What follows belongs to an exercise in optimizing a design on an open flow for small area; a production flow would make more cautious choices.
Where RTL was checked, it was by simulation tests only, not by an equivalence proof against the original.
Not every run is shown, and edits may drop behaviour that the tests do not exercise.
No functional check of the RTL was part of runs 1 and 5.
Treat power and IR drop as tool artefacts here; the default activity estimate runs too high for this design.

**Run 1: flops by top-level scope**

Drawn at 2 px/µm.
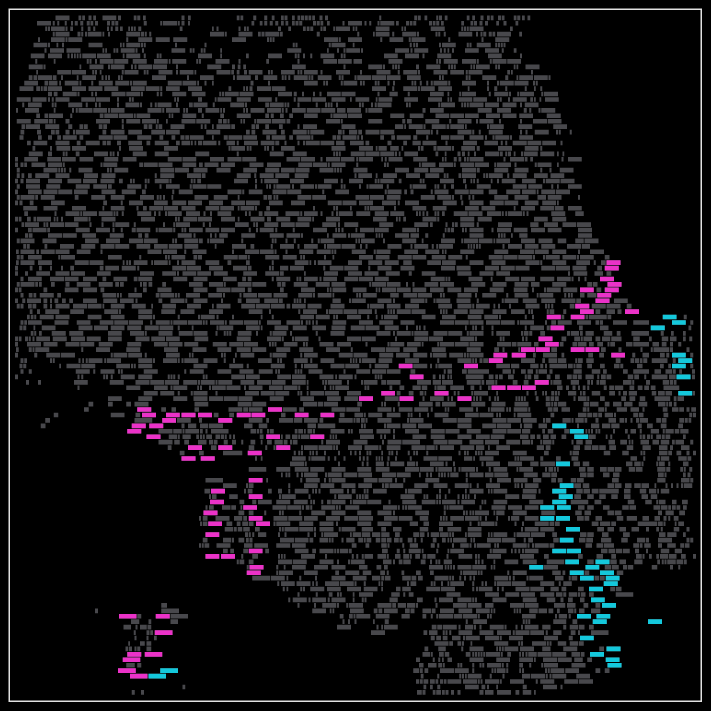
**Run 1: supply network**

Drawn at 1 px/µm. Pins as bars on the die edge.
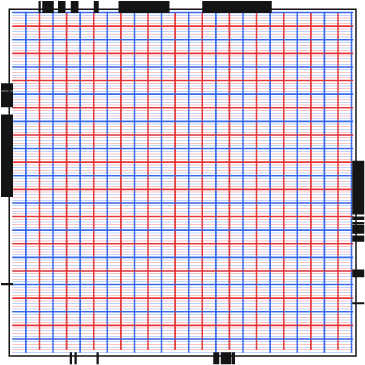
**Run 1: the metal 1 layer**

Drawn at 1.5 px/µm. Cells faint in the background.
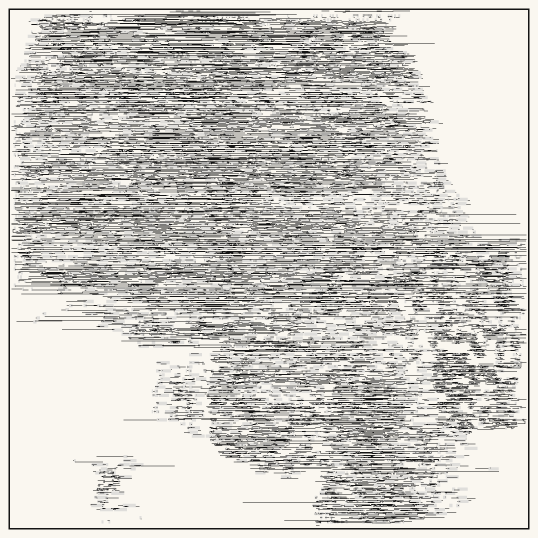
--- flow/design.v: outline only ---
// module mul: 2317 lines
// module bias_add: 320 lines
// module fa: 4 lines
// module ha: 4 lines
// module mac: 5628 lines
// module acc_add: 369 lines
// module mac_kern: 50 lines
// module bias_shifter: 41 lines
// module mux3n: 3 lines
// module act_shifter: 15 lines
// module bnorm_quant_act: 55 lines
// module conv_kern: 54 lines
module conv_kern(
    clk,
    rstn,
    is_last_layer,
    scale,
    bias,
    act_shift,
    bias_shift,
    is_conv3x3,
    vld_i,
    win,
    din,
    acc_o,
    vld_o
);
  // ...
==> flow/flow/run.sh <==
#!/bin/bash
# The standard layout (standard.sh), with every port buffered by a
# sky130_fd_sc_hd__buf_2 cell instead of the cell buffer_ports picks itself.
set -uo pipefail
bash standard.sh synth > synth.log 2>&1 || exit 1
BUFFER_PORTS_ARGS="-buffer_cell sky130_fd_sc_hd__buf_2" bash standard.sh finish > finish.log 2>&1
==> flow/standard.sh <==
#!/bin/bash
# synth_recipe.tcl (not shown) runs the flow's synth.tcl, then flattens the netlist and writes it again
# the make line also repeats each setting of config.mk as NAME=value (left out here)
make -C /OpenROAD-flow-scripts/flow DESIGN_CONFIG=/design/flow/config.mk WORK_HOME=/design/flow/orfs CLKGATE_MAP_FILE= SYNTH_SCRIPT=/design/flow/synth_recipe.tcl "${@:-finish}"
==> flow/config.mk <==
export PLATFORM = sky130hd
export DESIGN_NAME = conv_kern
export DESIGN_NICKNAME = conv_kern
export VERILOG_FILES = /design/flow/design.v
export SDC_FILE = /design/flow/constraint.sdc
export NUM_CORES = 4
export LEC_CHECK = 0
export CAP_MARGIN = 20
export CORE_MARGIN = 2
export CORE_UTILIZATION = 40
export GPL_TIMING_DRIVEN = 0
export SLEW_MARGIN = 20
export SYNTH_HIERARCHICAL = 1
==> flow/constraint.sdc <==
create_clock -name core_clock -period 8.0 [get_ports {clk}]
set_input_delay 1.6000 -clock core_clock [delete_from_list [all_inputs] [get_ports {clk}]]
set_output_delay 1.6000 -clock core_clock [all_outputs]
set_load 0.01 [all_outputs]
==> out/metrics.cfg, run 1 <==
[outcome]
run_status=finished clean

[setup_path]
crit_top_cell=sky130_fd_sc_hd__fa_1
path_class=in2reg
crit_buf_inv=3
cp-start-kind=primary input
reg2regPathDepth=23
endpoint_kind=register
critPathArrivalTime_ns=8.13
timing.critical_path.slowest_stage_cell=sky130_fd_sc_hd__fa_1
critPathMaxStageDelay_ns=0.54
critPathTopFamily=adder cells
cp_num_cells=25
required_time_at_the_endpoint_of_the_critical_path_ns=8.41
crit_fanout=10
regToRegSetupSlack_ns=0.54

[yosys]
synthesized_area_fraction_occupied_by_ao_oa_aoi_and_oai_cells_pct=4.29
synthAdderAreaFrac_pct=68.4
post_synth_mux_area_share_pct=0.800
synth_top_area_share_pct=63.2
ys_warns=10
proportion_of_synthesized_chip_area_in_sequential_cells_pct=5.67
synth_top_cells_by_area=sky130_fd_sc_hd__fa_1 (63%), sky130_fd_sc_hd__nand2_1 (10%), sky130_fd_sc_hd__dfxtp_1 (5.2%), sky130_fd_sc_hd__ha_1 (5.1%), sky130_fd_sc_hd__and2_1 (2.5%)
syn_inst=4202
synth.top_cells.by_count=sky130_fd_sc_hd__fa_1 (1472), sky130_fd_sc_hd__nand2_1 (1273), sky130_fd_sc_hd__ha_1 (190)
synth.largest_area_cell=sky130_fd_sc_hd__fa_1
mappedNetlistArea_um2=46600
async_reset_ff_share_pct=6.15
synth_top_family_by_area=adder cells
count_leader_synth=sky130_fd_sc_hd__fa_1
synth-edff-count=0
synth_area_per_cell_um2=11.1
synth_ff_type=sky130_fd_sc_hd__dfxtp_1
postSynthRegisterBits=130
synth-simple-area-share_pct=14.7
netlist-cell-type-count=80
synth_xor_xnor_area_share_pct=0.733

[timing]
setup_violations=0
fin_ws_ns=0.278
finalCritPeriodShare_pct=96.5
finalHoldViolations=0
clock.fmax_ghz=0.130
tns_setup_ns=0
slew_limit_fails=0
slew_headroom_pct=41.3
period_needed_ns=7.72
worstMarginPinSlew_ns=0.880
timing.clock.skew_ns=0.0190
fin_hold_ws_ns=0.341

[global_routing]
grt_pass1_vias=38287
aggregate_global_route_resource_usage_pct=30.0
use_met1_pct=39.8
grtUsageMet3_pct=7.90
globalRoute.totalOverflow=0
grt-busiest-layer=met2
grt_start_max_net_pins=28
grt_pass1_wl_um=256000
grt_antenna_before_repair=29
grt_util_met2_pct=45.9

[hold_path]
worst_hold_path.num_cells=0
worstHoldPathType=reg2reg

[clock_tree]
clockRootBuffer=sky130_fd_sc_hd__clkbuf_16
tritoncts.num_buffers=17
clk_latency_ns=0.48
ctsLongestPathBuffers=2
h-tree-depth=4
cts_sink_count=130
hold_buffer_count_at_cts=0
ctsResizeCount=4
tritoncts=yes
post-cts-setup-buffers=0
clock_pin_slew_on_the_worst_setup_and_hold_paths_ns=0.06

[cells_and_area]
final_common_cell=sky130_fd_sc_hd__fa_1
sequential_cell_area_um2=2640
layout.cells.largest_class=multi-input gates
multi_input_area_um2=41500
multi_input_gates=3593
n_fill_cell=11173
final_layout_size_suffix_gt1_share_pct=12.8
postLayoutCoreUtil_pct=43.5
mostFrequentLayoutCells=sky130_fd_sc_hd__fa_1 (1472), sky130_fd_sc_hd__nand2_1 (1273), sky130_fd_sc_hd__buf_2 (308), sky130_fd_sc_hd__ha_1 (190), sky130_fd_sc_hd__and2_1 (186)
clock_buffer_cells=19
design_area_um2=50400
largest_register_ffs=36
bufs_w_o_clock=545
finalNetCount=6401
number_of_cells_in_the_finished_layout_apart_from_fillers=6002
seq-cell-share_pct=5.24
inv_count=151
nonClkBufAreaFrac_pct=6.13
clk_cell_area_share_pct=1.17
fraction_of_area_in_multi_input_gates_pct=82.4
design.seq.count=130
area.growth.synth_to_final_pct=8.16
antenna_cells_inserted=27

[placed_design]
gpl.final_weighted_congestion=1.03
dp_hpwl_um=151000
detailedPlace.worstSlack_ns=-0.863
detailed_place.area_um2=49700
placed_cells_incl_taps=5940
portBuffers=199

[drt]
route.layer.met1.wl_um=67600
routedWlPerCell_um=29.4
top_layer=met5
met2_wirelength_um=78900
firstDrtPassIters=12
vias_per_cell=5.81
remaining_drc_errors=0
routed_wirelength_um=176000
vias_post_dr=34866
wl_met3_um=19500
postRouteAntennaNets=0
starting_drt_drc_count=4718

[floorplanning]
top_level_i_o_count=310
dieWidth_um=345
die_height_um=345
fp.dieArea_um2=119000
rows=125
tap_cells=1524
start_util_pct=40.2

[job]
drv.max_cap_violation_count=0

-- 'flops by top-level scope' (at the start) --
| color | scope | sequential cells |
|---|---|---|
| magenta | u_mac_kern | 83 |
| cyan | u_bnorm_quant_act | 47 |

-- 'supply network' (at the start) --
| color | net |
|---|---|
| blue | VSS |
| red | VDD |
met4 straps: 25
rows: 125
met1 rails: 126
standard cell core area: 116000 µm²

-- 'the metal 1 layer' (at the start) --
longest straight run: 151 µm
main direction: horizontal
share of all routed wire: 38%

**Run 1: full-chip view from the flow's report step**

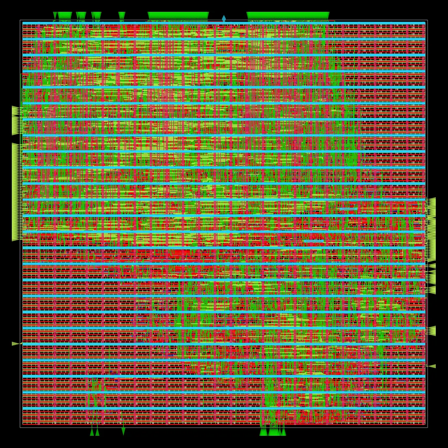

==> run 2: too many edits to list; what changed since run 1 <==
flow/design.v: 8860 -> 7712 lines; modules unchanged: 5
  mul: edited, 2317 -> 1899 lines
  mac_kern: edited, 50 -> 42 lines
  bias_shifter: edited, 41 -> 14 lines
  bnorm_quant_act: edited, 55 -> 52 lines
  removed: bias_add, acc_add, mux3n
==> module bnorm_quant_act as of run 2 <==
module bnorm_quant_act(
    input            clk,
    input            resetn,
    input            is_last_layer,
    input  [15:0]    scale,
    input  [15:0]    bias,
    input  [2:0]     act_shift,
    input  [4:0]     bias_shift,
    input  [24:0]    accum_in,
    input            accum_vld_in,
    output reg [7:0] accum_out,
    output reg       accum_vld_out
);
reg shift_ok;
always @(posedge clk)
    shift_ok <= (bias_shift >= 5'd5) && (bias_shift <= 5'd25);
wire [15:0] scale_m = scale & {16{shift_ok}};
wire [40:0] mult_s, mult_c;
mul u_mul (
    .a (accum_in),
    .b (scale_m),
    .s (mult_s),
    .c (mult_c)
);
wire [40:0] mult = mult_s + mult_c;
reg [35:0] mult_r;
reg        vld_r;
always @(posedge clk)
    mult_r <= mult[40:5];
always @(posedge clk or negedge resetn)
    if (!resetn) vld_r <= 1'b0;
    else         vld_r <= accum_vld_in;
wire [26:0] mult_shift;
bias_shifter u_bias_shift (
    .d_in    (mult_r),
    .n_shift (bias_shift),
    .d_out   (mult_shift)
);
wire [26:0] acc_mean = mult_shift + {{11{bias[15]}}, bias};
wire [7:0]  act;
act_shifter u_act_shift (
    .d_in          (acc_mean),
    .n_shift       (act_shift),
    .is_last_layer (is_last_layer),
    .d_out         (act)
);
always @(posedge clk)
    accum_out <= act;
always @(posedge clk or negedge resetn)
    if (!resetn) accum_vld_out <= 1'b0;
    else         accum_vld_out <= vld_r;
endmodule
==> module bias_shifter as of run 2 <==
module bias_shifter(
    input  [35:0] d_in,
    input  [4:0]  n_shift,
    output [26:0] d_out
);
wire [4:0]         sh  = n_shift - 5'd5;
wire signed [35:0] d5  = d_in;
wire [35:0]        a16 = d5 >>> 16;
wire [35:0]        a8  = d5 >>> 8;
wire [33:0] s1 = sh[4] ? a16[33:0] : (sh[3] ? a8[33:0] : d5[33:0]);
wire [29:0] s2 = sh[2] ? s1[33:4] : s1[29:0];
wire [27:0] s3 = sh[1] ? s2[29:2] : s2[27:0];
assign d_out   = sh[0] ? s3[27:1] : s3[26:0];
endmodule
==> module mac_kern as of run 2 <==
module mac_kern(
    input             clk,
    input             rstn,
    input             is_conv3x3,
    input             vld_i,
    input  [127:0]    win,
    input  [127:0]    din,
    output reg [24:0] acc_o,
    output reg        vld_o
);
reg [3:0] pix_idx;
wire first = ~is_conv3x3 | (pix_idx == 4'd0);
wire last  = ~is_conv3x3 | (pix_idx == 4'd8);
always @(posedge clk or negedge rstn)
    if (!rstn)
        pix_idx <= 4'd0;
    else if (vld_i & is_conv3x3)
        pix_idx <= (pix_idx == 4'd8) ? 4'd0 : pix_idx + 4'd1;
wire [24:0] dot_s, dot_c;
mac u_mac (
    .win (win),
    .din (din),
    .s   (dot_s),
    .c   (dot_c)
);
reg [24:0] dot_s_r, dot_c_r;
reg        first_r, last_r, vld_r;
always @(posedge clk) begin
    dot_s_r <= dot_s;
    dot_c_r <= dot_c;
    first_r <= first;
    last_r  <= last;
end
always @(posedge clk or negedge rstn)
    if (!rstn) vld_r <= 1'b0;
    else       vld_r <= vld_i;
always @(posedge clk)
    acc_o <= (first_r ? 25'd0 : acc_o) + dot_s_r + dot_c_r;
always @(posedge clk or negedge rstn)
    if (!rstn) vld_o <= 1'b0;
    else       vld_o <= vld_r & last_r;
endmodule
==> flow/run.sh (new file) <==
#!/bin/bash
# synth_recipe.tcl (not shown) runs the flow's synth.tcl, then flattens the netlist and writes it again
# the make line also repeats each setting of config.mk as NAME=value (left out here)
make -C /OpenROAD-flow-scripts/flow DESIGN_CONFIG=/design/flow/config.mk WORK_HOME=/design/flow/orfs CLKGATE_MAP_FILE= SYNTH_SCRIPT=/design/flow/synth_recipe.tcl finish
--- a/flow/config.mk
+++ b/flow/config.mk
@@ -9,5 +9,4 @@
 export CORE_MARGIN = 2
 export CORE_UTILIZATION = 40
-export GPL_TIMING_DRIVEN = 0
 export SLEW_MARGIN = 20
 export SYNTH_HIERARCHICAL = 1
removed: flow/flow/run.sh
removed: flow/standard.sh
**Run 2: full-chip view from the flow's report step**

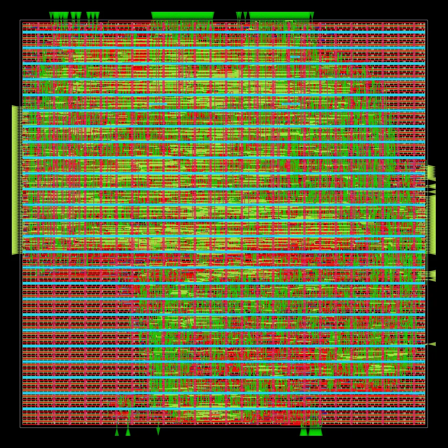
Detailed Route WL: 202000 µm
placement row count: 128
number of cells in the finished layout apart from fillers: 6612
top-level I/O count: 310

==> out/metrics.cfg, run 2 <==
[hold_path]
worstHoldPathType=reg2reg  ; unchanged
worst_hold_path.num_cells=0  ; unchanged

[yosys]
synth-simple-area-share_pct=15.2  ; was 14.7%
synth_area_per_cell_um2=10.7  ; was 11.1 µm²
synthAdderAreaFrac_pct=64.0  ; was 68.4%
synth_top_cells_by_area=sky130_fd_sc_hd__fa_1 (60%), sky130_fd_sc_hd__nand2_1 (10%), sky130_fd_sc_hd__dfxtp_1 (5.0%), sky130_fd_sc_hd__ha_1 (3.8%), sky130_fd_sc_hd__and2_1 (2.7%)  ; was sky130_fd_sc_hd__fa_1 (63%), sky130_fd_sc_hd__nand2_1 (10%), sky130_fd_sc_hd__dfxtp_1 (5.2%), sky130_fd_sc_hd__ha_1 (5.1%), sky130_fd_sc_hd__and2_1 (2.5%)
synthesized_area_fraction_occupied_by_ao_oa_aoi_and_oai_cells_pct=5.61  ; was 4.29%
synth_xor_xnor_area_share_pct=1.52  ; was 0.733%
synth_top_family_by_area=adder cells  ; unchanged
synth-edff-count=0  ; unchanged
mappedNetlistArea_um2=48800  ; was 46600 µm²
async_reset_ff_share_pct=6.15  ; unchanged
syn_inst=4551  ; was 4202
post_synth_mux_area_share_pct=2.15  ; was 0.800%
count_leader_synth=sky130_fd_sc_hd__fa_1  ; unchanged
synth.largest_area_cell=sky130_fd_sc_hd__fa_1  ; unchanged
synth_ff_type=sky130_fd_sc_hd__dfxtp_1  ; unchanged
synth_top_area_share_pct=60.2  ; was 63.2%
proportion_of_synthesized_chip_area_in_sequential_cells_pct=5.42  ; was 5.67%
netlist-cell-type-count=98  ; was 80
synth.top_cells.by_count=sky130_fd_sc_hd__fa_1 (1466), sky130_fd_sc_hd__nand2_1 (1308), sky130_fd_sc_hd__and2_1 (214)  ; was sky130_fd_sc_hd__fa_1 (1472), sky130_fd_sc_hd__nand2_1 (1273), sky130_fd_sc_hd__ha_1 (190)
postSynthRegisterBits=130  ; unchanged
ys_warns=8  ; was 10

[global_routing]
grt_util_met2_pct=48.0  ; was 45.9%
use_met1_pct=46.5  ; was 39.8%
grt-busiest-layer=met2  ; unchanged
grt_start_max_net_pins=30  ; was 28
aggregate_global_route_resource_usage_pct=32.7  ; was 30.0%
grt_pass1_wl_um=289000  ; was 256000 µm
globalRoute.totalOverflow=0  ; unchanged
grt_pass1_vias=41166  ; was 38.3k
grtUsageMet3_pct=10.5  ; was 7.90%
grt_antenna_before_repair=14  ; was 29

[drt]
remaining_drc_errors=0  ; unchanged
vias_post_dr=37941  ; was 34.9k
firstDrtPassIters=7  ; was 12
postRouteAntennaNets=0  ; unchanged
starting_drt_drc_count=4593  ; was 4718
vias_per_cell=5.74  ; was 5.81
met2_wirelength_um=87600  ; was 78900 µm
route.layer.met1.wl_um=83100  ; was 67600 µm
top_layer=met5  ; unchanged
routedWlPerCell_um=30.5  ; was 29.4 µm
wl_met3_um=24800  ; was 19500 µm

[cells_and_area]
inv_count=136  ; was 151
final_layout_size_suffix_gt1_share_pct=11.1  ; was 12.8%
postLayoutCoreUtil_pct=46.2  ; was 43.5%
clock_buffer_cells=17  ; was 19
finalNetCount=6882  ; was 6401
area.growth.synth_to_final_pct=15.0  ; was 8.16%
multi_input_area_um2=43200  ; was 41500 µm²
multi_input_gates=3917  ; was 3593
clk_cell_area_share_pct=1.08  ; was 1.17%
design_area_um2=56100  ; was 50400 µm²
design.seq.count=130  ; unchanged
nonClkBufAreaFrac_pct=12.6  ; was 6.13%
layout.cells.largest_class=multi-input gates  ; unchanged
n_fill_cell=11481  ; was 11.2k
bufs_w_o_clock=764  ; was 545
largest_register_ffs=36  ; unchanged
sequential_cell_area_um2=2640  ; unchanged
mostFrequentLayoutCells=sky130_fd_sc_hd__fa_1 (1466), sky130_fd_sc_hd__nand2_1 (1308), sky130_fd_sc_hd__buf_4 (410), sky130_fd_sc_hd__clkdlybuf4s50_1 (309), sky130_fd_sc_hd__and2_1 (214)  ; was sky130_fd_sc_hd__fa_1 (1472), sky130_fd_sc_hd__nand2_1 (1273), sky130_fd_sc_hd__buf_2 (308), sky130_fd_sc_hd__ha_1 (190), sky130_fd_sc_hd__and2_1 (186)
seq-cell-share_pct=4.71  ; was 5.24%
antenna_cells_inserted=9  ; was 27

[clock_tree]
tritoncts=yes  ; unchanged
ctsLongestPathBuffers=2  ; unchanged
h-tree-depth=4  ; unchanged
post-cts-setup-buffers=0  ; unchanged
ctsResizeCount=0  ; was 4
clock_pin_slew_on_the_worst_setup_and_hold_paths_ns=0.07  ; was 0.06 ns
clockRootBuffer=sky130_fd_sc_hd__clkbuf_16  ; unchanged
tritoncts.num_buffers=17  ; unchanged
clk_latency_ns=0.48  ; about the same
cts_sink_count=130  ; unchanged

[timing]
tns_setup_ns=0  ; unchanged
fin_hold_ws_ns=0.363  ; was 0.341 ns
slew_limit_fails=0  ; unchanged
slew_headroom_pct=33.8  ; was 41.3%
timing.clock.skew_ns=0.0111  ; was 0.0190 ns
worstMarginPinSlew_ns=0.992  ; was 0.880 ns
setup_violations=0  ; unchanged
finalHoldViolations=0  ; unchanged
finalCritPeriodShare_pct=95.5  ; was 96.5%
fin_ws_ns=0.359  ; was 0.278 ns
clock.fmax_ghz=0.131  ; was 0.130 GHz

[floorplanning]
fp.dieArea_um2=125000  ; was 119000 µm²
start_util_pct=40.2  ; about the same
dieWidth_um=353  ; was 345 µm
core_area_um2=121000  ; was 116000 µm²
die_height_um=353  ; was 345 µm
tap_cells=1625  ; was 1524

[placed_design]
dp_hpwl_um=178000  ; was 151000 µm
gpl.final_weighted_congestion=1.06  ; was 1.03
detailedPlace.worstSlack_ns=-0.0669  ; was -0.863 ns
portBuffers=309  ; was 199
placed_cells_incl_taps=6572  ; was 5940
detailed_place.area_um2=55500  ; was 49700 µm²

[setup_path]
regToRegSetupSlack_ns=1.50  ; was 0.54 ns
path_cells=clkdlybuf4s50_1, nand2_1, fa_1, fa_1, fa_1, fa_1, fa_1, fa_1, fa_1, fa_1, fa_1, fa_1, fa_1
reg2regPathDepth=18  ; was 23
crit_fanout=5  ; was 10
crit_top_cell=sky130_fd_sc_hd__fa_1  ; unchanged
path_class=in2reg  ; unchanged
critPathTopFamily=adder cells  ; unchanged
required_time_at_the_endpoint_of_the_critical_path_ns=8.36  ; was 8.41 ns
critPathArrivalTime_ns=8.00  ; was 8.13 ns
crit_buf_inv=1  ; was 3
critPathMaxStageDelay_ns=0.73  ; was 0.54 ns
timing.critical_path.slowest_stage_cell=sky130_fd_sc_hd__clkdlybuf4s50_1  ; was sky130_fd_sc_hd__fa_1
endpoint_kind=register  ; unchanged
cp-start-kind=primary input  ; unchanged

[job]
drv.max_cap_violation_count=0  ; unchanged

[outcome]
run_status=finished clean  ; unchanged

**Run 2: selected gate families**

Drawn at 1.5 px/µm.
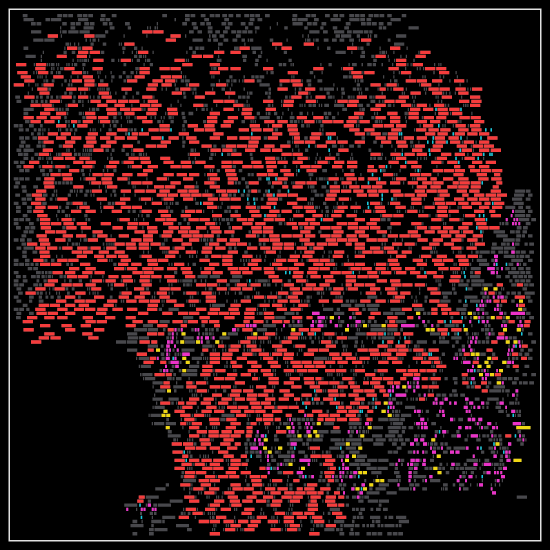
| color | family | cells | most used |
|---|---|---|---|
| cyan | inv cells | 136 | inv_1 |
| red | fa/ha/maj cells | 1615 | fa_1 |
| yellow | xor and xnor cells | 83 | xnor2_1 |
| magenta | aoi and oai cells | 308 | a21oi_1 |
commonest non-fill, non-tap cell in the layout: sky130_fd_sc_hd__fa_1
fraction of area in multi-input gates: 77.0%

**Run 2: supply network**

Drawn at 1 px/µm. Pins as bars on the die edge.
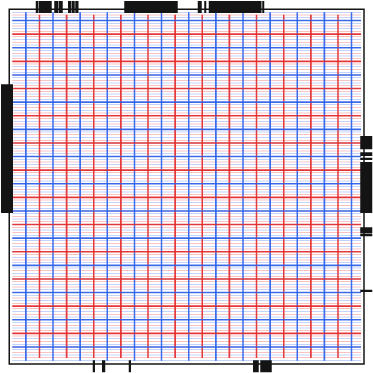

--- run 3: outline of the changes from run 2 ---
flow/design.v: 7712 -> 8884 lines; modules unchanged: 4
  mul: edited, 1899 -> 2312 lines
  bias_add: new, 320 lines
  mac: edited, 5628 -> 6039 lines
  mac_kern: edited, 42 -> 37 lines
  bias_shifter: edited, 14 -> 41 lines
  mux3n: new, 3 lines
  bnorm_quant_act: edited, 52 -> 55 lines
==> module mux3n as of run 3 <==
module mux3n (input a, input b, input c, input sa, input sb, input sc, output y);
assign y = ~((sa & a) | (sb & b) | (sc & c));
endmodule
==> module bias_add as of run 3 <==
module bias_add (
    input  [26:0] a,
    input  [15:0] b,
    output [26:0] y
);
wire ba_1;
wire ba_2;
wire ba_3;
wire ba_4;
wire ba_5;
wire ba_6;
wire ba_7;
wire ba_8;
wire ba_9;
wire ba_10;
wire ba_11;
wire ba_12;
wire ba_13;
wire ba_14;
wire ba_15;
wire ba_16;
wire ba_17;
wire ba_18;
wire ba_19;
wire ba_20;
wire ba_21;
wire ba_22;
wire ba_23;
wire ba_24;
wire ba_25;
wire ba_26;
wire ba_27;
wire ba_28;
wire ba_29;
wire ba_30;
wire ba_31;
wire ba_32;
wire ba_33;
wire ba_34;
wire ba_35;
wire ba_36;
wire ba_37;
wire ba_38;
wire ba_39;
wire ba_40;
wire ba_41;
wire ba_42;
wire ba_43;
wire ba_44;
wire ba_45;
wire ba_46;
wire ba_47;
wire ba_48;
wire ba_49;
wire ba_50;
wire ba_51;
wire ba_52;
wire ba_53;
wire ba_54;
wire ba_55;
wire ba_56;
wire ba_57;
wire ba_58;
wire ba_59;
wire ba_60;
wire ba_61;
wire ba_62;
wire ba_63;
wire ba_64;
wire ba_65;
wire ba_66;
wire ba_67;
wire ba_68;
wire ba_69;
wire ba_70;
wire ba_71;
wire ba_72;
wire ba_73;
wire ba_74;
wire ba_75;
wire ba_76;
wire ba_77;
wire ba_78;
wire ba_79;
wire ba_80;
wire ba_81;
wire ba_82;
wire ba_83;
wire ba_84;
wire ba_85;
wire ba_86;
wire ba_87;
wire ba_88;
wire ba_89;
wire ba_90;
wire ba_91;
wire ba_92;
wire ba_93;
wire ba_94;
wire ba_95;
wire ba_96;
wire ba_97;
wire ba_98;
wire ba_99;
wire ba_100;
wire ba_101;
wire ba_102;
wire ba_103;
wire ba_104;
wire ba_105;
wire ba_106;
wire ba_107;
wire ba_108;
wire ba_109;
wire ba_110;
wire ba_111;
wire ba_112;
wire ba_113;
wire ba_114;
wire ba_115;
wire ba_116;
wire ba_117;
wire ba_118;
wire ba_119;
wire ba_120;
wire ba_121;
wire ba_122;
wire ba_123;
wire ba_124;
wire ba_125;
wire ba_126;
wire ba_127;
wire ba_128;
wire ba_129;
wire ba_130;
wire ba_131;
wire ba_132;
wire ba_133;
wire ba_134;
wire ba_135;
wire ba_136;
wire ba_137;
wire ba_138;
wire ba_139;
wire ba_140;
wire ba_141;
wire ba_142;
wire ba_143;
wire ba_144;
wire ba_145;
wire ba_146;
wire ba_147;
wire ba_148;
wire ba_149;
wire ba_150;
wire ba_151;
wire ba_152;
wire ba_153;
wire ba_154;
wire ba_155;
wire ba_156;
wire ba_157;
wire ba_158;
wire ba_159;
wire ba_160;
wire ba_161;
wire ba_162;
wire ba_163;
wire ba_164;
wire ba_165;
wire ba_166;
wire ba_167;
wire ba_168;
wire ba_169;
wire ba_170;
ha u_ba_1 (.a(a[0]), .b(b[0]), .s(ba_1), .co(ba_2));
ha u_ba_3 (.a(a[1]), .b(b[1]), .s(ba_3), .co(ba_4));
ha u_ba_5 (.a(a[2]), .b(b[2]), .s(ba_5), .co(ba_6));
ha u_ba_7 (.a(a[3]), .b(b[3]), .s(ba_7), .co(ba_8));
ha u_ba_9 (.a(a[4]), .b(b[4]), .s(ba_9), .co(ba_10));
ha u_ba_11 (.a(a[5]), .b(b[5]), .s(ba_11), .co(ba_12));
ha u_ba_13 (.a(a[6]), .b(b[6]), .s(ba_13), .co(ba_14));
ha u_ba_15 (.a(a[7]), .b(b[7]), .s(ba_15), .co(ba_16));
ha u_ba_17 (.a(a[8]), .b(b[8]), .s(ba_17), .co(ba_18));
ha u_ba_19 (.a(a[9]), .b(b[9]), .s(ba_19), .co(ba_20));
ha u_ba_21 (.a(a[10]), .b(b[10]), .s(ba_21), .co(ba_22));
ha u_ba_23 (.a(a[11]), .b(b[11]), .s(ba_23), .co(ba_24));
ha u_ba_25 (.a(a[12]), .b(b[12]), .s(ba_25), .co(ba_26));
ha u_ba_27 (.a(a[13]), .b(b[13]), .s(ba_27), .co(ba_28));
ha u_ba_29 (.a(a[14]), .b(b[14]), .s(ba_29), .co(ba_30));
ha u_ba_31 (.a(a[15]), .b(b[15]), .s(ba_31), .co(ba_32));
ha u_ba_33 (.a(a[16]), .b(b[15]), .s(ba_33), .co(ba_34));
ha u_ba_35 (.a(a[17]), .b(b[15]), .s(ba_35), .co(ba_36));
ha u_ba_37 (.a(a[18]), .b(b[15]), .s(ba_37), .co(ba_38));
ha u_ba_39 (.a(a[19]), .b(b[15]), .s(ba_39), .co(ba_40));
ha u_ba_41 (.a(a[20]), .b(b[15]), .s(ba_41), .co(ba_42));
ha u_ba_43 (.a(a[21]), .b(b[15]), .s(ba_43), .co(ba_44));
ha u_ba_45 (.a(a[22]), .b(b[15]), .s(ba_45), .co(ba_46));
ha u_ba_47 (.a(a[23]), .b(b[15]), .s(ba_47), .co(ba_48));
ha u_ba_49 (.a(a[24]), .b(b[15]), .s(ba_49), .co(ba_50));
ha u_ba_51 (.a(a[25]), .b(b[15]), .s(ba_51), .co(ba_52));
ha u_ba_53 (.a(a[26]), .b(b[15]), .s(ba_53), .co(ba_54));
assign ba_55 = ba_4 | (ba_3 & ba_2);
assign ba_56 = ba_3 & ba_1;
assign ba_57 = ba_8 | (ba_7 & ba_6);
assign ba_58 = ba_7 & ba_5;
assign ba_59 = ba_12 | (ba_11 & ba_10);
assign ba_60 = ba_11 & ba_9;
assign ba_61 = ba_16 | (ba_15 & ba_14);
assign ba_62 = ba_15 & ba_13;
assign ba_63 = ba_20 | (ba_19 & ba_18);
assign ba_64 = ba_19 & ba_17;
assign ba_65 = ba_24 | (ba_23 & ba_22);
assign ba_66 = ba_23 & ba_21;
assign ba_67 = ba_28 | (ba_27 & ba_26);
assign ba_68 = ba_27 & ba_25;
assign ba_69 = ba_32 | (ba_31 & ba_30);
assign ba_70 = ba_31 & ba_29;
assign ba_71 = ba_36 | (ba_35 & ba_34);
assign ba_72 = ba_35 & ba_33;
assign ba_73 = ba_40 | (ba_39 & ba_38);
assign ba_74 = ba_39 & ba_37;
assign ba_75 = ba_44 | (ba_43 & ba_42);
assign ba_76 = ba_43 & ba_41;
assign ba_77 = ba_48 | (ba_47 & ba_46);
assign ba_78 = ba_47 & ba_45;
assign ba_79 = ba_52 | (ba_51 & ba_50);
assign ba_80 = ba_51 & ba_49;
assign ba_81 = ba_57 | (ba_58 & ba_55);
assign ba_82 = ba_58 & ba_56;
assign ba_83 = ba_61 | (ba_62 & ba_59);
assign ba_84 = ba_62 & ba_60;
assign ba_85 = ba_65 | (ba_66 & ba_63);
assign ba_86 = ba_66 & ba_64;
assign ba_87 = ba_69 | (ba_70 & ba_67);
assign ba_88 = ba_70 & ba_68;
assign ba_89 = ba_73 | (ba_74 & ba_71);
assign ba_90 = ba_74 & ba_72;
assign ba_91 = ba_77 | (ba_78 & ba_75);
assign ba_92 = ba_78 & ba_76;
assign ba_93 = ba_83 | (ba_84 & ba_81);
assign ba_94 = ba_84 & ba_82;
assign ba_95 = ba_87 | (ba_88 & ba_85);
assign ba_96 = ba_88 & ba_86;
assign ba_97 = ba_91 | (ba_92 & ba_89);
assign ba_98 = ba_92 & ba_90;
assign ba_99 = ba_95 | (ba_96 & ba_93);
assign ba_100 = ba_96 & ba_94;
assign ba_101 = ba_97 | (ba_98 & ba_99);
assign ba_102 = ba_98 & ba_100;
assign ba_103 = ba_85 | (ba_86 & ba_93);
assign ba_104 = ba_86 & ba_94;
assign ba_105 = ba_89 | (ba_90 & ba_99);
assign ba_106 = ba_90 & ba_100;
assign ba_107 = ba_59 | (ba_60 & ba_81);
assign ba_108 = ba_60 & ba_82;
assign ba_109 = ba_63 | (ba_64 & ba_93);
assign ba_110 = ba_64 & ba_94;
assign ba_111 = ba_67 | (ba_68 & ba_103);
assign ba_112 = ba_68 & ba_104;
assign ba_113 = ba_71 | (ba_72 & ba_99);
assign ba_114 = ba_72 & ba_100;
assign ba_115 = ba_75 | (ba_76 & ba_105);
assign ba_116 = ba_76 & ba_106;
assign ba_117 = ba_79 | (ba_80 & ba_101);
assign ba_118 = ba_80 & ba_102;
assign ba_119 = ba_6 | (ba_5 & ba_55);
assign ba_120 = ba_5 & ba_56;
assign ba_121 = ba_10 | (ba_9 & ba_81);
assign ba_122 = ba_9 & ba_82;
assign ba_123 = ba_14 | (ba_13 & ba_107);
assign ba_124 = ba_13 & ba_108;
assign ba_125 = ba_18 | (ba_17 & ba_93);
assign ba_126 = ba_17 & ba_94;
assign ba_127 = ba_22 | (ba_21 & ba_109);
assign ba_128 = ba_21 & ba_110;
assign ba_129 = ba_26 | (ba_25 & ba_103);
assign ba_130 = ba_25 & ba_104;
assign ba_131 = ba_30 | (ba_29 & ba_111);
assign ba_132 = ba_29 & ba_112;
assign ba_133 = ba_34 | (ba_33 & ba_99);
assign ba_134 = ba_33 & ba_100;
assign ba_135 = ba_38 | (ba_37 & ba_113);
assign ba_136 = ba_37 & ba_114;
assign ba_137 = ba_42 | (ba_41 & ba_105);
assign ba_138 = ba_41 & ba_106;
assign ba_139 = ba_46 | (ba_45 & ba_115);
assign ba_140 = ba_45 & ba_116;
assign ba_141 = ba_50 | (ba_49 & ba_101);
assign ba_142 = ba_49 & ba_102;
assign ba_143 = ba_54 | (ba_53 & ba_117);
assign ba_144 = ba_53 & ba_118;
assign ba_145 = ba_3 ^ ba_2;
assign ba_146 = ba_5 ^ ba_55;
assign ba_147 = ba_7 ^ ba_119;
assign ba_148 = ba_9 ^ ba_81;
assign ba_149 = ba_11 ^ ba_121;
assign ba_150 = ba_13 ^ ba_107;
assign ba_151 = ba_15 ^ ba_123;
assign ba_152 = ba_17 ^ ba_93;
assign ba_153 = ba_19 ^ ba_125;
assign ba_154 = ba_21 ^ ba_109;
assign ba_155 = ba_23 ^ ba_127;
assign ba_156 = ba_25 ^ ba_103;
assign ba_157 = ba_27 ^ ba_129;
assign ba_158 = ba_29 ^ ba_111;
assign ba_159 = ba_31 ^ ba_131;
assign ba_160 = ba_33 ^ ba_99;
assign ba_161 = ba_35 ^ ba_133;
assign ba_162 = ba_37 ^ ba_113;
assign ba_163 = ba_39 ^ ba_135;
assign ba_164 = ba_41 ^ ba_105;
assign ba_165 = ba_43 ^ ba_137;
assign ba_166 = ba_45 ^ ba_115;
assign ba_167 = ba_47 ^ ba_139;
assign ba_168 = ba_49 ^ ba_101;
assign ba_169 = ba_51 ^ ba_141;
assign ba_170 = ba_53 ^ ba_117;
assign y = {ba_170, ba_169, ba_168, ba_167, ba_166, ba_165, ba_164, ba_163, ba_162, ba_161, ba_160, ba_159, ba_158, ba_157, ba_156, ba_155, ba_154, ba_153, ba_152, ba_151, ba_150, ba_149, ba_148, ba_147, ba_146, ba_145, ba_1};
endmodule
==> module mac_kern as of run 3 <==
module mac_kern(
    input         clk,
    input         rstn,
    input         is_conv3x3,
    input         vld_i,
    input  [127:0] win,
    input  [127:0] din,
    output [24:0] acc_o,
    output reg    vld_o
);
reg [3:0] pix_idx;
wire first = ~is_conv3x3 | (pix_idx == 4'd0);
wire last  = ~is_conv3x3 | (pix_idx == 4'd8);
always @(posedge clk or negedge rstn)
    if (!rstn)
        pix_idx <= 4'd0;
    else if (vld_i & is_conv3x3)
        pix_idx <= (pix_idx == 4'd8) ? 4'd0 : pix_idx + 4'd1;
reg first_r, last_r, vld_r;
always @(posedge clk) begin
    first_r <= first;
    last_r  <= last;
end
always @(posedge clk or negedge rstn)
    if (!rstn) vld_r <= 1'b0;
    else       vld_r <= vld_i;
mac u_mac (
    .clk (clk),
    .win (win),
    .din (din),
    .clr (first_r),
    .acc (acc_o)
);
always @(posedge clk or negedge rstn)
    if (!rstn) vld_o <= 1'b0;
    else       vld_o <= vld_r & last_r;
endmodule
==> module bias_shifter as of run 3 <==
module bias_shifter(
    input  [35:0] d_in,
    input  [4:0]  n_shift,
    output [26:0] d_out
);
reg [2:0] a, b, c;
always @* begin
    case (n_shift)
        5'd6,  5'd9,  5'd12, 5'd15, 5'd18, 5'd21, 5'd24: c = 3'b010;
        5'd7,  5'd10, 5'd13, 5'd16, 5'd19, 5'd22, 5'd25: c = 3'b100;
        default:                                          c = 3'b001;
    endcase
    case (n_shift)
        5'd8,  5'd9,  5'd10, 5'd17, 5'd18, 5'd19:        b = 3'b010;
        5'd11, 5'd12, 5'd13, 5'd20, 5'd21, 5'd22:        b = 3'b100;
        default:                                          b = 3'b001;
    endcase
    if (n_shift >= 5'd23 && n_shift <= 5'd25)      a = 3'b100;
    else if (n_shift >= 5'd14 && n_shift <= 5'd22) a = 3'b010;
    else                                           a = 3'b001;
end
wire signed [35:0] d  = d_in;
wire [35:0]        d9  = d >>> 9;
wire [35:0]        d18 = d >>> 18;
wire [34:0] s1n;
wire [28:0] s2;
wire [26:0] s3n;
genvar i;
generate
    for (i = 0; i < 35; i = i + 1) begin : g_s1
        mux3n u_mux (.a(d[i]), .b(d9[i]), .c(d18[i]), .sa(a[0]), .sb(a[1]), .sc(a[2]), .y(s1n[i]));
    end
    for (i = 0; i < 29; i = i + 1) begin : g_s2
        mux3n u_mux (.a(s1n[i]), .b(s1n[i + 3]), .c(s1n[i + 6]), .sa(b[0]), .sb(b[1]), .sc(b[2]), .y(s2[i]));
    end
    for (i = 0; i < 27; i = i + 1) begin : g_s3
        mux3n u_mux (.a(s2[i]), .b(s2[i + 1]), .c(s2[i + 2]), .sa(c[0]), .sb(c[1]), .sc(c[2]), .y(s3n[i]));
    end
endgenerate
assign d_out = ~s3n;
endmodule
==> module bnorm_quant_act as of run 3 <==
module bnorm_quant_act(
    input            clk,
    input            resetn,
    input            is_last_layer,
    input  [15:0]    scale,
    input  [15:0]    bias,
    input  [2:0]     act_shift,
    input  [4:0]     bias_shift,
    input  [24:0]    accum_in,
    input            accum_vld_in,
    output reg [7:0] accum_out,
    output reg       accum_vld_out
);
reg shift_ok;
always @(posedge clk)
    shift_ok <= (bias_shift >= 5'd5) && (bias_shift <= 5'd25);
wire [15:0] scale_m = scale & {16{shift_ok}};
wire [35:0] mult;
mul u_mul (
    .a (accum_in),
    .b (scale_m),
    .p (mult)
);
reg [35:0] mult_r;
reg        vld_r;
always @(posedge clk)
    mult_r <= mult;
always @(posedge clk or negedge resetn)
    if (!resetn) vld_r <= 1'b0;
    else         vld_r <= accum_vld_in;
wire [26:0] mult_shift;
bias_shifter u_bias_shift (
    .d_in    (mult_r),
    .n_shift (bias_shift),
    .d_out   (mult_shift)
);
wire [26:0] acc_mean;
bias_add u_bias_add (
    .a (mult_shift),
    .b (bias),
    .y (acc_mean)
);
wire [7:0]  act;
act_shifter u_act_shift (
    .d_in          (acc_mean),
    .n_shift       (act_shift),
    .is_last_layer (is_last_layer),
    .d_out         (act)
);
always @(posedge clk)
    accum_out <= act;
always @(posedge clk or negedge resetn)
    if (!resetn) accum_vld_out <= 1'b0;
    else         accum_vld_out <= vld_r;
endmodule
==> flow/flow/run.sh (new file) <==
#!/bin/bash
# The standard layout (standard.sh), with every port buffered by a
# sky130_fd_sc_hd__buf_2 cell instead of the cell buffer_ports picks itself.
set -uo pipefail
bash standard.sh synth > synth.log 2>&1 || exit 1
BUFFER_PORTS_ARGS="-buffer_cell sky130_fd_sc_hd__buf_2" bash standard.sh finish > finish.log 2>&1
==> flow/standard.sh (new file) <==
#!/bin/bash
# synth_recipe.tcl (not shown) runs the flow's synth.tcl, then flattens the netlist and writes it again
# the make line also repeats each setting of config.mk as NAME=value (left out here)
make -C /OpenROAD-flow-scripts/flow DESIGN_CONFIG=/design/flow/config.mk WORK_HOME=/design/flow/orfs CLKGATE_MAP_FILE= SYNTH_SCRIPT=/design/flow/synth_recipe.tcl "${@:-finish}"
--- a/flow/config.mk
+++ b/flow/config.mk
@@ -9,4 +9,5 @@
 export CORE_MARGIN = 2
 export CORE_UTILIZATION = 40
+export GPL_TIMING_DRIVEN = 0
 export SLEW_MARGIN = 20
 export SYNTH_HIERARCHICAL = 1
removed: flow/run.sh
**Run 3: supply network**

Drawn at 1 px/µm. Pins as bars on the die edge.
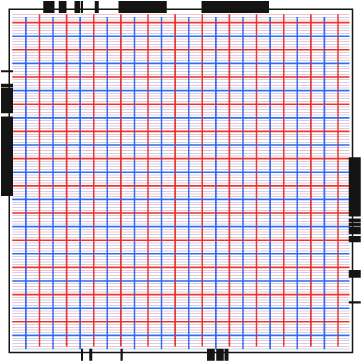
die outline height: 342 µm
standard cell core area: 113000 µm²
die width: 342 µm

**Run 3: IR drop over the die**

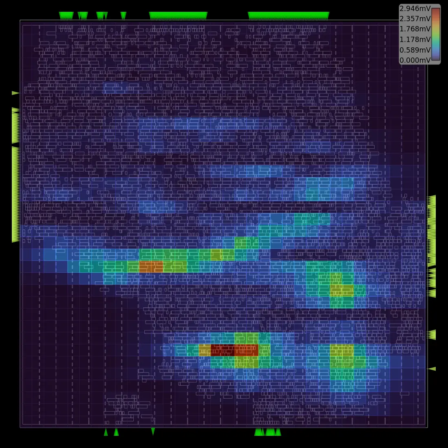

==> out/metrics.cfg, run 3 <==
[clock_tree]
clock_pin_slew_on_the_worst_setup_and_hold_paths_ns=0.06  ; was 0.07 ns
post-cts-setup-buffers=0  ; unchanged
tritoncts=yes  ; unchanged
ctsLongestPathBuffers=2  ; unchanged
tritoncts.num_buffers=17  ; unchanged
ctsResizeCount=4  ; was 0
h-tree-depth=4  ; unchanged
clk_latency_ns=0.48  ; about the same
hold_buffer_count_at_cts=0  ; unchanged
clockRootBuffer=sky130_fd_sc_hd__clkbuf_16  ; unchanged
cts_sink_count=120  ; was 130

[setup_path]
timing.critical_path.slowest_stage_cell=sky130_fd_sc_hd__clkbuf_1  ; was sky130_fd_sc_hd__clkdlybuf4s50_1
reg2regPathDepth=23  ; was 18
critPathTopFamily=adder cells  ; unchanged
path_class=in2reg  ; unchanged
crit_top_cell=sky130_fd_sc_hd__fa_1  ; unchanged
critPathMaxStageDelay_ns=0.76  ; was 0.73 ns
endpoint_kind=register  ; unchanged
path_cells=clkbuf_1, nand2_1, fa_1, fa_1, fa_1, fa_1, fa_1, fa_1, fa_1, fa_1, fa_1, fa_1, fa_1  ; was clkdlybuf4s50_1, nand2_1, fa_1, fa_1, fa_1, fa_1, fa_1, fa_1, fa_1, fa_1, fa_1, fa_1, fa_1
cp-start-kind=primary input  ; unchanged
required_time_at_the_endpoint_of_the_critical_path_ns=8.34  ; was 8.36 ns
regToRegSetupSlack_ns=0.40  ; was 1.50 ns
crit_fanout=8  ; was 5
crit_buf_inv=1  ; unchanged
cp_num_cells=13  ; unchanged
critPathArrivalTime_ns=8.28  ; was 8.00 ns

[cells_and_area]
multi_input_gates=3580  ; was 3917
nonClkBufAreaFrac_pct=4.82  ; was 12.6%
layout.cells.largest_class=multi-input gates  ; unchanged
postLayoutCoreUtil_pct=43.8  ; was 46.2%
seq-cell-share_pct=4.95  ; was 4.71%
multi_input_area_um2=41400  ; was 43200 µm²
area.growth.synth_to_final_pct=8.22  ; was 15.0%
finalNetCount=6303  ; was 6882
design.seq.count=120  ; was 130
antenna_cells_inserted=25  ; was 9
clk_cell_area_share_pct=1.23  ; was 1.08%
number_of_cells_in_the_finished_layout_apart_from_fillers=5882  ; was 6612
final_layout_size_suffix_gt1_share_pct=8.93  ; was 11.1%
mostFrequentLayoutCells=sky130_fd_sc_hd__fa_1 (1466), sky130_fd_sc_hd__nand2_1 (1270), sky130_fd_sc_hd__buf_2 (200), sky130_fd_sc_hd__ha_1 (192), sky130_fd_sc_hd__and2_1 (185)  ; was sky130_fd_sc_hd__fa_1 (1466), sky130_fd_sc_hd__nand2_1 (1308), sky130_fd_sc_hd__buf_4 (410), sky130_fd_sc_hd__clkdlybuf4s50_1 (309), sky130_fd_sc_hd__and2_1 (214)
fraction_of_area_in_multi_input_gates_pct=83.9  ; was 77.0%
largest_register_ffs=36  ; unchanged
n_fill_cell=10795  ; was 11.5k
clock_buffer_cells=17  ; unchanged
design_area_um2=49400  ; was 56100 µm²
inv_count=155  ; was 136

[drt]
firstDrtPassIters=12  ; was 7
top_layer=met5  ; unchanged
met2_wirelength_um=78000  ; was 87600 µm
routedWlPerCell_um=30.3  ; was 30.5 µm
vias_per_cell=5.90  ; was 5.74
vias_post_dr=34700  ; was 37.9k
remaining_drc_errors=0  ; unchanged
starting_drt_drc_count=4419  ; was 4593
routed_wirelength_um=178000  ; was 202000 µm
route.layer.met1.wl_um=66800  ; was 83100 µm
wl_met3_um=22200  ; was 24800 µm
postRouteAntennaNets=0  ; unchanged

[timing]
period_needed_ns=7.94  ; was 7.64 ns
slew_limit_fails=0  ; unchanged
fin_hold_ws_ns=0.358  ; was 0.363 ns
fin_ws_ns=0.0614  ; was 0.359 ns
setup_violations=0  ; unchanged
worstMarginPinSlew_ns=1.05  ; was 0.992 ns
finalCritPeriodShare_pct=99.2  ; was 95.5%
slew_headroom_pct=30.1  ; was 33.8%
finalHoldViolations=0  ; unchanged
clock.fmax_ghz=0.126  ; was 0.131 GHz

[yosys]
postSynthRegisterBits=120  ; was 130
synth_area_per_cell_um2=11.1  ; was 10.7 µm²
async_reset_ff_share_pct=6.67  ; was 6.15%
synth_ff_type=sky130_fd_sc_hd__dfxtp_1  ; unchanged
ys_warns=10  ; was 8
synth-simple-area-share_pct=15.1  ; was 15.2%
synth.top_cells.by_count=sky130_fd_sc_hd__fa_1 (1466), sky130_fd_sc_hd__nand2_1 (1270), sky130_fd_sc_hd__ha_1 (192)  ; was sky130_fd_sc_hd__fa_1 (1466), sky130_fd_sc_hd__nand2_1 (1308), sky130_fd_sc_hd__and2_1 (214)
synth_top_family_by_area=adder cells  ; unchanged
synthAdderAreaFrac_pct=69.6  ; was 64.0%
synth_top_area_share_pct=64.3  ; was 60.2%
synthesized_area_fraction_occupied_by_ao_oa_aoi_and_oai_cells_pct=4.37  ; was 5.61%
mappedNetlistArea_um2=45600  ; was 48800 µm²
count_leader_synth=sky130_fd_sc_hd__fa_1  ; unchanged
synth.largest_area_cell=sky130_fd_sc_hd__fa_1  ; unchanged
proportion_of_synthesized_chip_area_in_sequential_cells_pct=5.35  ; was 5.42%
synth_xor_xnor_area_share_pct=0.749  ; was 1.52%
synth-edff-count=0  ; unchanged
post_synth_mux_area_share_pct=0.817  ; was 2.15%
synth_top_cells_by_area=sky130_fd_sc_hd__fa_1 (64%), sky130_fd_sc_hd__nand2_1 (10%), sky130_fd_sc_hd__ha_1 (5.3%), sky130_fd_sc_hd__dfxtp_1 (4.9%), sky130_fd_sc_hd__and2_1 (2.5%)  ; was sky130_fd_sc_hd__fa_1 (60%), sky130_fd_sc_hd__nand2_1 (10%), sky130_fd_sc_hd__dfxtp_1 (5.0%), sky130_fd_sc_hd__ha_1 (3.8%), sky130_fd_sc_hd__and2_1 (2.7%)

[floorplanning]
top_level_i_o_count=310  ; unchanged
start_util_pct=40.4  ; was 40.2%
tap_cells=1500  ; was 1625
fp.dieArea_um2=117000  ; was 125000 µm²
rows=123  ; was 128

[job]
drv.max_cap_violation_count=0  ; unchanged

[hold_path]
worst_hold_path.num_cells=0  ; unchanged
worstHoldPathType=reg2reg  ; unchanged

[global_routing]
grt-busiest-layer=met2  ; unchanged
grt_antenna_before_repair=30  ; was 14
grt_pass1_vias=38316  ; was 41.2k
grt_pass1_wl_um=257000  ; was 289000 µm
use_met1_pct=41.1  ; was 46.5%
globalRoute.totalOverflow=0  ; unchanged
grt_util_met2_pct=45.9  ; was 48.0%
grtUsageMet3_pct=9.63  ; was 10.5%
grt_start_max_net_pins=28  ; was 30

[placed_design]
dp_hpwl_um=153000  ; was 178000 µm
detailed_place.area_um2=48600  ; was 55500 µm²
portBuffers=198  ; was 309
detailedPlace.worstSlack_ns=-0.911  ; was -0.0669 ns
gpl.final_weighted_congestion=1.04  ; was 1.06
placed_cells_incl_taps=5822  ; was 6572

[outcome]
run_status=finished clean  ; unchanged

**Run 3: selected gate families**

Drawn at 1.5 px/µm.
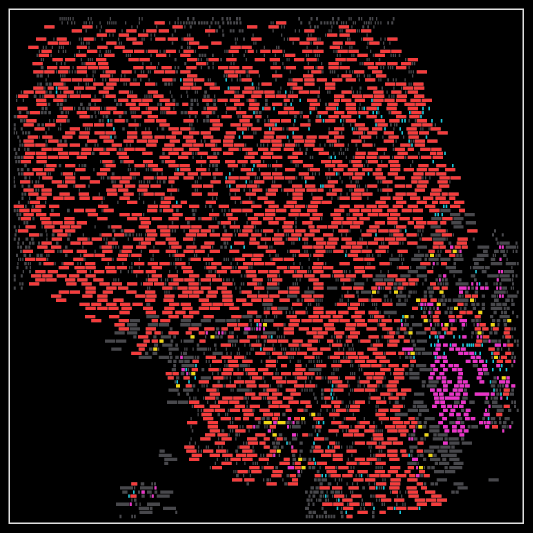

==> run 4: changes to the inputs <==
--- a/flow/config.mk
+++ b/flow/config.mk
@@ -7,7 +7,8 @@
 export LEC_CHECK = 0
 export CAP_MARGIN = 20
 export CORE_MARGIN = 2
-export CORE_UTILIZATION = 40
+export CORE_UTILIZATION = 60
 export GPL_TIMING_DRIVEN = 0
+export PLACE_DENSITY = 0.72
 export SLEW_MARGIN = 20
 export SYNTH_HIERARCHICAL = 1
**Run 4: selected gate families**

Drawn at 1.5 px/µm.
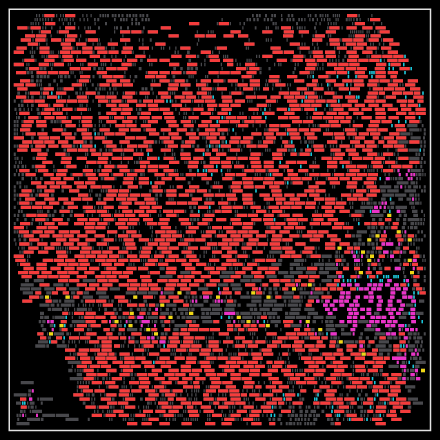
| color | family | cells | most used |
|---|---|---|---|
| red | fa/ha/maj cells | 1658 | fa_1 |
| magenta | aoi and oai cells | 188 | a222oi_1 |
| cyan | inv cells | 155 | inv_1 |
| yellow | xor and xnor cells | 39 | xnor2_1 |
number of cells in the finished layout apart from fillers: 5345
fraction of area in multi-input gates: 85.1%

**Run 4: flops by top-level scope**

Drawn at 2 px/µm.
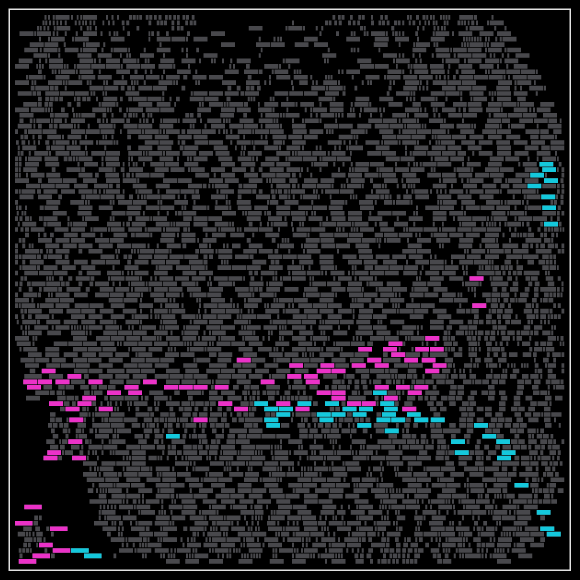
| color | scope | sequential cells |
|---|---|---|
| cyan | u_bnorm_quant_act | 47 |
| magenta | u_mac_kern | 73 |

==> out/metrics.cfg, run 4 <==
[cells_and_area]
clock_buffer_cells=17  ; unchanged
final_common_cell=sky130_fd_sc_hd__fa_1  ; unchanged
design_area_um2=48600  ; was 49400 µm²
bufs_w_o_clock=468  ; was 470
area.growth.synth_to_final_pct=6.57  ; was 8.22%
finalNetCount=6300  ; was 6303
nonClkBufAreaFrac_pct=4.88  ; was 4.82%
largest_register_ffs=36  ; unchanged
layout.cells.largest_class=multi-input gates  ; unchanged
seq-cell-share_pct=5.02  ; was 4.95%
design.seq.count=120  ; unchanged
n_fill_cell=6143  ; was 10.8k
sequential_cell_area_um2=2440  ; unchanged
inv_count=155  ; unchanged
multi_input_area_um2=41400  ; about the same

[yosys]
synth-simple-area-share_pct=15.1  ; unchanged
proportion_of_synthesized_chip_area_in_sequential_cells_pct=5.35  ; unchanged
async_reset_ff_share_pct=6.67  ; unchanged
mappedNetlistArea_um2=45600  ; unchanged
synth.top_cells.by_count=sky130_fd_sc_hd__fa_1 (1466), sky130_fd_sc_hd__nand2_1 (1270), sky130_fd_sc_hd__ha_1 (192)  ; unchanged
synth_area_per_cell_um2=11.1  ; unchanged
synth_top_family_by_area=adder cells  ; unchanged
synthAdderAreaFrac_pct=69.6  ; unchanged
synthesized_area_fraction_occupied_by_ao_oa_aoi_and_oai_cells_pct=4.37  ; unchanged
synth_xor_xnor_area_share_pct=0.749  ; unchanged
synth_top_area_share_pct=64.3  ; unchanged
ys_warns=10  ; unchanged
synth-edff-count=0  ; unchanged
synth_ff_type=sky130_fd_sc_hd__dfxtp_1  ; unchanged
postSynthRegisterBits=120  ; unchanged
count_leader_synth=sky130_fd_sc_hd__fa_1  ; unchanged

[clock_tree]
cts_sink_count=120  ; unchanged
h-tree-depth=4  ; unchanged
hold_buffer_count_at_cts=0  ; unchanged
clockRootBuffer=sky130_fd_sc_hd__clkbuf_16  ; unchanged
ctsLongestPathBuffers=2  ; unchanged
ctsResizeCount=3  ; was 4
tritoncts=yes  ; unchanged
clock_pin_slew_on_the_worst_setup_and_hold_paths_ns=0.07  ; was 0.06 ns
post-cts-setup-buffers=0  ; unchanged
clk_latency_ns=0.46  ; was 0.48 ns

[drt]
route.layer.met1.wl_um=59800  ; was 66800 µm
vias_post_dr=35704  ; was 34.7k
postRouteAntennaNets=0  ; unchanged
routed_wirelength_um=172000  ; was 178000 µm
top_layer=met5  ; unchanged
remaining_drc_errors=0  ; unchanged
routedWlPerCell_um=32.1  ; was 30.3 µm
wl_met3_um=25900  ; was 22200 µm
vias_per_cell=6.68  ; was 5.90
firstDrtPassIters=14  ; was 12
met2_wirelength_um=72300  ; was 78000 µm
starting_drt_drc_count=5530  ; was 4419

[global_routing]
grt_antenna_before_repair=19  ; was 30
grtUsageMet3_pct=16.7  ; was 9.63%
grt-busiest-layer=met2  ; unchanged
use_met1_pct=60.3  ; was 41.1%
grt_util_met2_pct=63.6  ; was 45.9%
grt_pass1_wl_um=248000  ; was 257000 µm
globalRoute.totalOverflow=0  ; unchanged
aggregate_global_route_resource_usage_pct=45.2  ; was 30.9%

[timing]
slew_headroom_pct=27.5  ; was 30.1%
worstMarginPinSlew_ns=1.09  ; was 1.05 ns
finalHoldViolations=0  ; unchanged
setup_violations=0  ; unchanged
tns_setup_ns=0  ; unchanged
fin_ws_ns=0.311  ; was 0.0614 ns
timing.clock.skew_ns=0.0141  ; was 0.0234 ns
finalCritPeriodShare_pct=96.1  ; was 99.2%
fin_hold_ws_ns=0.346  ; was 0.358 ns

[setup_path]
critPathTopFamily=adder cells  ; unchanged
regToRegSetupSlack_ns=0.74  ; was 0.40 ns
timing.critical_path.slowest_stage_cell=sky130_fd_sc_hd__fa_1  ; was sky130_fd_sc_hd__clkbuf_1
crit_buf_inv=3  ; was 1
reg2regPathDepth=24  ; was 23
cp-start-kind=primary input  ; unchanged
crit_fanout=10  ; was 8
cp_num_cells=25  ; was 13
endpoint_kind=register  ; unchanged
required_time_at_the_endpoint_of_the_critical_path_ns=8.40  ; was 8.34 ns

[floorplanning]
tap_cells=978  ; was 1500
start_util_pct=60.4  ; was 40.4%
rows=101  ; was 123
die_height_um=280  ; was 342 µm
top_level_i_o_count=310  ; unchanged
fp.dieArea_um2=78300  ; was 117000 µm²
dieWidth_um=280  ; was 342 µm

[hold_path]
worst_hold_path.num_cells=0  ; unchanged
worstHoldPathType=reg2reg  ; unchanged

[outcome]
run_status=finished clean  ; unchanged

[placed_design]
detailedPlace.worstSlack_ns=-0.806  ; was -0.911 ns
placed_cells_incl_taps=5300  ; was 5822
dp_hpwl_um=145000  ; was 153000 µm

**Run 4: supply network**

Drawn at 1.5 px/µm. Pins as bars on the die edge.
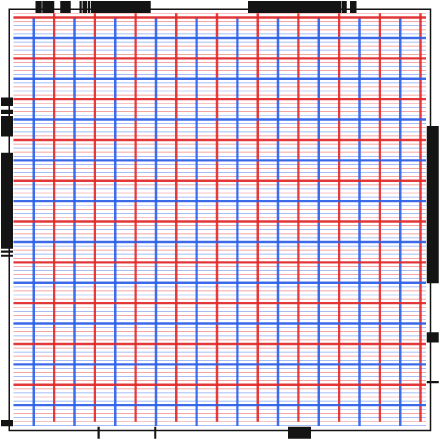

==> run 5: changes to the inputs <==
--- a/flow/design.v
+++ b/flow/design.v
@@ -8468,54 +8468,6 @@
 wire ac_108;
 wire ac_109;
 wire ac_110;
-wire ac_111;
-wire ac_112;
-wire ac_113;
-wire ac_114;
-wire ac_115;
-wire ac_116;
-wire ac_117;
-wire ac_118;
-wire ac_119;
-wire ac_120;
-wire ac_121;
-wire ac_122;
-wire ac_123;
-wire ac_124;
-wire ac_125;
-wire ac_126;
-wire ac_127;
-wire ac_128;
-wire ac_129;
-wire ac_130;
-wire ac_131;
-wire ac_132;
-wire ac_133;
-wire ac_134;
-wire ac_135;
-wire ac_136;
-wire ac_137;
-wire ac_138;
-wire ac_139;
-wire ac_140;
-wire ac_141;
-wire ac_142;
-wire ac_143;
-wire ac_144;
-wire ac_145;
-wire ac_146;
-wire ac_147;
-wire ac_148;
-wire ac_149;
-wire ac_150;
-wire ac_151;
-wire ac_152;
-wire ac_153;
-wire ac_154;
-wire ac_155;
-wire ac_156;
-wire ac_157;
-wire ac_158;
 ha u_a_1 (.a(dot0_r[0]), .b(dot1_r[0]), .s(a_1), .co(a_2));
 fa u_a_3 (.a(dot0_r[1]), .b(dot1_r[1]), .c(acc_m[1]), .s(a_3), .co(a_4));
 fa u_a_5 (.a(dot0_r[2]), .b(dot1_r[2]), .c(acc_m[2]), .s(a_5), .co(a_6));
@@ -8542,15 +8494,15 @@
 assign a_47 = ~acc_m[23];
 assign a_49 = ~acc_m[24];
 ha u_ac_1 (.a(acc_m[0]), .b(a_1), .s(ac_1), .co(ac_2));
-ha u_ac_3 (.a(a_2), .b(a_3), .s(ac_3), .co(ac_4));
-ha u_ac_5 (.a(a_4), .b(a_5), .s(ac_5), .co(ac_6));
-ha u_ac_7 (.a(a_6), .b(a_7), .s(ac_7), .co(ac_8));
-ha u_ac_9 (.a(a_8), .b(a_9), .s(ac_9), .co(ac_10));
-ha u_ac_11 (.a(a_10), .b(a_11), .s(ac_11), .co(ac_12));
-ha u_ac_13 (.a(a_12), .b(a_13), .s(ac_13), .co(ac_14));
-ha u_ac_15 (.a(a_14), .b(a_15), .s(ac_15), .co(ac_16));
-ha u_ac_17 (.a(a_16), .b(a_17), .s(ac_17), .co(ac_18));
-ha u_ac_19 (.a(a_18), .b(a_19), .s(ac_19), .co(ac_20));
+fa u_ac_3 (.a(a_2), .b(a_3), .c(ac_2), .s(ac_3), .co(ac_4));
+fa u_ac_5 (.a(a_4), .b(a_5), .c(ac_4), .s(ac_5), .co(ac_6));
+fa u_ac_7 (.a(a_6), .b(a_7), .c(ac_6), .s(ac_7), .co(ac_8));
+fa u_ac_9 (.a(a_8), .b(a_9), .c(ac_8), .s(ac_9), .co(ac_10));
+fa u_ac_11 (.a(a_10), .b(a_11), .c(ac_10), .s(ac_11), .co(ac_12));
+fa u_ac_13 (.a(a_12), .b(a_13), .c(ac_12), .s(ac_13), .co(ac_14));
+fa u_ac_15 (.a(a_14), .b(a_15), .c(ac_14), .s(ac_15), .co(ac_16));
+fa u_ac_17 (.a(a_16), .b(a_17), .c(ac_16), .s(ac_17), .co(ac_18));
+fa u_ac_19 (.a(a_18), .b(a_19), .c(ac_18), .s(ac_19), .co(ac_20));
 ha u_ac_21 (.a(a_20), .b(a_21), .s(ac_21), .co(ac_22));
 ha u_ac_23 (.a(a_22), .b(a_23), .s(ac_23), .co(ac_24));
 ha u_ac_25 (.a(a_24), .b(a_25), .s(ac_25), .co(ac_26));
@@ -8566,116 +8518,68 @@
 ha u_ac_45 (.a(acc_m[21]), .b(a_45), .s(ac_45), .co(ac_46));
 ha u_ac_47 (.a(acc_m[22]), .b(a_47), .s(ac_47), .co(ac_48));
 ha u_ac_49 (.a(acc_m[23]), .b(a_49), .s(ac_49), .co(ac_50));
-assign ac_51 = ac_4 | (ac_3 & ac_2);
-assign ac_52 = ac_3 & ac_1;
-assign ac_53 = ac_8 | (ac_7 & ac_6);
-assign ac_54 = ac_7 & ac_5;
-assign ac_55 = ac_12 | (ac_11 & ac_10);
-assign ac_56 = ac_11 & ac_9;
-assign ac_57 = ac_16 | (ac_15 & ac_14);
-assign ac_58 = ac_15 & ac_13;
-assign ac_59 = ac_20 | (ac_19 & ac_18);
-assign ac_60 = ac_19 & ac_17;
-assign ac_61 = ac_24 | (ac_23 & ac_22);
-assign ac_62 = ac_23 & ac_21;
-assign ac_63 = ac_28 | (ac_27 & ac_26);
-assign ac_64 = ac_27 & ac_25;
-assign ac_65 = ac_32 | (ac_31 & ac_30);
-assign ac_66 = ac_31 & ac_29;
-assign ac_67 = ac_36 | (ac_35 & ac_34);
-assign ac_68 = ac_35 & ac_33;
-assign ac_69 = ac_40 | (ac_39 & ac_38);
-assign ac_70 = ac_39 & ac_37;
-assign ac_71 = ac_44 | (ac_43 & ac_42);
-assign ac_72 = ac_43 & ac_41;
-assign ac_73 = ac_48 | (ac_47 & ac_46);
-assign ac_74 = ac_47 & ac_45;
-assign ac_75 = ac_53 | (ac_54 & ac_51);
-assign ac_76 = ac_54 & ac_52;
-assign ac_77 = ac_57 | (ac_58 & ac_55);
-assign ac_78 = ac_58 & ac_56;
-assign ac_79 = ac_61 | (ac_62 & ac_59);
-assign ac_80 = ac_62 & ac_60;
-assign ac_81 = ac_65 | (ac_66 & ac_63);
-assign ac_82 = ac_66 & ac_64;
-assign ac_83 = ac_69 | (ac_70 & ac_67);
-assign ac_84 = ac_70 & ac_68;
-assign ac_85 = ac_73 | (ac_74 & ac_71);
-assign ac_86 = ac_74 & ac_72;
-assign ac_87 = ac_77 | (ac_78 & ac_75);
-assign ac_88 = ac_78 & ac_76;
-assign ac_89 = ac_81 | (ac_82 & ac_79);
-assign ac_90 = ac_82 & ac_80;
-assign ac_91 = ac_85 | (ac_86 & ac_83);
-assign ac_92 = ac_86 & ac_84;
-assign ac_93 = ac_89 | (ac_90 & ac_87);
-assign ac_94 = ac_90 & ac_88;
-assign ac_95 = ac_91 | (ac_92 & ac_93);
-assign ac_96 = ac_92 & ac_94;
-assign ac_97 = ac_79 | (ac_80 & ac_87);
-assign ac_98 = ac_80 & ac_88;
-assign ac_99 = ac_83 | (ac_84 & ac_93);
-assign ac_100 = ac_84 & ac_94;
-assign ac_101 = ac_55 | (ac_56 & ac_75);
-assign ac_102 = ac_56 & ac_76;
-assign ac_103 = ac_59 | (ac_60 & ac_87);
-assign ac_104 = ac_60 & ac_88;
-assign ac_105 = ac_63 | (ac_64 & ac_97);
-assign ac_106 = ac_64 & ac_98;
-assign ac_107 = ac_67 | (ac_68 & ac_93);
-assign ac_108 = ac_68 & ac_94;
-assign ac_109 = ac_71 | (ac_72 & ac_99);
-assign ac_110 = ac_72 & ac_100;
-assign ac_111 = ac_6 | (ac_5 & ac_51);
-assign ac_112 = ac_5 & ac_52;
-assign ac_113 = ac_10 | (ac_9 & ac_75);
-assign ac_114 = ac_9 & ac_76;
-assign ac_115 = ac_14 | (ac_13 & ac_101);
-assign ac_116 = ac_13 & ac_102;
-assign ac_117 = ac_18 | (ac_17 & ac_87);
-assign ac_118 = ac_17 & ac_88;
-assign ac_119 = ac_22 | (ac_21 & ac_103);
-assign ac_120 = ac_21 & ac_104;
-assign ac_121 = ac_26 | (ac_25 & ac_97);
-assign ac_122 = ac_25 & ac_98;
-assign ac_123 = ac_30 | (ac_29 & ac_105);
-assign ac_124 = ac_29 & ac_106;
-assign ac_125 = ac_34 | (ac_33 & ac_93);
-assign ac_126 = ac_33 & ac_94;
-assign ac_127 = ac_38 | (ac_37 & ac_107);
-assign ac_128 = ac_37 & ac_108;
-assign ac_129 = ac_42 | (ac_41 & ac_99);
-assign ac_130 = ac_41 & ac_100;
-assign ac_131 = ac_46 | (ac_45 & ac_109);
-assign ac_132 = ac_45 & ac_110;
-assign ac_133 = ac_50 | (ac_49 & ac_95);
-assign ac_134 = ac_49 & ac_96;
-assign ac_135 = ac_3 ^ ac_2;
-assign ac_136 = ac_5 ^ ac_51;
-assign ac_137 = ac_7 ^ ac_111;
-assign ac_138 = ac_9 ^ ac_75;
-assign ac_139 = ac_11 ^ ac_113;
-assign ac_140 = ac_13 ^ ac_101;
-assign ac_141 = ac_15 ^ ac_115;
-assign ac_142 = ac_17 ^ ac_87;
-assign ac_143 = ac_19 ^ ac_117;
-assign ac_144 = ac_21 ^ ac_103;
-assign ac_145 = ac_23 ^ ac_119;
-assign ac_146 = ac_25 ^ ac_97;
-assign ac_147 = ac_27 ^ ac_121;
-assign ac_148 = ac_29 ^ ac_105;
-assign ac_149 = ac_31 ^ ac_123;
-assign ac_150 = ac_33 ^ ac_93;
-assign ac_151 = ac_35 ^ ac_125;
-assign ac_152 = ac_37 ^ ac_107;
-assign ac_153 = ac_39 ^ ac_127;
-assign ac_154 = ac_41 ^ ac_99;
-assign ac_155 = ac_43 ^ ac_129;
-assign ac_156 = ac_45 ^ ac_109;
-assign ac_157 = ac_47 ^ ac_131;
-assign ac_158 = ac_49 ^ ac_95;
+assign ac_51 = ac_22 | (ac_21 & ac_20);
+assign ac_52 = ac_24 | (ac_23 & ac_51);
+assign ac_53 = ac_23 & ac_21;
+assign ac_54 = ac_28 | (ac_27 & ac_26);
+assign ac_55 = ac_27 & ac_25;
+assign ac_56 = ac_32 | (ac_31 & ac_30);
+assign ac_57 = ac_31 & ac_29;
+assign ac_58 = ac_36 | (ac_35 & ac_34);
+assign ac_59 = ac_35 & ac_33;
+assign ac_60 = ac_40 | (ac_39 & ac_38);
+assign ac_61 = ac_39 & ac_37;
+assign ac_62 = ac_44 | (ac_43 & ac_42);
+assign ac_63 = ac_43 & ac_41;
+assign ac_64 = ac_48 | (ac_47 & ac_46);
+assign ac_65 = ac_47 & ac_45;
+assign ac_66 = ac_54 | (ac_55 & ac_52);
+assign ac_67 = ac_55 & ac_53;
+assign ac_68 = ac_58 | (ac_59 & ac_56);
+assign ac_69 = ac_59 & ac_57;
+assign ac_70 = ac_62 | (ac_63 & ac_60);
+assign ac_71 = ac_63 & ac_61;
+assign ac_72 = ac_68 | (ac_69 & ac_66);
+assign ac_73 = ac_69 & ac_67;
+assign ac_74 = ac_70 | (ac_71 & ac_72);
+assign ac_75 = ac_71 & ac_73;
+assign ac_76 = ac_56 | (ac_57 & ac_66);
+assign ac_77 = ac_57 & ac_67;
+assign ac_78 = ac_60 | (ac_61 & ac_72);
+assign ac_79 = ac_61 & ac_73;
+assign ac_80 = ac_64 | (ac_65 & ac_74);
+assign ac_81 = ac_65 & ac_75;
+assign ac_82 = ac_26 | (ac_25 & ac_52);
+assign ac_83 = ac_25 & ac_53;
+assign ac_84 = ac_30 | (ac_29 & ac_66);
+assign ac_85 = ac_29 & ac_67;
+assign ac_86 = ac_34 | (ac_33 & ac_76);
+assign ac_87 = ac_33 & ac_77;
+assign ac_88 = ac_38 | (ac_37 & ac_72);
+assign ac_89 = ac_37 & ac_73;
+assign ac_90 = ac_42 | (ac_41 & ac_78);
+assign ac_91 = ac_41 & ac_79;
+assign ac_92 = ac_46 | (ac_45 & ac_74);
+assign ac_93 = ac_45 & ac_75;
+assign ac_94 = ac_50 | (ac_49 & ac_80);
+assign ac_95 = ac_49 & ac_81;
+assign ac_96 = ac_21 ^ ac_20;
+assign ac_97 = ac_23 ^ ac_51;
+assign ac_98 = ac_25 ^ ac_52;
+assign ac_99 = ac_27 ^ ac_82;
+assign ac_100 = ac_29 ^ ac_66;
+assign ac_101 = ac_31 ^ ac_84;
+assign ac_102 = ac_33 ^ ac_76;
+assign ac_103 = ac_35 ^ ac_86;
+assign ac_104 = ac_37 ^ ac_72;
+assign ac_105 = ac_39 ^ ac_88;
+assign ac_106 = ac_41 ^ ac_78;
+assign ac_107 = ac_43 ^ ac_90;
+assign ac_108 = ac_45 ^ ac_74;
+assign ac_109 = ac_47 ^ ac_92;
+assign ac_110 = ac_49 ^ ac_80;
 always @(posedge clk)
-    acc <= {ac_158, ac_157, ac_156, ac_155, ac_154, ac_153, ac_152, ac_151, ac_150, ac_149, ac_148, ac_147, ac_146, ac_145, ac_144, ac_143, ac_142, ac_141, ac_140, ac_139, ac_138, ac_137, ac_136, ac_135, ac_1};
+    acc <= {ac_110, ac_109, ac_108, ac_107, ac_106, ac_105, ac_104, ac_103, ac_102, ac_101, ac_100, ac_99, ac_98, ac_97, ac_96, ac_19, ac_17, ac_15, ac_13, ac_11, ac_9, ac_7, ac_5, ac_3, ac_1};
 endmodule
 module mac_kern(
     input         clk,
==> flow/flow/run.sh (replaced) <==
#!/bin/bash
# The standard layout (standard.sh) with two changes after synthesis:
# the buffers synthesis put in are removed at floorplan, and every port
# is buffered by a sky130_fd_sc_hd__buf_2 cell.
set -uo pipefail
bash standard.sh synth > synth.log 2>&1 || exit 1
REMOVE_ABC_BUFFERS=1 BUFFER_PORTS_ARGS="-buffer_cell sky130_fd_sc_hd__buf_2" bash standard.sh finish > finish.log 2>&1
--- a/flow/config.mk
+++ b/flow/config.mk
@@ -7,8 +7,7 @@
 export LEC_CHECK = 0
 export CAP_MARGIN = 20
 export CORE_MARGIN = 2
-export CORE_UTILIZATION = 60
+export CORE_UTILIZATION = 40
 export GPL_TIMING_DRIVEN = 0
-export PLACE_DENSITY = 0.72
 export SLEW_MARGIN = 20
 export SYNTH_HIERARCHICAL = 1
**Run 5: supply network**

Drawn at 1 px/µm. Pins as bars on the die edge.
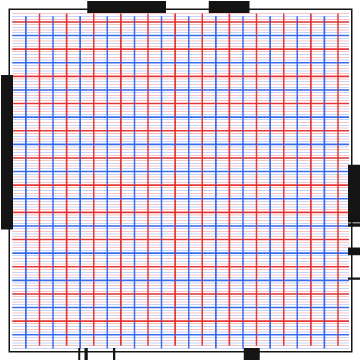
| color | net |
|---|---|
| red | VDD |
| blue | VSS |
met4 straps: 24
signal pins: 310
met1 rails: 124
rows: 123
standard cell core area: 113000 µm²
die outline height: 341 µm
die width: 341 µm

**Run 5: flops by top-level scope**

Drawn at 2 px/µm.
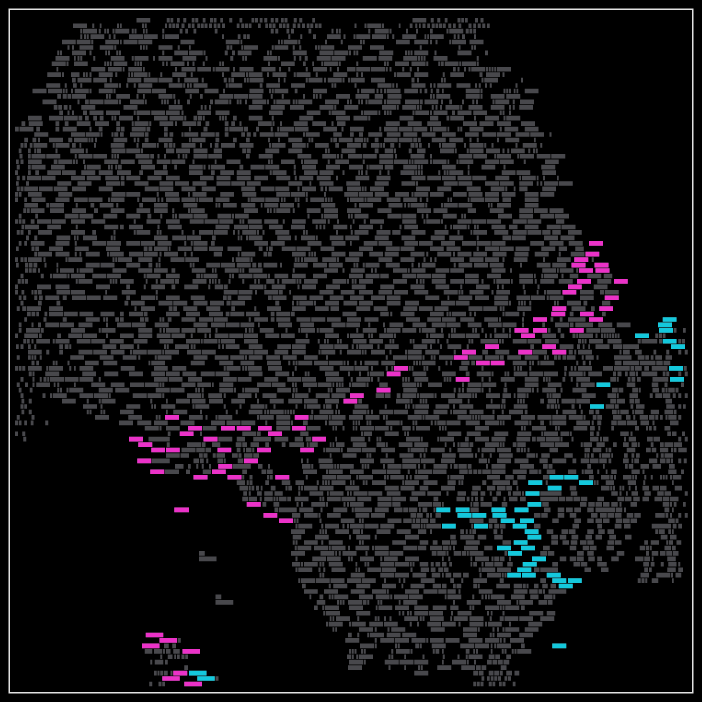
| color | scope | sequential cells |
|---|---|---|
| magenta | u_mac_kern | 73 |
| cyan | u_bnorm_quant_act | 47 |
share of the core filled with cells: 43.0%
number of cells in the finished layout apart from fillers: 5678
area of the die: 116000 µm²

==> out/metrics.cfg, run 5 <==
[outcome]
run_status=finished clean  ; unchanged

[cells_and_area]
seq-cell-share_pct=5.05  ; was 5.02%
clk_cell_area_share_pct=1.25  ; was 1.17%
fraction_of_area_in_multi_input_gates_pct=85.2  ; was 85.1%
design.seq.count=120  ; unchanged
sequential_cell_area_um2=2440  ; about the same
bufs_w_o_clock=317  ; was 468
final_common_cell=sky130_fd_sc_hd__fa_1  ; unchanged
antenna_cells_inserted=10  ; was 13
final_layout_size_suffix_gt1_share_pct=10.1  ; was 8.93%
finalNetCount=6110  ; was 6300
area.growth.synth_to_final_pct=6.49  ; was 6.57%
multi_input_area_um2=41200  ; was 41400 µm²
layout.cells.largest_class=multi-input gates  ; unchanged
design_area_um2=48400  ; was 48600 µm²
mostFrequentLayoutCells=sky130_fd_sc_hd__fa_1 (1475), sky130_fd_sc_hd__nand2_1 (1269), sky130_fd_sc_hd__buf_2 (309), sky130_fd_sc_hd__and2_1 (181), sky130_fd_sc_hd__ha_1 (179)  ; was sky130_fd_sc_hd__fa_1 (1465), sky130_fd_sc_hd__nand2_1 (1270), sky130_fd_sc_hd__buf_2 (200), sky130_fd_sc_hd__ha_1 (192), sky130_fd_sc_hd__and2_1 (185)
clock_buffer_cells=18  ; was 17

[global_routing]
grt_pass1_wl_um=248000  ; about the same
aggregate_global_route_resource_usage_pct=29.7  ; was 45.2%
grt_antenna_before_repair=10  ; was 19
grt_start_max_net_pins=36  ; unchanged
grt_util_met2_pct=45.4  ; was 63.6%
globalRoute.totalOverflow=0  ; unchanged

[yosys]
synth-edff-count=0  ; unchanged
syn_inst=4082  ; was 4117
ys_warns=10  ; unchanged
synth_xor_xnor_area_share_pct=0.655  ; was 0.749%
proportion_of_synthesized_chip_area_in_sequential_cells_pct=5.37  ; was 5.35%
netlist-cell-type-count=78  ; was 82
mappedNetlistArea_um2=45400  ; was 45600 µm²
synthAdderAreaFrac_pct=69.9  ; was 69.6%
async_reset_ff_share_pct=6.67  ; unchanged
synth-simple-area-share_pct=15.0  ; was 15.1%
synth_top_cells_by_area=sky130_fd_sc_hd__fa_1 (65%), sky130_fd_sc_hd__nand2_1 (10%), sky130_fd_sc_hd__dfxtp_1 (4.9%), sky130_fd_sc_hd__ha_1 (4.9%), sky130_fd_sc_hd__and2_1 (2.5%)  ; was sky130_fd_sc_hd__fa_1 (64%), sky130_fd_sc_hd__nand2_1 (10%), sky130_fd_sc_hd__ha_1 (5.3%), sky130_fd_sc_hd__dfxtp_1 (4.9%), sky130_fd_sc_hd__and2_1 (2.5%)
count_leader_synth=sky130_fd_sc_hd__fa_1  ; unchanged
synth.top_cells.by_count=sky130_fd_sc_hd__fa_1 (1475), sky130_fd_sc_hd__nand2_1 (1269), sky130_fd_sc_hd__clkbuf_1 (190)  ; was sky130_fd_sc_hd__fa_1 (1466), sky130_fd_sc_hd__nand2_1 (1270), sky130_fd_sc_hd__ha_1 (192)

[clock_tree]
h-tree-depth=4  ; unchanged
ctsLongestPathBuffers=2  ; unchanged
tritoncts=yes  ; unchanged
clock_pin_slew_on_the_worst_setup_and_hold_paths_ns=0.06  ; was 0.07 ns
tritoncts.num_buffers=17  ; unchanged
post-cts-setup-buffers=0  ; unchanged
cts_sink_count=120  ; unchanged
clockRootBuffer=sky130_fd_sc_hd__clkbuf_16  ; unchanged
hold_buffer_count_at_cts=0  ; unchanged
ctsResizeCount=0  ; was 3

[setup_path]
regToRegSetupSlack_ns=0.75  ; was 0.74 ns
reg2regPathDepth=22  ; was 24
required_time_at_the_endpoint_of_the_critical_path_ns=8.39  ; was 8.40 ns
critPathTopFamily=adder cells  ; unchanged
path_cells=buf_2, and2_4, nand2_1, fa_1, fa_1, fa_1, fa_1, fa_1, fa_1, fa_1, ha_1, or2_2, ha_1, o211ai_1, a211oi_2, nor3_4, o31ai_4, a41oi_1, inv_1, a31o_1, ha_1, nor2_1, xnor2_1
crit_fanout=25  ; was 10
crit_top_cell=sky130_fd_sc_hd__fa_1  ; unchanged
critPathMaxStageDelay_ns=0.58  ; was 0.57 ns
critPathArrivalTime_ns=8.06  ; was 8.09 ns
path_class=in2reg  ; unchanged
crit_buf_inv=2  ; was 3

[floorplanning]
top_level_i_o_count=310  ; unchanged
tap_cells=1500  ; was 978
start_util_pct=40.3  ; was 60.4%
rows=123  ; was 101

[placed_design]
gpl.final_weighted_congestion=1.02  ; was 1.06
placed_cells_incl_taps=5634  ; was 5300
detailedPlace.worstSlack_ns=-0.400  ; was -0.806 ns
dp_hpwl_um=143000  ; was 145000 µm
detailed_place.area_um2=47700  ; was 48000 µm²

[timing]
fin_ws_ns=0.332  ; was 0.311 ns
setup_violations=0  ; unchanged
worstMarginPinSlew_ns=1.04  ; was 1.09 ns
timing.clock.skew_ns=0.0138  ; was 0.0141 ns
clock.fmax_ghz=0.130  ; about the same
slew_headroom_pct=30.9  ; was 27.5%
finalCritPeriodShare_pct=95.8  ; was 96.1%
period_needed_ns=7.67  ; was 7.69 ns
finalHoldViolations=0  ; unchanged

[drt]
met2_wirelength_um=76200  ; was 72300 µm
firstDrtPassIters=14  ; unchanged
top_layer=met5  ; unchanged
starting_drt_drc_count=4559  ; was 5530
wl_met3_um=19900  ; was 25900 µm
vias_post_dr=33756  ; was 35.7k
route.layer.met1.wl_um=63800  ; was 59800 µm
vias_per_cell=5.95  ; was 6.68

[job]
drv.max_cap_violation_count=0  ; unchanged

[hold_path]
worst_hold_path.num_cells=0  ; unchanged

**Run 5: the metal 1 layer**

Drawn at 1.5 px/µm. Cells faint in the background.
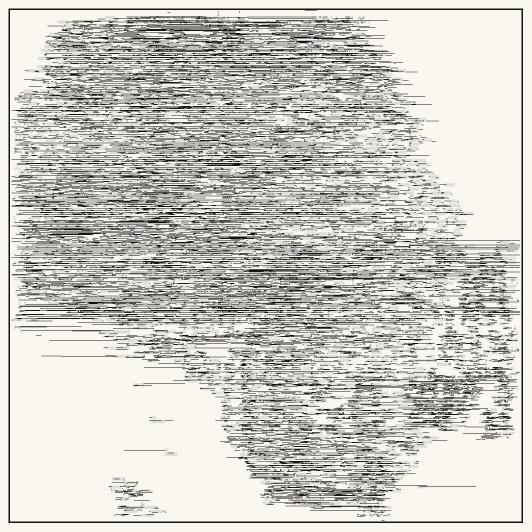

==> run 6: changes to the inputs <==
--- a/flow/design.v
+++ b/flow/design.v
@@ -8668,14 +8668,29 @@
     input         is_last_layer,
     output [7:0]  d_out
 );
-wire [10:0] s1 = n_shift[2] ? d_in[14:4] : d_in[10:0];
-wire [8:0]  s2 = n_shift[1] ? s1[10:2]  : s1[8:0];
-wire [7:0]  v  = n_shift[0] ? s2[8:1]   : s2[7:0];
+wire [10:0] s1n;
+wire [8:0]  s2;
+wire [7:0]  vn;
+genvar i;
+generate
+    for (i = 0; i < 11; i = i + 1) begin : g_s1
+        mux2n u_mux (.a(d_in[i]), .b(d_in[i + 4]), .s(n_shift[2]), .y(s1n[i]));
+    end
+    for (i = 0; i < 9; i = i + 1) begin : g_s2
+        mux2n u_mux (.a(s1n[i]), .b(s1n[i + 2]), .s(n_shift[1]), .y(s2[i]));
+    end
+    for (i = 0; i < 8; i = i + 1) begin : g_s3
+        mux2n u_mux (.a(s2[i]), .b(s2[i + 1]), .s(n_shift[0]), .y(vn[i]));
+    end
+endgenerate
 wire [6:0] mask = 7'b1111111 << n_shift;
 wire       over = (|d_in[25:15]) | (|(d_in[14:8] & mask));
 wire neg  = ~is_last_layer & d_in[26];
 wire clip = ~is_last_layer & over;
-assign d_out = (v | {8{clip}}) & ~{8{neg}};
+assign d_out = ~((vn & {8{~clip}}) | {8{neg}});
+endmodule
+module mux2n (input a, input b, input s, output y);
+assign y = ~(s ? b : a);
 endmodule
 module bnorm_quant_act(
     input            clk,
**Run 6: the metal 1 layer**

Drawn at 1.5 px/µm. Cells faint in the background.
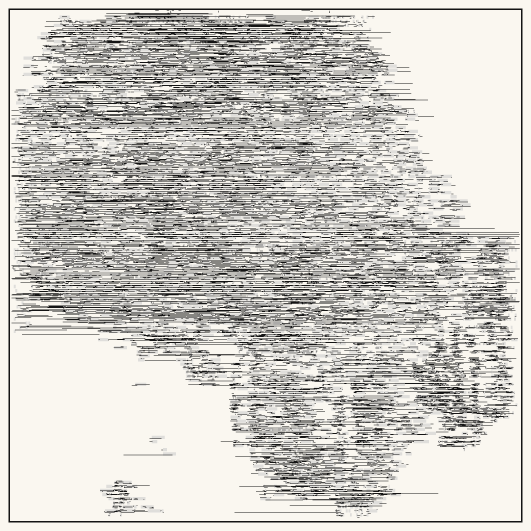
fraction of met1 tracks used by global routing: 38.9%
Detailed Route WL: 169000 µm

==> out/metrics.cfg, run 6 <==
[outcome]
run_status=finished clean  ; unchanged

[yosys]
syn_inst=4079  ; was 4082
synth.top_cells.by_count=sky130_fd_sc_hd__fa_1 (1475), sky130_fd_sc_hd__nand2_1 (1268), sky130_fd_sc_hd__clkbuf_1 (190)  ; was sky130_fd_sc_hd__fa_1 (1475), sky130_fd_sc_hd__nand2_1 (1269), sky130_fd_sc_hd__clkbuf_1 (190)
synth-simple-area-share_pct=15.1  ; was 15.0%
synth_top_family_by_area=adder cells  ; unchanged
synthAdderAreaFrac_pct=70.0  ; was 69.9%
proportion_of_synthesized_chip_area_in_sequential_cells_pct=5.38  ; was 5.37%
postSynthRegisterBits=120  ; unchanged
synth_top_cells_by_area=sky130_fd_sc_hd__fa_1 (65%), sky130_fd_sc_hd__nand2_1 (10%), sky130_fd_sc_hd__dfxtp_1 (4.9%), sky130_fd_sc_hd__ha_1 (4.9%), sky130_fd_sc_hd__and2_1 (2.6%)  ; was sky130_fd_sc_hd__fa_1 (65%), sky130_fd_sc_hd__nand2_1 (10%), sky130_fd_sc_hd__dfxtp_1 (4.9%), sky130_fd_sc_hd__ha_1 (4.9%), sky130_fd_sc_hd__and2_1 (2.5%)
synth-edff-count=0  ; unchanged
synth_ff_type=sky130_fd_sc_hd__dfxtp_1  ; unchanged
synth_top_area_share_pct=65.1  ; was 65.0%
netlist-cell-type-count=73  ; was 78
synth.largest_area_cell=sky130_fd_sc_hd__fa_1  ; unchanged
synthesized_area_fraction_occupied_by_ao_oa_aoi_and_oai_cells_pct=4.10  ; was 4.13%
post_synth_mux_area_share_pct=0.742  ; was 0.821%
synth_area_per_cell_um2=11.1  ; about the same
async_reset_ff_share_pct=6.67  ; unchanged
count_leader_synth=sky130_fd_sc_hd__fa_1  ; unchanged
mappedNetlistArea_um2=45400  ; about the same
synth_xor_xnor_area_share_pct=0.637  ; was 0.655%

[drt]
starting_drt_drc_count=4369  ; was 4559
met2_wirelength_um=76300  ; was 76200 µm
firstDrtPassIters=14  ; unchanged
postRouteAntennaNets=0  ; unchanged
wl_met3_um=18600  ; was 19900 µm
vias_post_dr=33708  ; was 33.8k
vias_per_cell=5.94  ; was 5.95
remaining_drc_errors=0  ; unchanged
route.layer.met1.wl_um=63800  ; about the same
top_layer=met5  ; unchanged

[clock_tree]
clockRootBuffer=sky130_fd_sc_hd__clkbuf_16  ; unchanged
ctsResizeCount=0  ; unchanged
ctsLongestPathBuffers=2  ; unchanged
clk_latency_ns=0.47  ; about the same
clock_pin_slew_on_the_worst_setup_and_hold_paths_ns=0.07  ; was 0.06 ns
hold_buffer_count_at_cts=0  ; unchanged
post-cts-setup-buffers=0  ; unchanged
tritoncts.num_buffers=17  ; unchanged
tritoncts=yes  ; unchanged
h-tree-depth=4  ; unchanged
cts_sink_count=120  ; unchanged

[cells_and_area]
inv_count=154  ; was 155
n_fill_cell=10790  ; about the same
finalNetCount=6110  ; unchanged
final_layout_size_suffix_gt1_share_pct=9.81  ; was 10.1%
multi_input_gates=3547  ; was 3544
layout.cells.largest_class=multi-input gates  ; unchanged
area.growth.synth_to_final_pct=6.48  ; was 6.49%
sequential_cell_area_um2=2440  ; unchanged
final_common_cell=sky130_fd_sc_hd__fa_1  ; unchanged
multi_input_area_um2=41200  ; about the same
largest_register_ffs=36  ; unchanged
clock_buffer_cells=17  ; was 18
mostFrequentLayoutCells=sky130_fd_sc_hd__fa_1 (1475), sky130_fd_sc_hd__nand2_1 (1268), sky130_fd_sc_hd__buf_2 (309), sky130_fd_sc_hd__and2_1 (181), sky130_fd_sc_hd__ha_1 (179)  ; was sky130_fd_sc_hd__fa_1 (1475), sky130_fd_sc_hd__nand2_1 (1269), sky130_fd_sc_hd__buf_2 (309), sky130_fd_sc_hd__and2_1 (181), sky130_fd_sc_hd__ha_1 (179)
clk_cell_area_share_pct=1.21  ; was 1.25%
number_of_cells_in_the_finished_layout_apart_from_fillers=5679  ; was 5678
nonClkBufAreaFrac_pct=3.34  ; was 3.40%
seq-cell-share_pct=5.06  ; was 5.05%
fraction_of_area_in_multi_input_gates_pct=85.2  ; about the same
bufs_w_o_clock=315  ; was 317
antenna_cells_inserted=11  ; was 10
design_area_um2=48300  ; was 48400 µm²

[timing]
slew_limit_fails=0  ; unchanged
slew_headroom_pct=31.0  ; was 30.9%
timing.clock.skew_ns=0.0138  ; about the same
fin_ws_ns=0.272  ; was 0.332 ns
worstMarginPinSlew_ns=1.03  ; was 1.04 ns
clock.fmax_ghz=0.129  ; was 0.130 GHz
tns_setup_ns=0  ; unchanged
fin_hold_ws_ns=0.353  ; was 0.355 ns
finalCritPeriodShare_pct=96.6  ; was 95.8%
setup_violations=0  ; unchanged

[floorplanning]
rows=123  ; unchanged
dieWidth_um=341  ; about the same
top_level_i_o_count=310  ; unchanged
die_height_um=341  ; about the same
core_area_um2=112000  ; was 113000 µm²
start_util_pct=40.3  ; about the same
tap_cells=1500  ; unchanged

[global_routing]
grt-busiest-layer=met2  ; unchanged
aggregate_global_route_resource_usage_pct=29.4  ; was 29.7%
grt_pass1_vias=37204  ; about the same
grt_antenna_before_repair=12  ; was 10
grtUsageMet3_pct=7.55  ; was 7.97%
grt_pass1_wl_um=246000  ; was 248000 µm
grt_start_max_net_pins=38  ; was 36
globalRoute.totalOverflow=0  ; unchanged
grt_util_met2_pct=45.4  ; unchanged

[setup_path]
critPathMaxStageDelay_ns=0.58  ; about the same
timing.critical_path.slowest_stage_cell=sky130_fd_sc_hd__and2_2  ; was sky130_fd_sc_hd__fa_1
crit_buf_inv=2  ; unchanged
crit_fanout=25  ; unchanged
regToRegSetupSlack_ns=0.69  ; was 0.75 ns
critPathTopFamily=adder cells  ; unchanged
cp_num_cells=23  ; unchanged
required_time_at_the_endpoint_of_the_critical_path_ns=8.39  ; about the same
reg2regPathDepth=22  ; unchanged
cp-start-kind=primary input  ; unchanged
critPathArrivalTime_ns=8.12  ; was 8.06 ns
path_class=in2reg  ; unchanged

[placed_design]
gpl.final_weighted_congestion=1.05  ; was 1.02
portBuffers=309  ; unchanged
placed_cells_incl_taps=5635  ; was 5634
dp_hpwl_um=142000  ; was 143000 µm
detailedPlace.worstSlack_ns=-0.371  ; was -0.400 ns
detailed_place.area_um2=47600  ; was 47700 µm²

[hold_path]
worstHoldPathType=reg2reg  ; unchanged
worst_hold_path.num_cells=0  ; unchanged

[job]
drv.max_cap_violation_count=0  ; unchanged

**Run 6: flops by top-level scope**

Drawn at 2 px/µm.
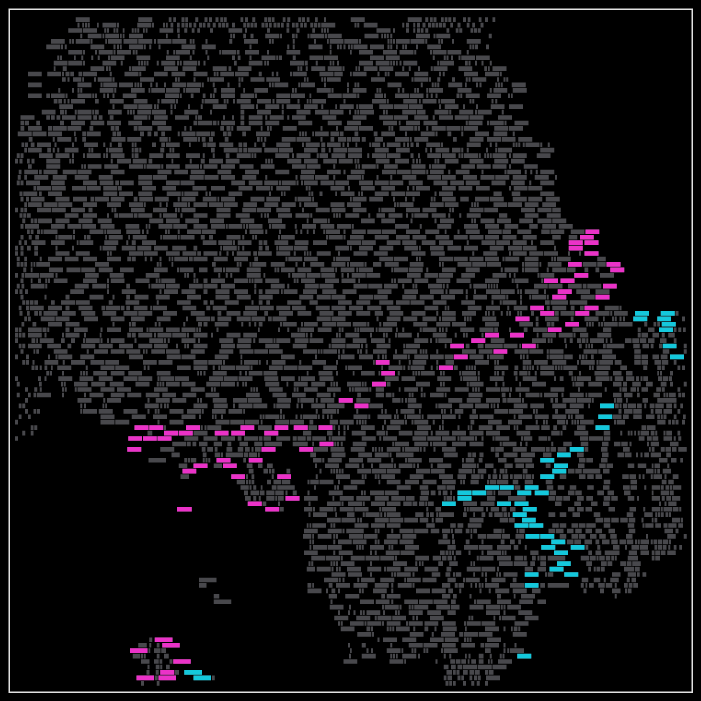
area of the die: 116000 µm²
share of the core filled with cells: 42.9%

**Run 6: full-chip view from the flow's report step**

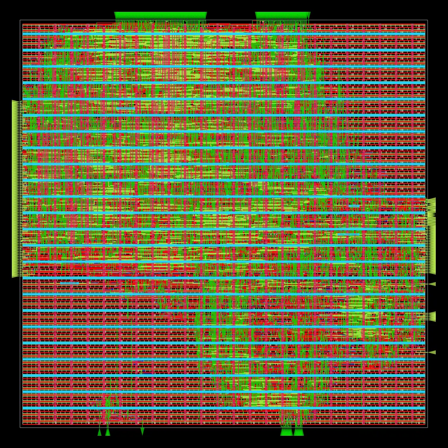

==> run 7: changes to the inputs <==
==> flow/flow/run.sh (replaced) <==
#!/bin/bash
# The standard layout (standard.sh) with two changes after synthesis:
# the buffers synthesis put in are removed at floorplan, and every port
# is buffered by a sky130_fd_sc_hd__buf_1 cell.
set -uo pipefail
bash standard.sh synth > synth.log 2>&1 || exit 1
REMOVE_ABC_BUFFERS=1 BUFFER_PORTS_ARGS="-buffer_cell sky130_fd_sc_hd__buf_1" bash standard.sh finish > finish.log 2>&1
**Run 7: full-chip view from the flow's report step**

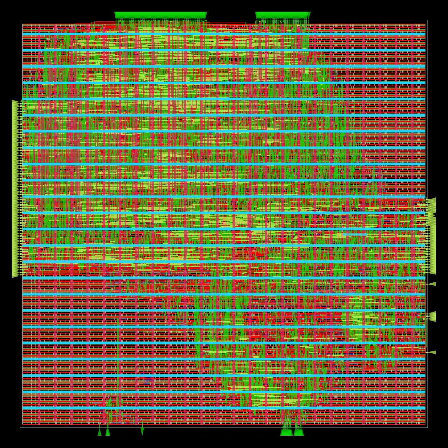
share of the core filled with cells: 42.6%
placement row count: 123
number of cells in the finished layout apart from fillers: 5683
die outline height: 341 µm

**Run 7: the metal 1 layer**

Drawn at 1.5 px/µm. Cells faint in the background.
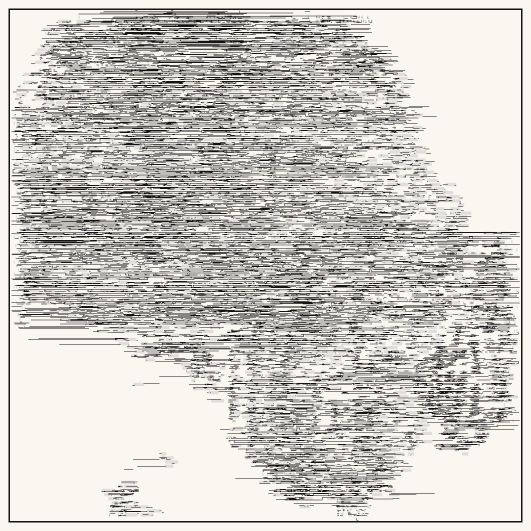
nets with wire on the layer: 5387
main direction: horizontal
wire length on this layer: 64.9 mm

==> out/metrics.cfg, run 7 <==
[placed_design]
dp_hpwl_um=143000  ; was 142000 µm
portBuffers=309  ; unchanged
gpl.final_weighted_congestion=1.06  ; was 1.05
placed_cells_incl_taps=5635  ; unchanged
detailed_place.area_um2=47300  ; was 47600 µm²

[drt]
met2_wirelength_um=77100  ; was 76300 µm
vias_post_dr=33972  ; was 33.7k
routedWlPerCell_um=30.2  ; was 29.7 µm
starting_drt_drc_count=4252  ; was 4369
remaining_drc_errors=0  ; unchanged
top_layer=met5  ; unchanged
firstDrtPassIters=9  ; was 14
route.layer.met1.wl_um=64900  ; was 63800 µm
vias_per_cell=5.98  ; was 5.94

[setup_path]
critPathMaxStageDelay_ns=0.71  ; was 0.58 ns
required_time_at_the_endpoint_of_the_critical_path_ns=8.34  ; was 8.39 ns
timing.critical_path.slowest_stage_cell=sky130_fd_sc_hd__buf_1  ; was sky130_fd_sc_hd__and2_2
reg2regPathDepth=22  ; unchanged
cp-start-kind=primary input  ; unchanged
crit_buf_inv=1  ; was 2
endpoint_kind=register  ; unchanged
critPathTopFamily=adder cells  ; unchanged
regToRegSetupSlack_ns=0.75  ; was 0.69 ns
critPathArrivalTime_ns=8.01  ; was 8.12 ns

[cells_and_area]
layout.cells.largest_class=multi-input gates  ; unchanged
inv_count=154  ; unchanged
bufs_w_o_clock=316  ; was 315
multi_input_area_um2=41200  ; about the same
finalNetCount=6112  ; was 6110
mostFrequentLayoutCells=sky130_fd_sc_hd__fa_1 (1475), sky130_fd_sc_hd__nand2_1 (1268), sky130_fd_sc_hd__buf_1 (304), sky130_fd_sc_hd__and2_1 (181), sky130_fd_sc_hd__ha_1 (179)  ; was sky130_fd_sc_hd__fa_1 (1475), sky130_fd_sc_hd__nand2_1 (1268), sky130_fd_sc_hd__buf_2 (309), sky130_fd_sc_hd__and2_1 (181), sky130_fd_sc_hd__ha_1 (179)
sequential_cell_area_um2=2440  ; unchanged
fraction_of_area_in_multi_input_gates_pct=85.9  ; was 85.2%
seq-cell-share_pct=5.10  ; was 5.06%
antenna_cells_inserted=13  ; was 11
multi_input_gates=3548  ; was 3547
nonClkBufAreaFrac_pct=2.59  ; was 3.34%
largest_register_ffs=36  ; unchanged
design_area_um2=47900  ; was 48300 µm²

[yosys]
syn_inst=4079  ; unchanged
synth_xor_xnor_area_share_pct=0.637  ; unchanged
synth.largest_area_cell=sky130_fd_sc_hd__fa_1  ; unchanged
synth-edff-count=0  ; unchanged
synthesized_area_fraction_occupied_by_ao_oa_aoi_and_oai_cells_pct=4.10  ; unchanged
ys_warns=10  ; unchanged
synth_area_per_cell_um2=11.1  ; unchanged
mappedNetlistArea_um2=45400  ; unchanged
synth-simple-area-share_pct=15.1  ; unchanged
count_leader_synth=sky130_fd_sc_hd__fa_1  ; unchanged
synth_top_family_by_area=adder cells  ; unchanged
postSynthRegisterBits=120  ; unchanged
synth_top_cells_by_area=sky130_fd_sc_hd__fa_1 (65%), sky130_fd_sc_hd__nand2_1 (10%), sky130_fd_sc_hd__dfxtp_1 (4.9%), sky130_fd_sc_hd__ha_1 (4.9%), sky130_fd_sc_hd__and2_1 (2.6%)  ; unchanged
netlist-cell-type-count=73  ; unchanged
async_reset_ff_share_pct=6.67  ; unchanged

[clock_tree]
clk_latency_ns=0.48  ; was 0.47 ns
ctsResizeCount=1  ; was 0
tritoncts=yes  ; unchanged
hold_buffer_count_at_cts=0  ; unchanged
tritoncts.num_buffers=17  ; unchanged
clockRootBuffer=sky130_fd_sc_hd__clkbuf_16  ; unchanged
cts_sink_count=120  ; unchanged
ctsLongestPathBuffers=2  ; unchanged

[global_routing]
grt_util_met2_pct=45.5  ; was 45.4%
grt-busiest-layer=met2  ; unchanged
aggregate_global_route_resource_usage_pct=29.8  ; was 29.4%
use_met1_pct=39.6  ; was 38.9%
grt_pass1_vias=37370  ; was 37.2k
grt_pass1_wl_um=248000  ; was 246000 µm
globalRoute.totalOverflow=0  ; unchanged
grt_start_max_net_pins=38  ; unchanged

[timing]
slew_headroom_pct=11.8  ; was 31.0%
worstMarginPinSlew_ns=1.32  ; was 1.03 ns
fin_hold_ws_ns=0.340  ; was 0.353 ns
setup_violations=0  ; unchanged
tns_setup_ns=0  ; unchanged
fin_ws_ns=0.335  ; was 0.272 ns
finalHoldViolations=0  ; unchanged
period_needed_ns=7.67  ; was 7.73 ns
timing.clock.skew_ns=0.0154  ; was 0.0138 ns

[floorplanning]
tap_cells=1500  ; unchanged
start_util_pct=40.3  ; unchanged
fp.dieArea_um2=116000  ; unchanged

[outcome]
run_status=finished clean  ; unchanged

[job]
drv.max_cap_violation_count=0  ; unchanged

[hold_path]
worst_hold_path.num_cells=0  ; unchanged
worstHoldPathType=reg2reg  ; unchanged

**Run 7: supply network**

Drawn at 1 px/µm. Pins as bars on the die edge.
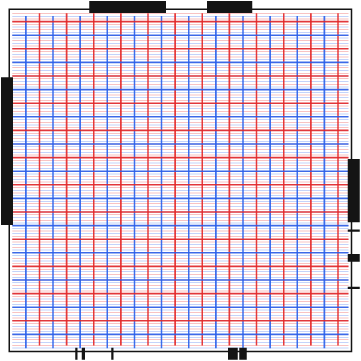

==> run 8: changes to the inputs <==
--- a/flow/config.mk
+++ b/flow/config.mk
@@ -7,7 +7,8 @@
 export LEC_CHECK = 0
 export CAP_MARGIN = 20
 export CORE_MARGIN = 2
-export CORE_UTILIZATION = 40
+export CORE_UTILIZATION = 55
 export GPL_TIMING_DRIVEN = 0
+export PLACE_DENSITY = 0.68
 export SLEW_MARGIN = 20
 export SYNTH_HIERARCHICAL = 1
**Run 8: supply network**

Drawn at 1 px/µm. Pins as bars on the die edge.
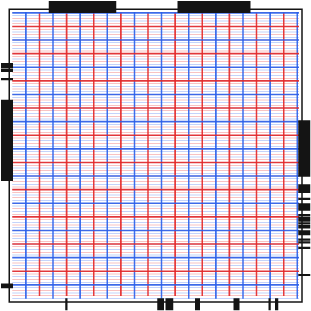
| color | net |
|---|---|
| blue | VSS |
| red | VDD |
met5 straps: 21
met4 straps: 21
signal pins: 310
rows: 105
met1 rails: 106

==> out/metrics.cfg, run 8 <==
[timing]
setup_violations=0  ; unchanged
timing.clock.skew_ns=0.0165  ; was 0.0154 ns
finalHoldViolations=0  ; unchanged
fin_ws_ns=0.237  ; was 0.335 ns
slew_headroom_pct=18.3  ; was 11.8%
slew_limit_fails=0  ; unchanged
worstMarginPinSlew_ns=1.23  ; was 1.32 ns
finalCritPeriodShare_pct=97.0  ; was 95.8%

[drt]
vias_post_dr=34210  ; was 34.0k
vias_per_cell=6.52  ; was 5.98
remaining_drc_errors=0  ; unchanged
wl_met3_um=24500  ; was 19600 µm
top_layer=met5  ; unchanged
firstDrtPassIters=12  ; was 9
starting_drt_drc_count=4786  ; was 4252
met2_wirelength_um=69200  ; was 77100 µm
route.layer.met1.wl_um=58100  ; was 64900 µm
postRouteAntennaNets=0  ; unchanged

[placed_design]
detailedPlace.worstSlack_ns=-0.474  ; was -0.664 ns
dp_hpwl_um=134000  ; was 143000 µm
detailed_place.area_um2=46700  ; was 47300 µm²
portBuffers=309  ; unchanged
placed_cells_incl_taps=5206  ; was 5635

[cells_and_area]
fraction_of_area_in_multi_input_gates_pct=86.8  ; was 85.9%
seq-cell-share_pct=5.15  ; was 5.10%
clk_cell_area_share_pct=1.33  ; was 1.21%
n_fill_cell=6949  ; was 10.7k
area.growth.synth_to_final_pct=4.55  ; was 5.69%
final_layout_size_suffix_gt1_share_pct=2.40  ; was 2.59%
bufs_w_o_clock=316  ; unchanged
number_of_cells_in_the_finished_layout_apart_from_fillers=5245  ; was 5683
antenna_cells_inserted=7  ; was 13
multi_input_area_um2=41200  ; about the same
clock_buffer_cells=17  ; unchanged
mostFrequentLayoutCells=sky130_fd_sc_hd__fa_1 (1475), sky130_fd_sc_hd__nand2_1 (1268), sky130_fd_sc_hd__buf_1 (308), sky130_fd_sc_hd__and2_1 (181), sky130_fd_sc_hd__ha_1 (179)  ; was sky130_fd_sc_hd__fa_1 (1475), sky130_fd_sc_hd__nand2_1 (1268), sky130_fd_sc_hd__buf_1 (304), sky130_fd_sc_hd__and2_1 (181), sky130_fd_sc_hd__ha_1 (179)
sequential_cell_area_um2=2440  ; unchanged
nonClkBufAreaFrac_pct=2.65  ; was 2.59%
layout.cells.largest_class=multi-input gates  ; unchanged
inv_count=154  ; unchanged
final_common_cell=sky130_fd_sc_hd__fa_1  ; unchanged
finalNetCount=6110  ; was 6112
design.seq.count=120  ; unchanged

[global_routing]
grtUsageMet3_pct=16.0  ; was 7.69%
use_met1_pct=52.4  ; was 39.6%
grt_util_met2_pct=56.1  ; was 45.5%
grt_antenna_before_repair=7  ; was 13
aggregate_global_route_resource_usage_pct=39.4  ; was 29.8%
grt_pass1_wl_um=239000  ; was 248000 µm
grt_pass1_vias=37006  ; was 37.4k
grt_start_max_net_pins=38  ; unchanged
globalRoute.totalOverflow=0  ; unchanged

[setup_path]
critPathMaxStageDelay_ns=0.86  ; was 0.71 ns
endpoint_kind=register  ; unchanged
crit_buf_inv=1  ; unchanged
cp_num_cells=13  ; unchanged
critPathTopFamily=adder cells  ; unchanged
reg2regPathDepth=22  ; unchanged
cp-start-kind=primary input  ; unchanged
crit_fanout=9  ; unchanged
timing.critical_path.slowest_stage_cell=sky130_fd_sc_hd__buf_1  ; unchanged
regToRegSetupSlack_ns=0.73  ; was 0.75 ns
path_class=in2reg  ; unchanged
required_time_at_the_endpoint_of_the_critical_path_ns=8.33  ; was 8.34 ns
crit_top_cell=sky130_fd_sc_hd__fa_1  ; unchanged
critPathArrivalTime_ns=8.10  ; was 8.01 ns

[job]
drv.max_cap_violation_count=0  ; unchanged

[yosys]
synth.largest_area_cell=sky130_fd_sc_hd__fa_1  ; unchanged
synth.top_cells.by_count=sky130_fd_sc_hd__fa_1 (1475), sky130_fd_sc_hd__nand2_1 (1268), sky130_fd_sc_hd__clkbuf_1 (190)  ; unchanged
synth-simple-area-share_pct=15.1  ; unchanged
synth_top_family_by_area=adder cells  ; unchanged
netlist-cell-type-count=73  ; unchanged
count_leader_synth=sky130_fd_sc_hd__fa_1  ; unchanged
proportion_of_synthesized_chip_area_in_sequential_cells_pct=5.38  ; unchanged
syn_inst=4079  ; unchanged
synth_area_per_cell_um2=11.1  ; unchanged
async_reset_ff_share_pct=6.67  ; unchanged
synth_top_cells_by_area=sky130_fd_sc_hd__fa_1 (65%), sky130_fd_sc_hd__nand2_1 (10%), sky130_fd_sc_hd__dfxtp_1 (4.9%), sky130_fd_sc_hd__ha_1 (4.9%), sky130_fd_sc_hd__and2_1 (2.6%)  ; unchanged
synth_xor_xnor_area_share_pct=0.637  ; unchanged
synth_top_area_share_pct=65.1  ; unchanged
synth-edff-count=0  ; unchanged
post_synth_mux_area_share_pct=0.742  ; unchanged
synthAdderAreaFrac_pct=70.0  ; unchanged
synthesized_area_fraction_occupied_by_ao_oa_aoi_and_oai_cells_pct=4.10  ; unchanged
postSynthRegisterBits=120  ; unchanged
ys_warns=10  ; unchanged

[floorplanning]
dieWidth_um=291  ; was 341 µm
rows=105  ; was 123
core_area_um2=81800  ; was 112000 µm²
tap_cells=1070  ; was 1500
top_level_i_o_count=310  ; unchanged
die_height_um=291  ; was 341 µm
start_util_pct=55.4  ; was 40.3%

[hold_path]
worstHoldPathType=reg2reg  ; unchanged
worst_hold_path.num_cells=0  ; unchanged

[clock_tree]
tritoncts=yes  ; unchanged
clockRootBuffer=sky130_fd_sc_hd__clkbuf_16  ; unchanged
hold_buffer_count_at_cts=0  ; unchanged
cts_sink_count=120  ; unchanged
tritoncts.num_buffers=17  ; unchanged
clk_latency_ns=0.46  ; was 0.48 ns
ctsResizeCount=1  ; unchanged
h-tree-depth=4  ; unchanged
clock_pin_slew_on_the_worst_setup_and_hold_paths_ns=0.07  ; about the same
ctsLongestPathBuffers=2  ; unchanged

[outcome]
run_status=finished clean  ; unchanged

**Run 8: full-chip view from the flow's report step**

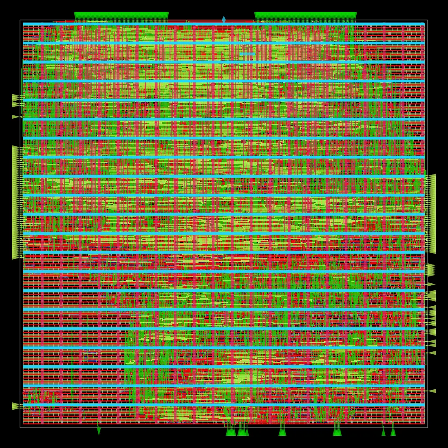
Detailed Route WL: 162000 µm
share of the core filled with cells: 57.9%
area of the die: 84800 µm²
post-route cell area: 47400 µm²

afterwards: timing with drivers on the ports:
No port has a modelled driver above. Below, the same layouts with a new extraction and two added sets of constraints. Step 1 assumes that a clkbuf_16 drives the clock port and a buf_2 every other input. Step 2 adds t to the input delays and takes it off the output delays; t is the mean of the earliest and latest rising clock arrival at the registers after step 1. Input paths then give back, and output paths get back, about the clock's delay inside the block. Three values: ideal, step 1, step 2; two values: the first two.
| run | shift t [ns] | slack for setup (ns) | hold WS [ns] | worst setup path at the end | pins driven straight from the clock port |
|---|---|---|---|---|---|
| run 1 | 0.530 | 0.278 / 0.304 / -0.226 | 0.341 / 0.341 / 0.341 | input to register | 1 |
| run 2 | 0.538 | 0.359 / 0.395 / -0.142 | 0.363 / 0.363 / 0.363 | input to register | 1 |
| run 3 | 0.520 | 0.061 / 0.089 / -0.432 | 0.358 / 0.358 / 0.358 | input to register | 1 |
| run 4 | 0.515 | 0.311 / 0.344 / -0.171 | 0.346 / 0.346 / 0.346 | input to register | 1 |
| run 5 | 0.519 | 0.332 / 0.365 / -0.154 | 0.355 / 0.355 / 0.355 | input to register | 1 |
| run 6 | 0.521 | 0.272 / 0.307 / -0.214 | 0.353 / 0.353 / 0.353 | input to register | 1 |
| run 7 | 0.530 | 0.335 / 0.364 / -0.166 | 0.340 / 0.340 / 0.340 | input to register | 1 |
| run 8 | 0.507 | 0.237 / 0.264 / -0.243 | 0.346 / 0.346 / 0.346 | input to register | 1 |
With both steps, setup timing fails in every run listed, where it was met with ideal ports. The setup slack of run 1, which loses most, moves by +0.026 ns with the drivers and by -0.504 ns with both steps.
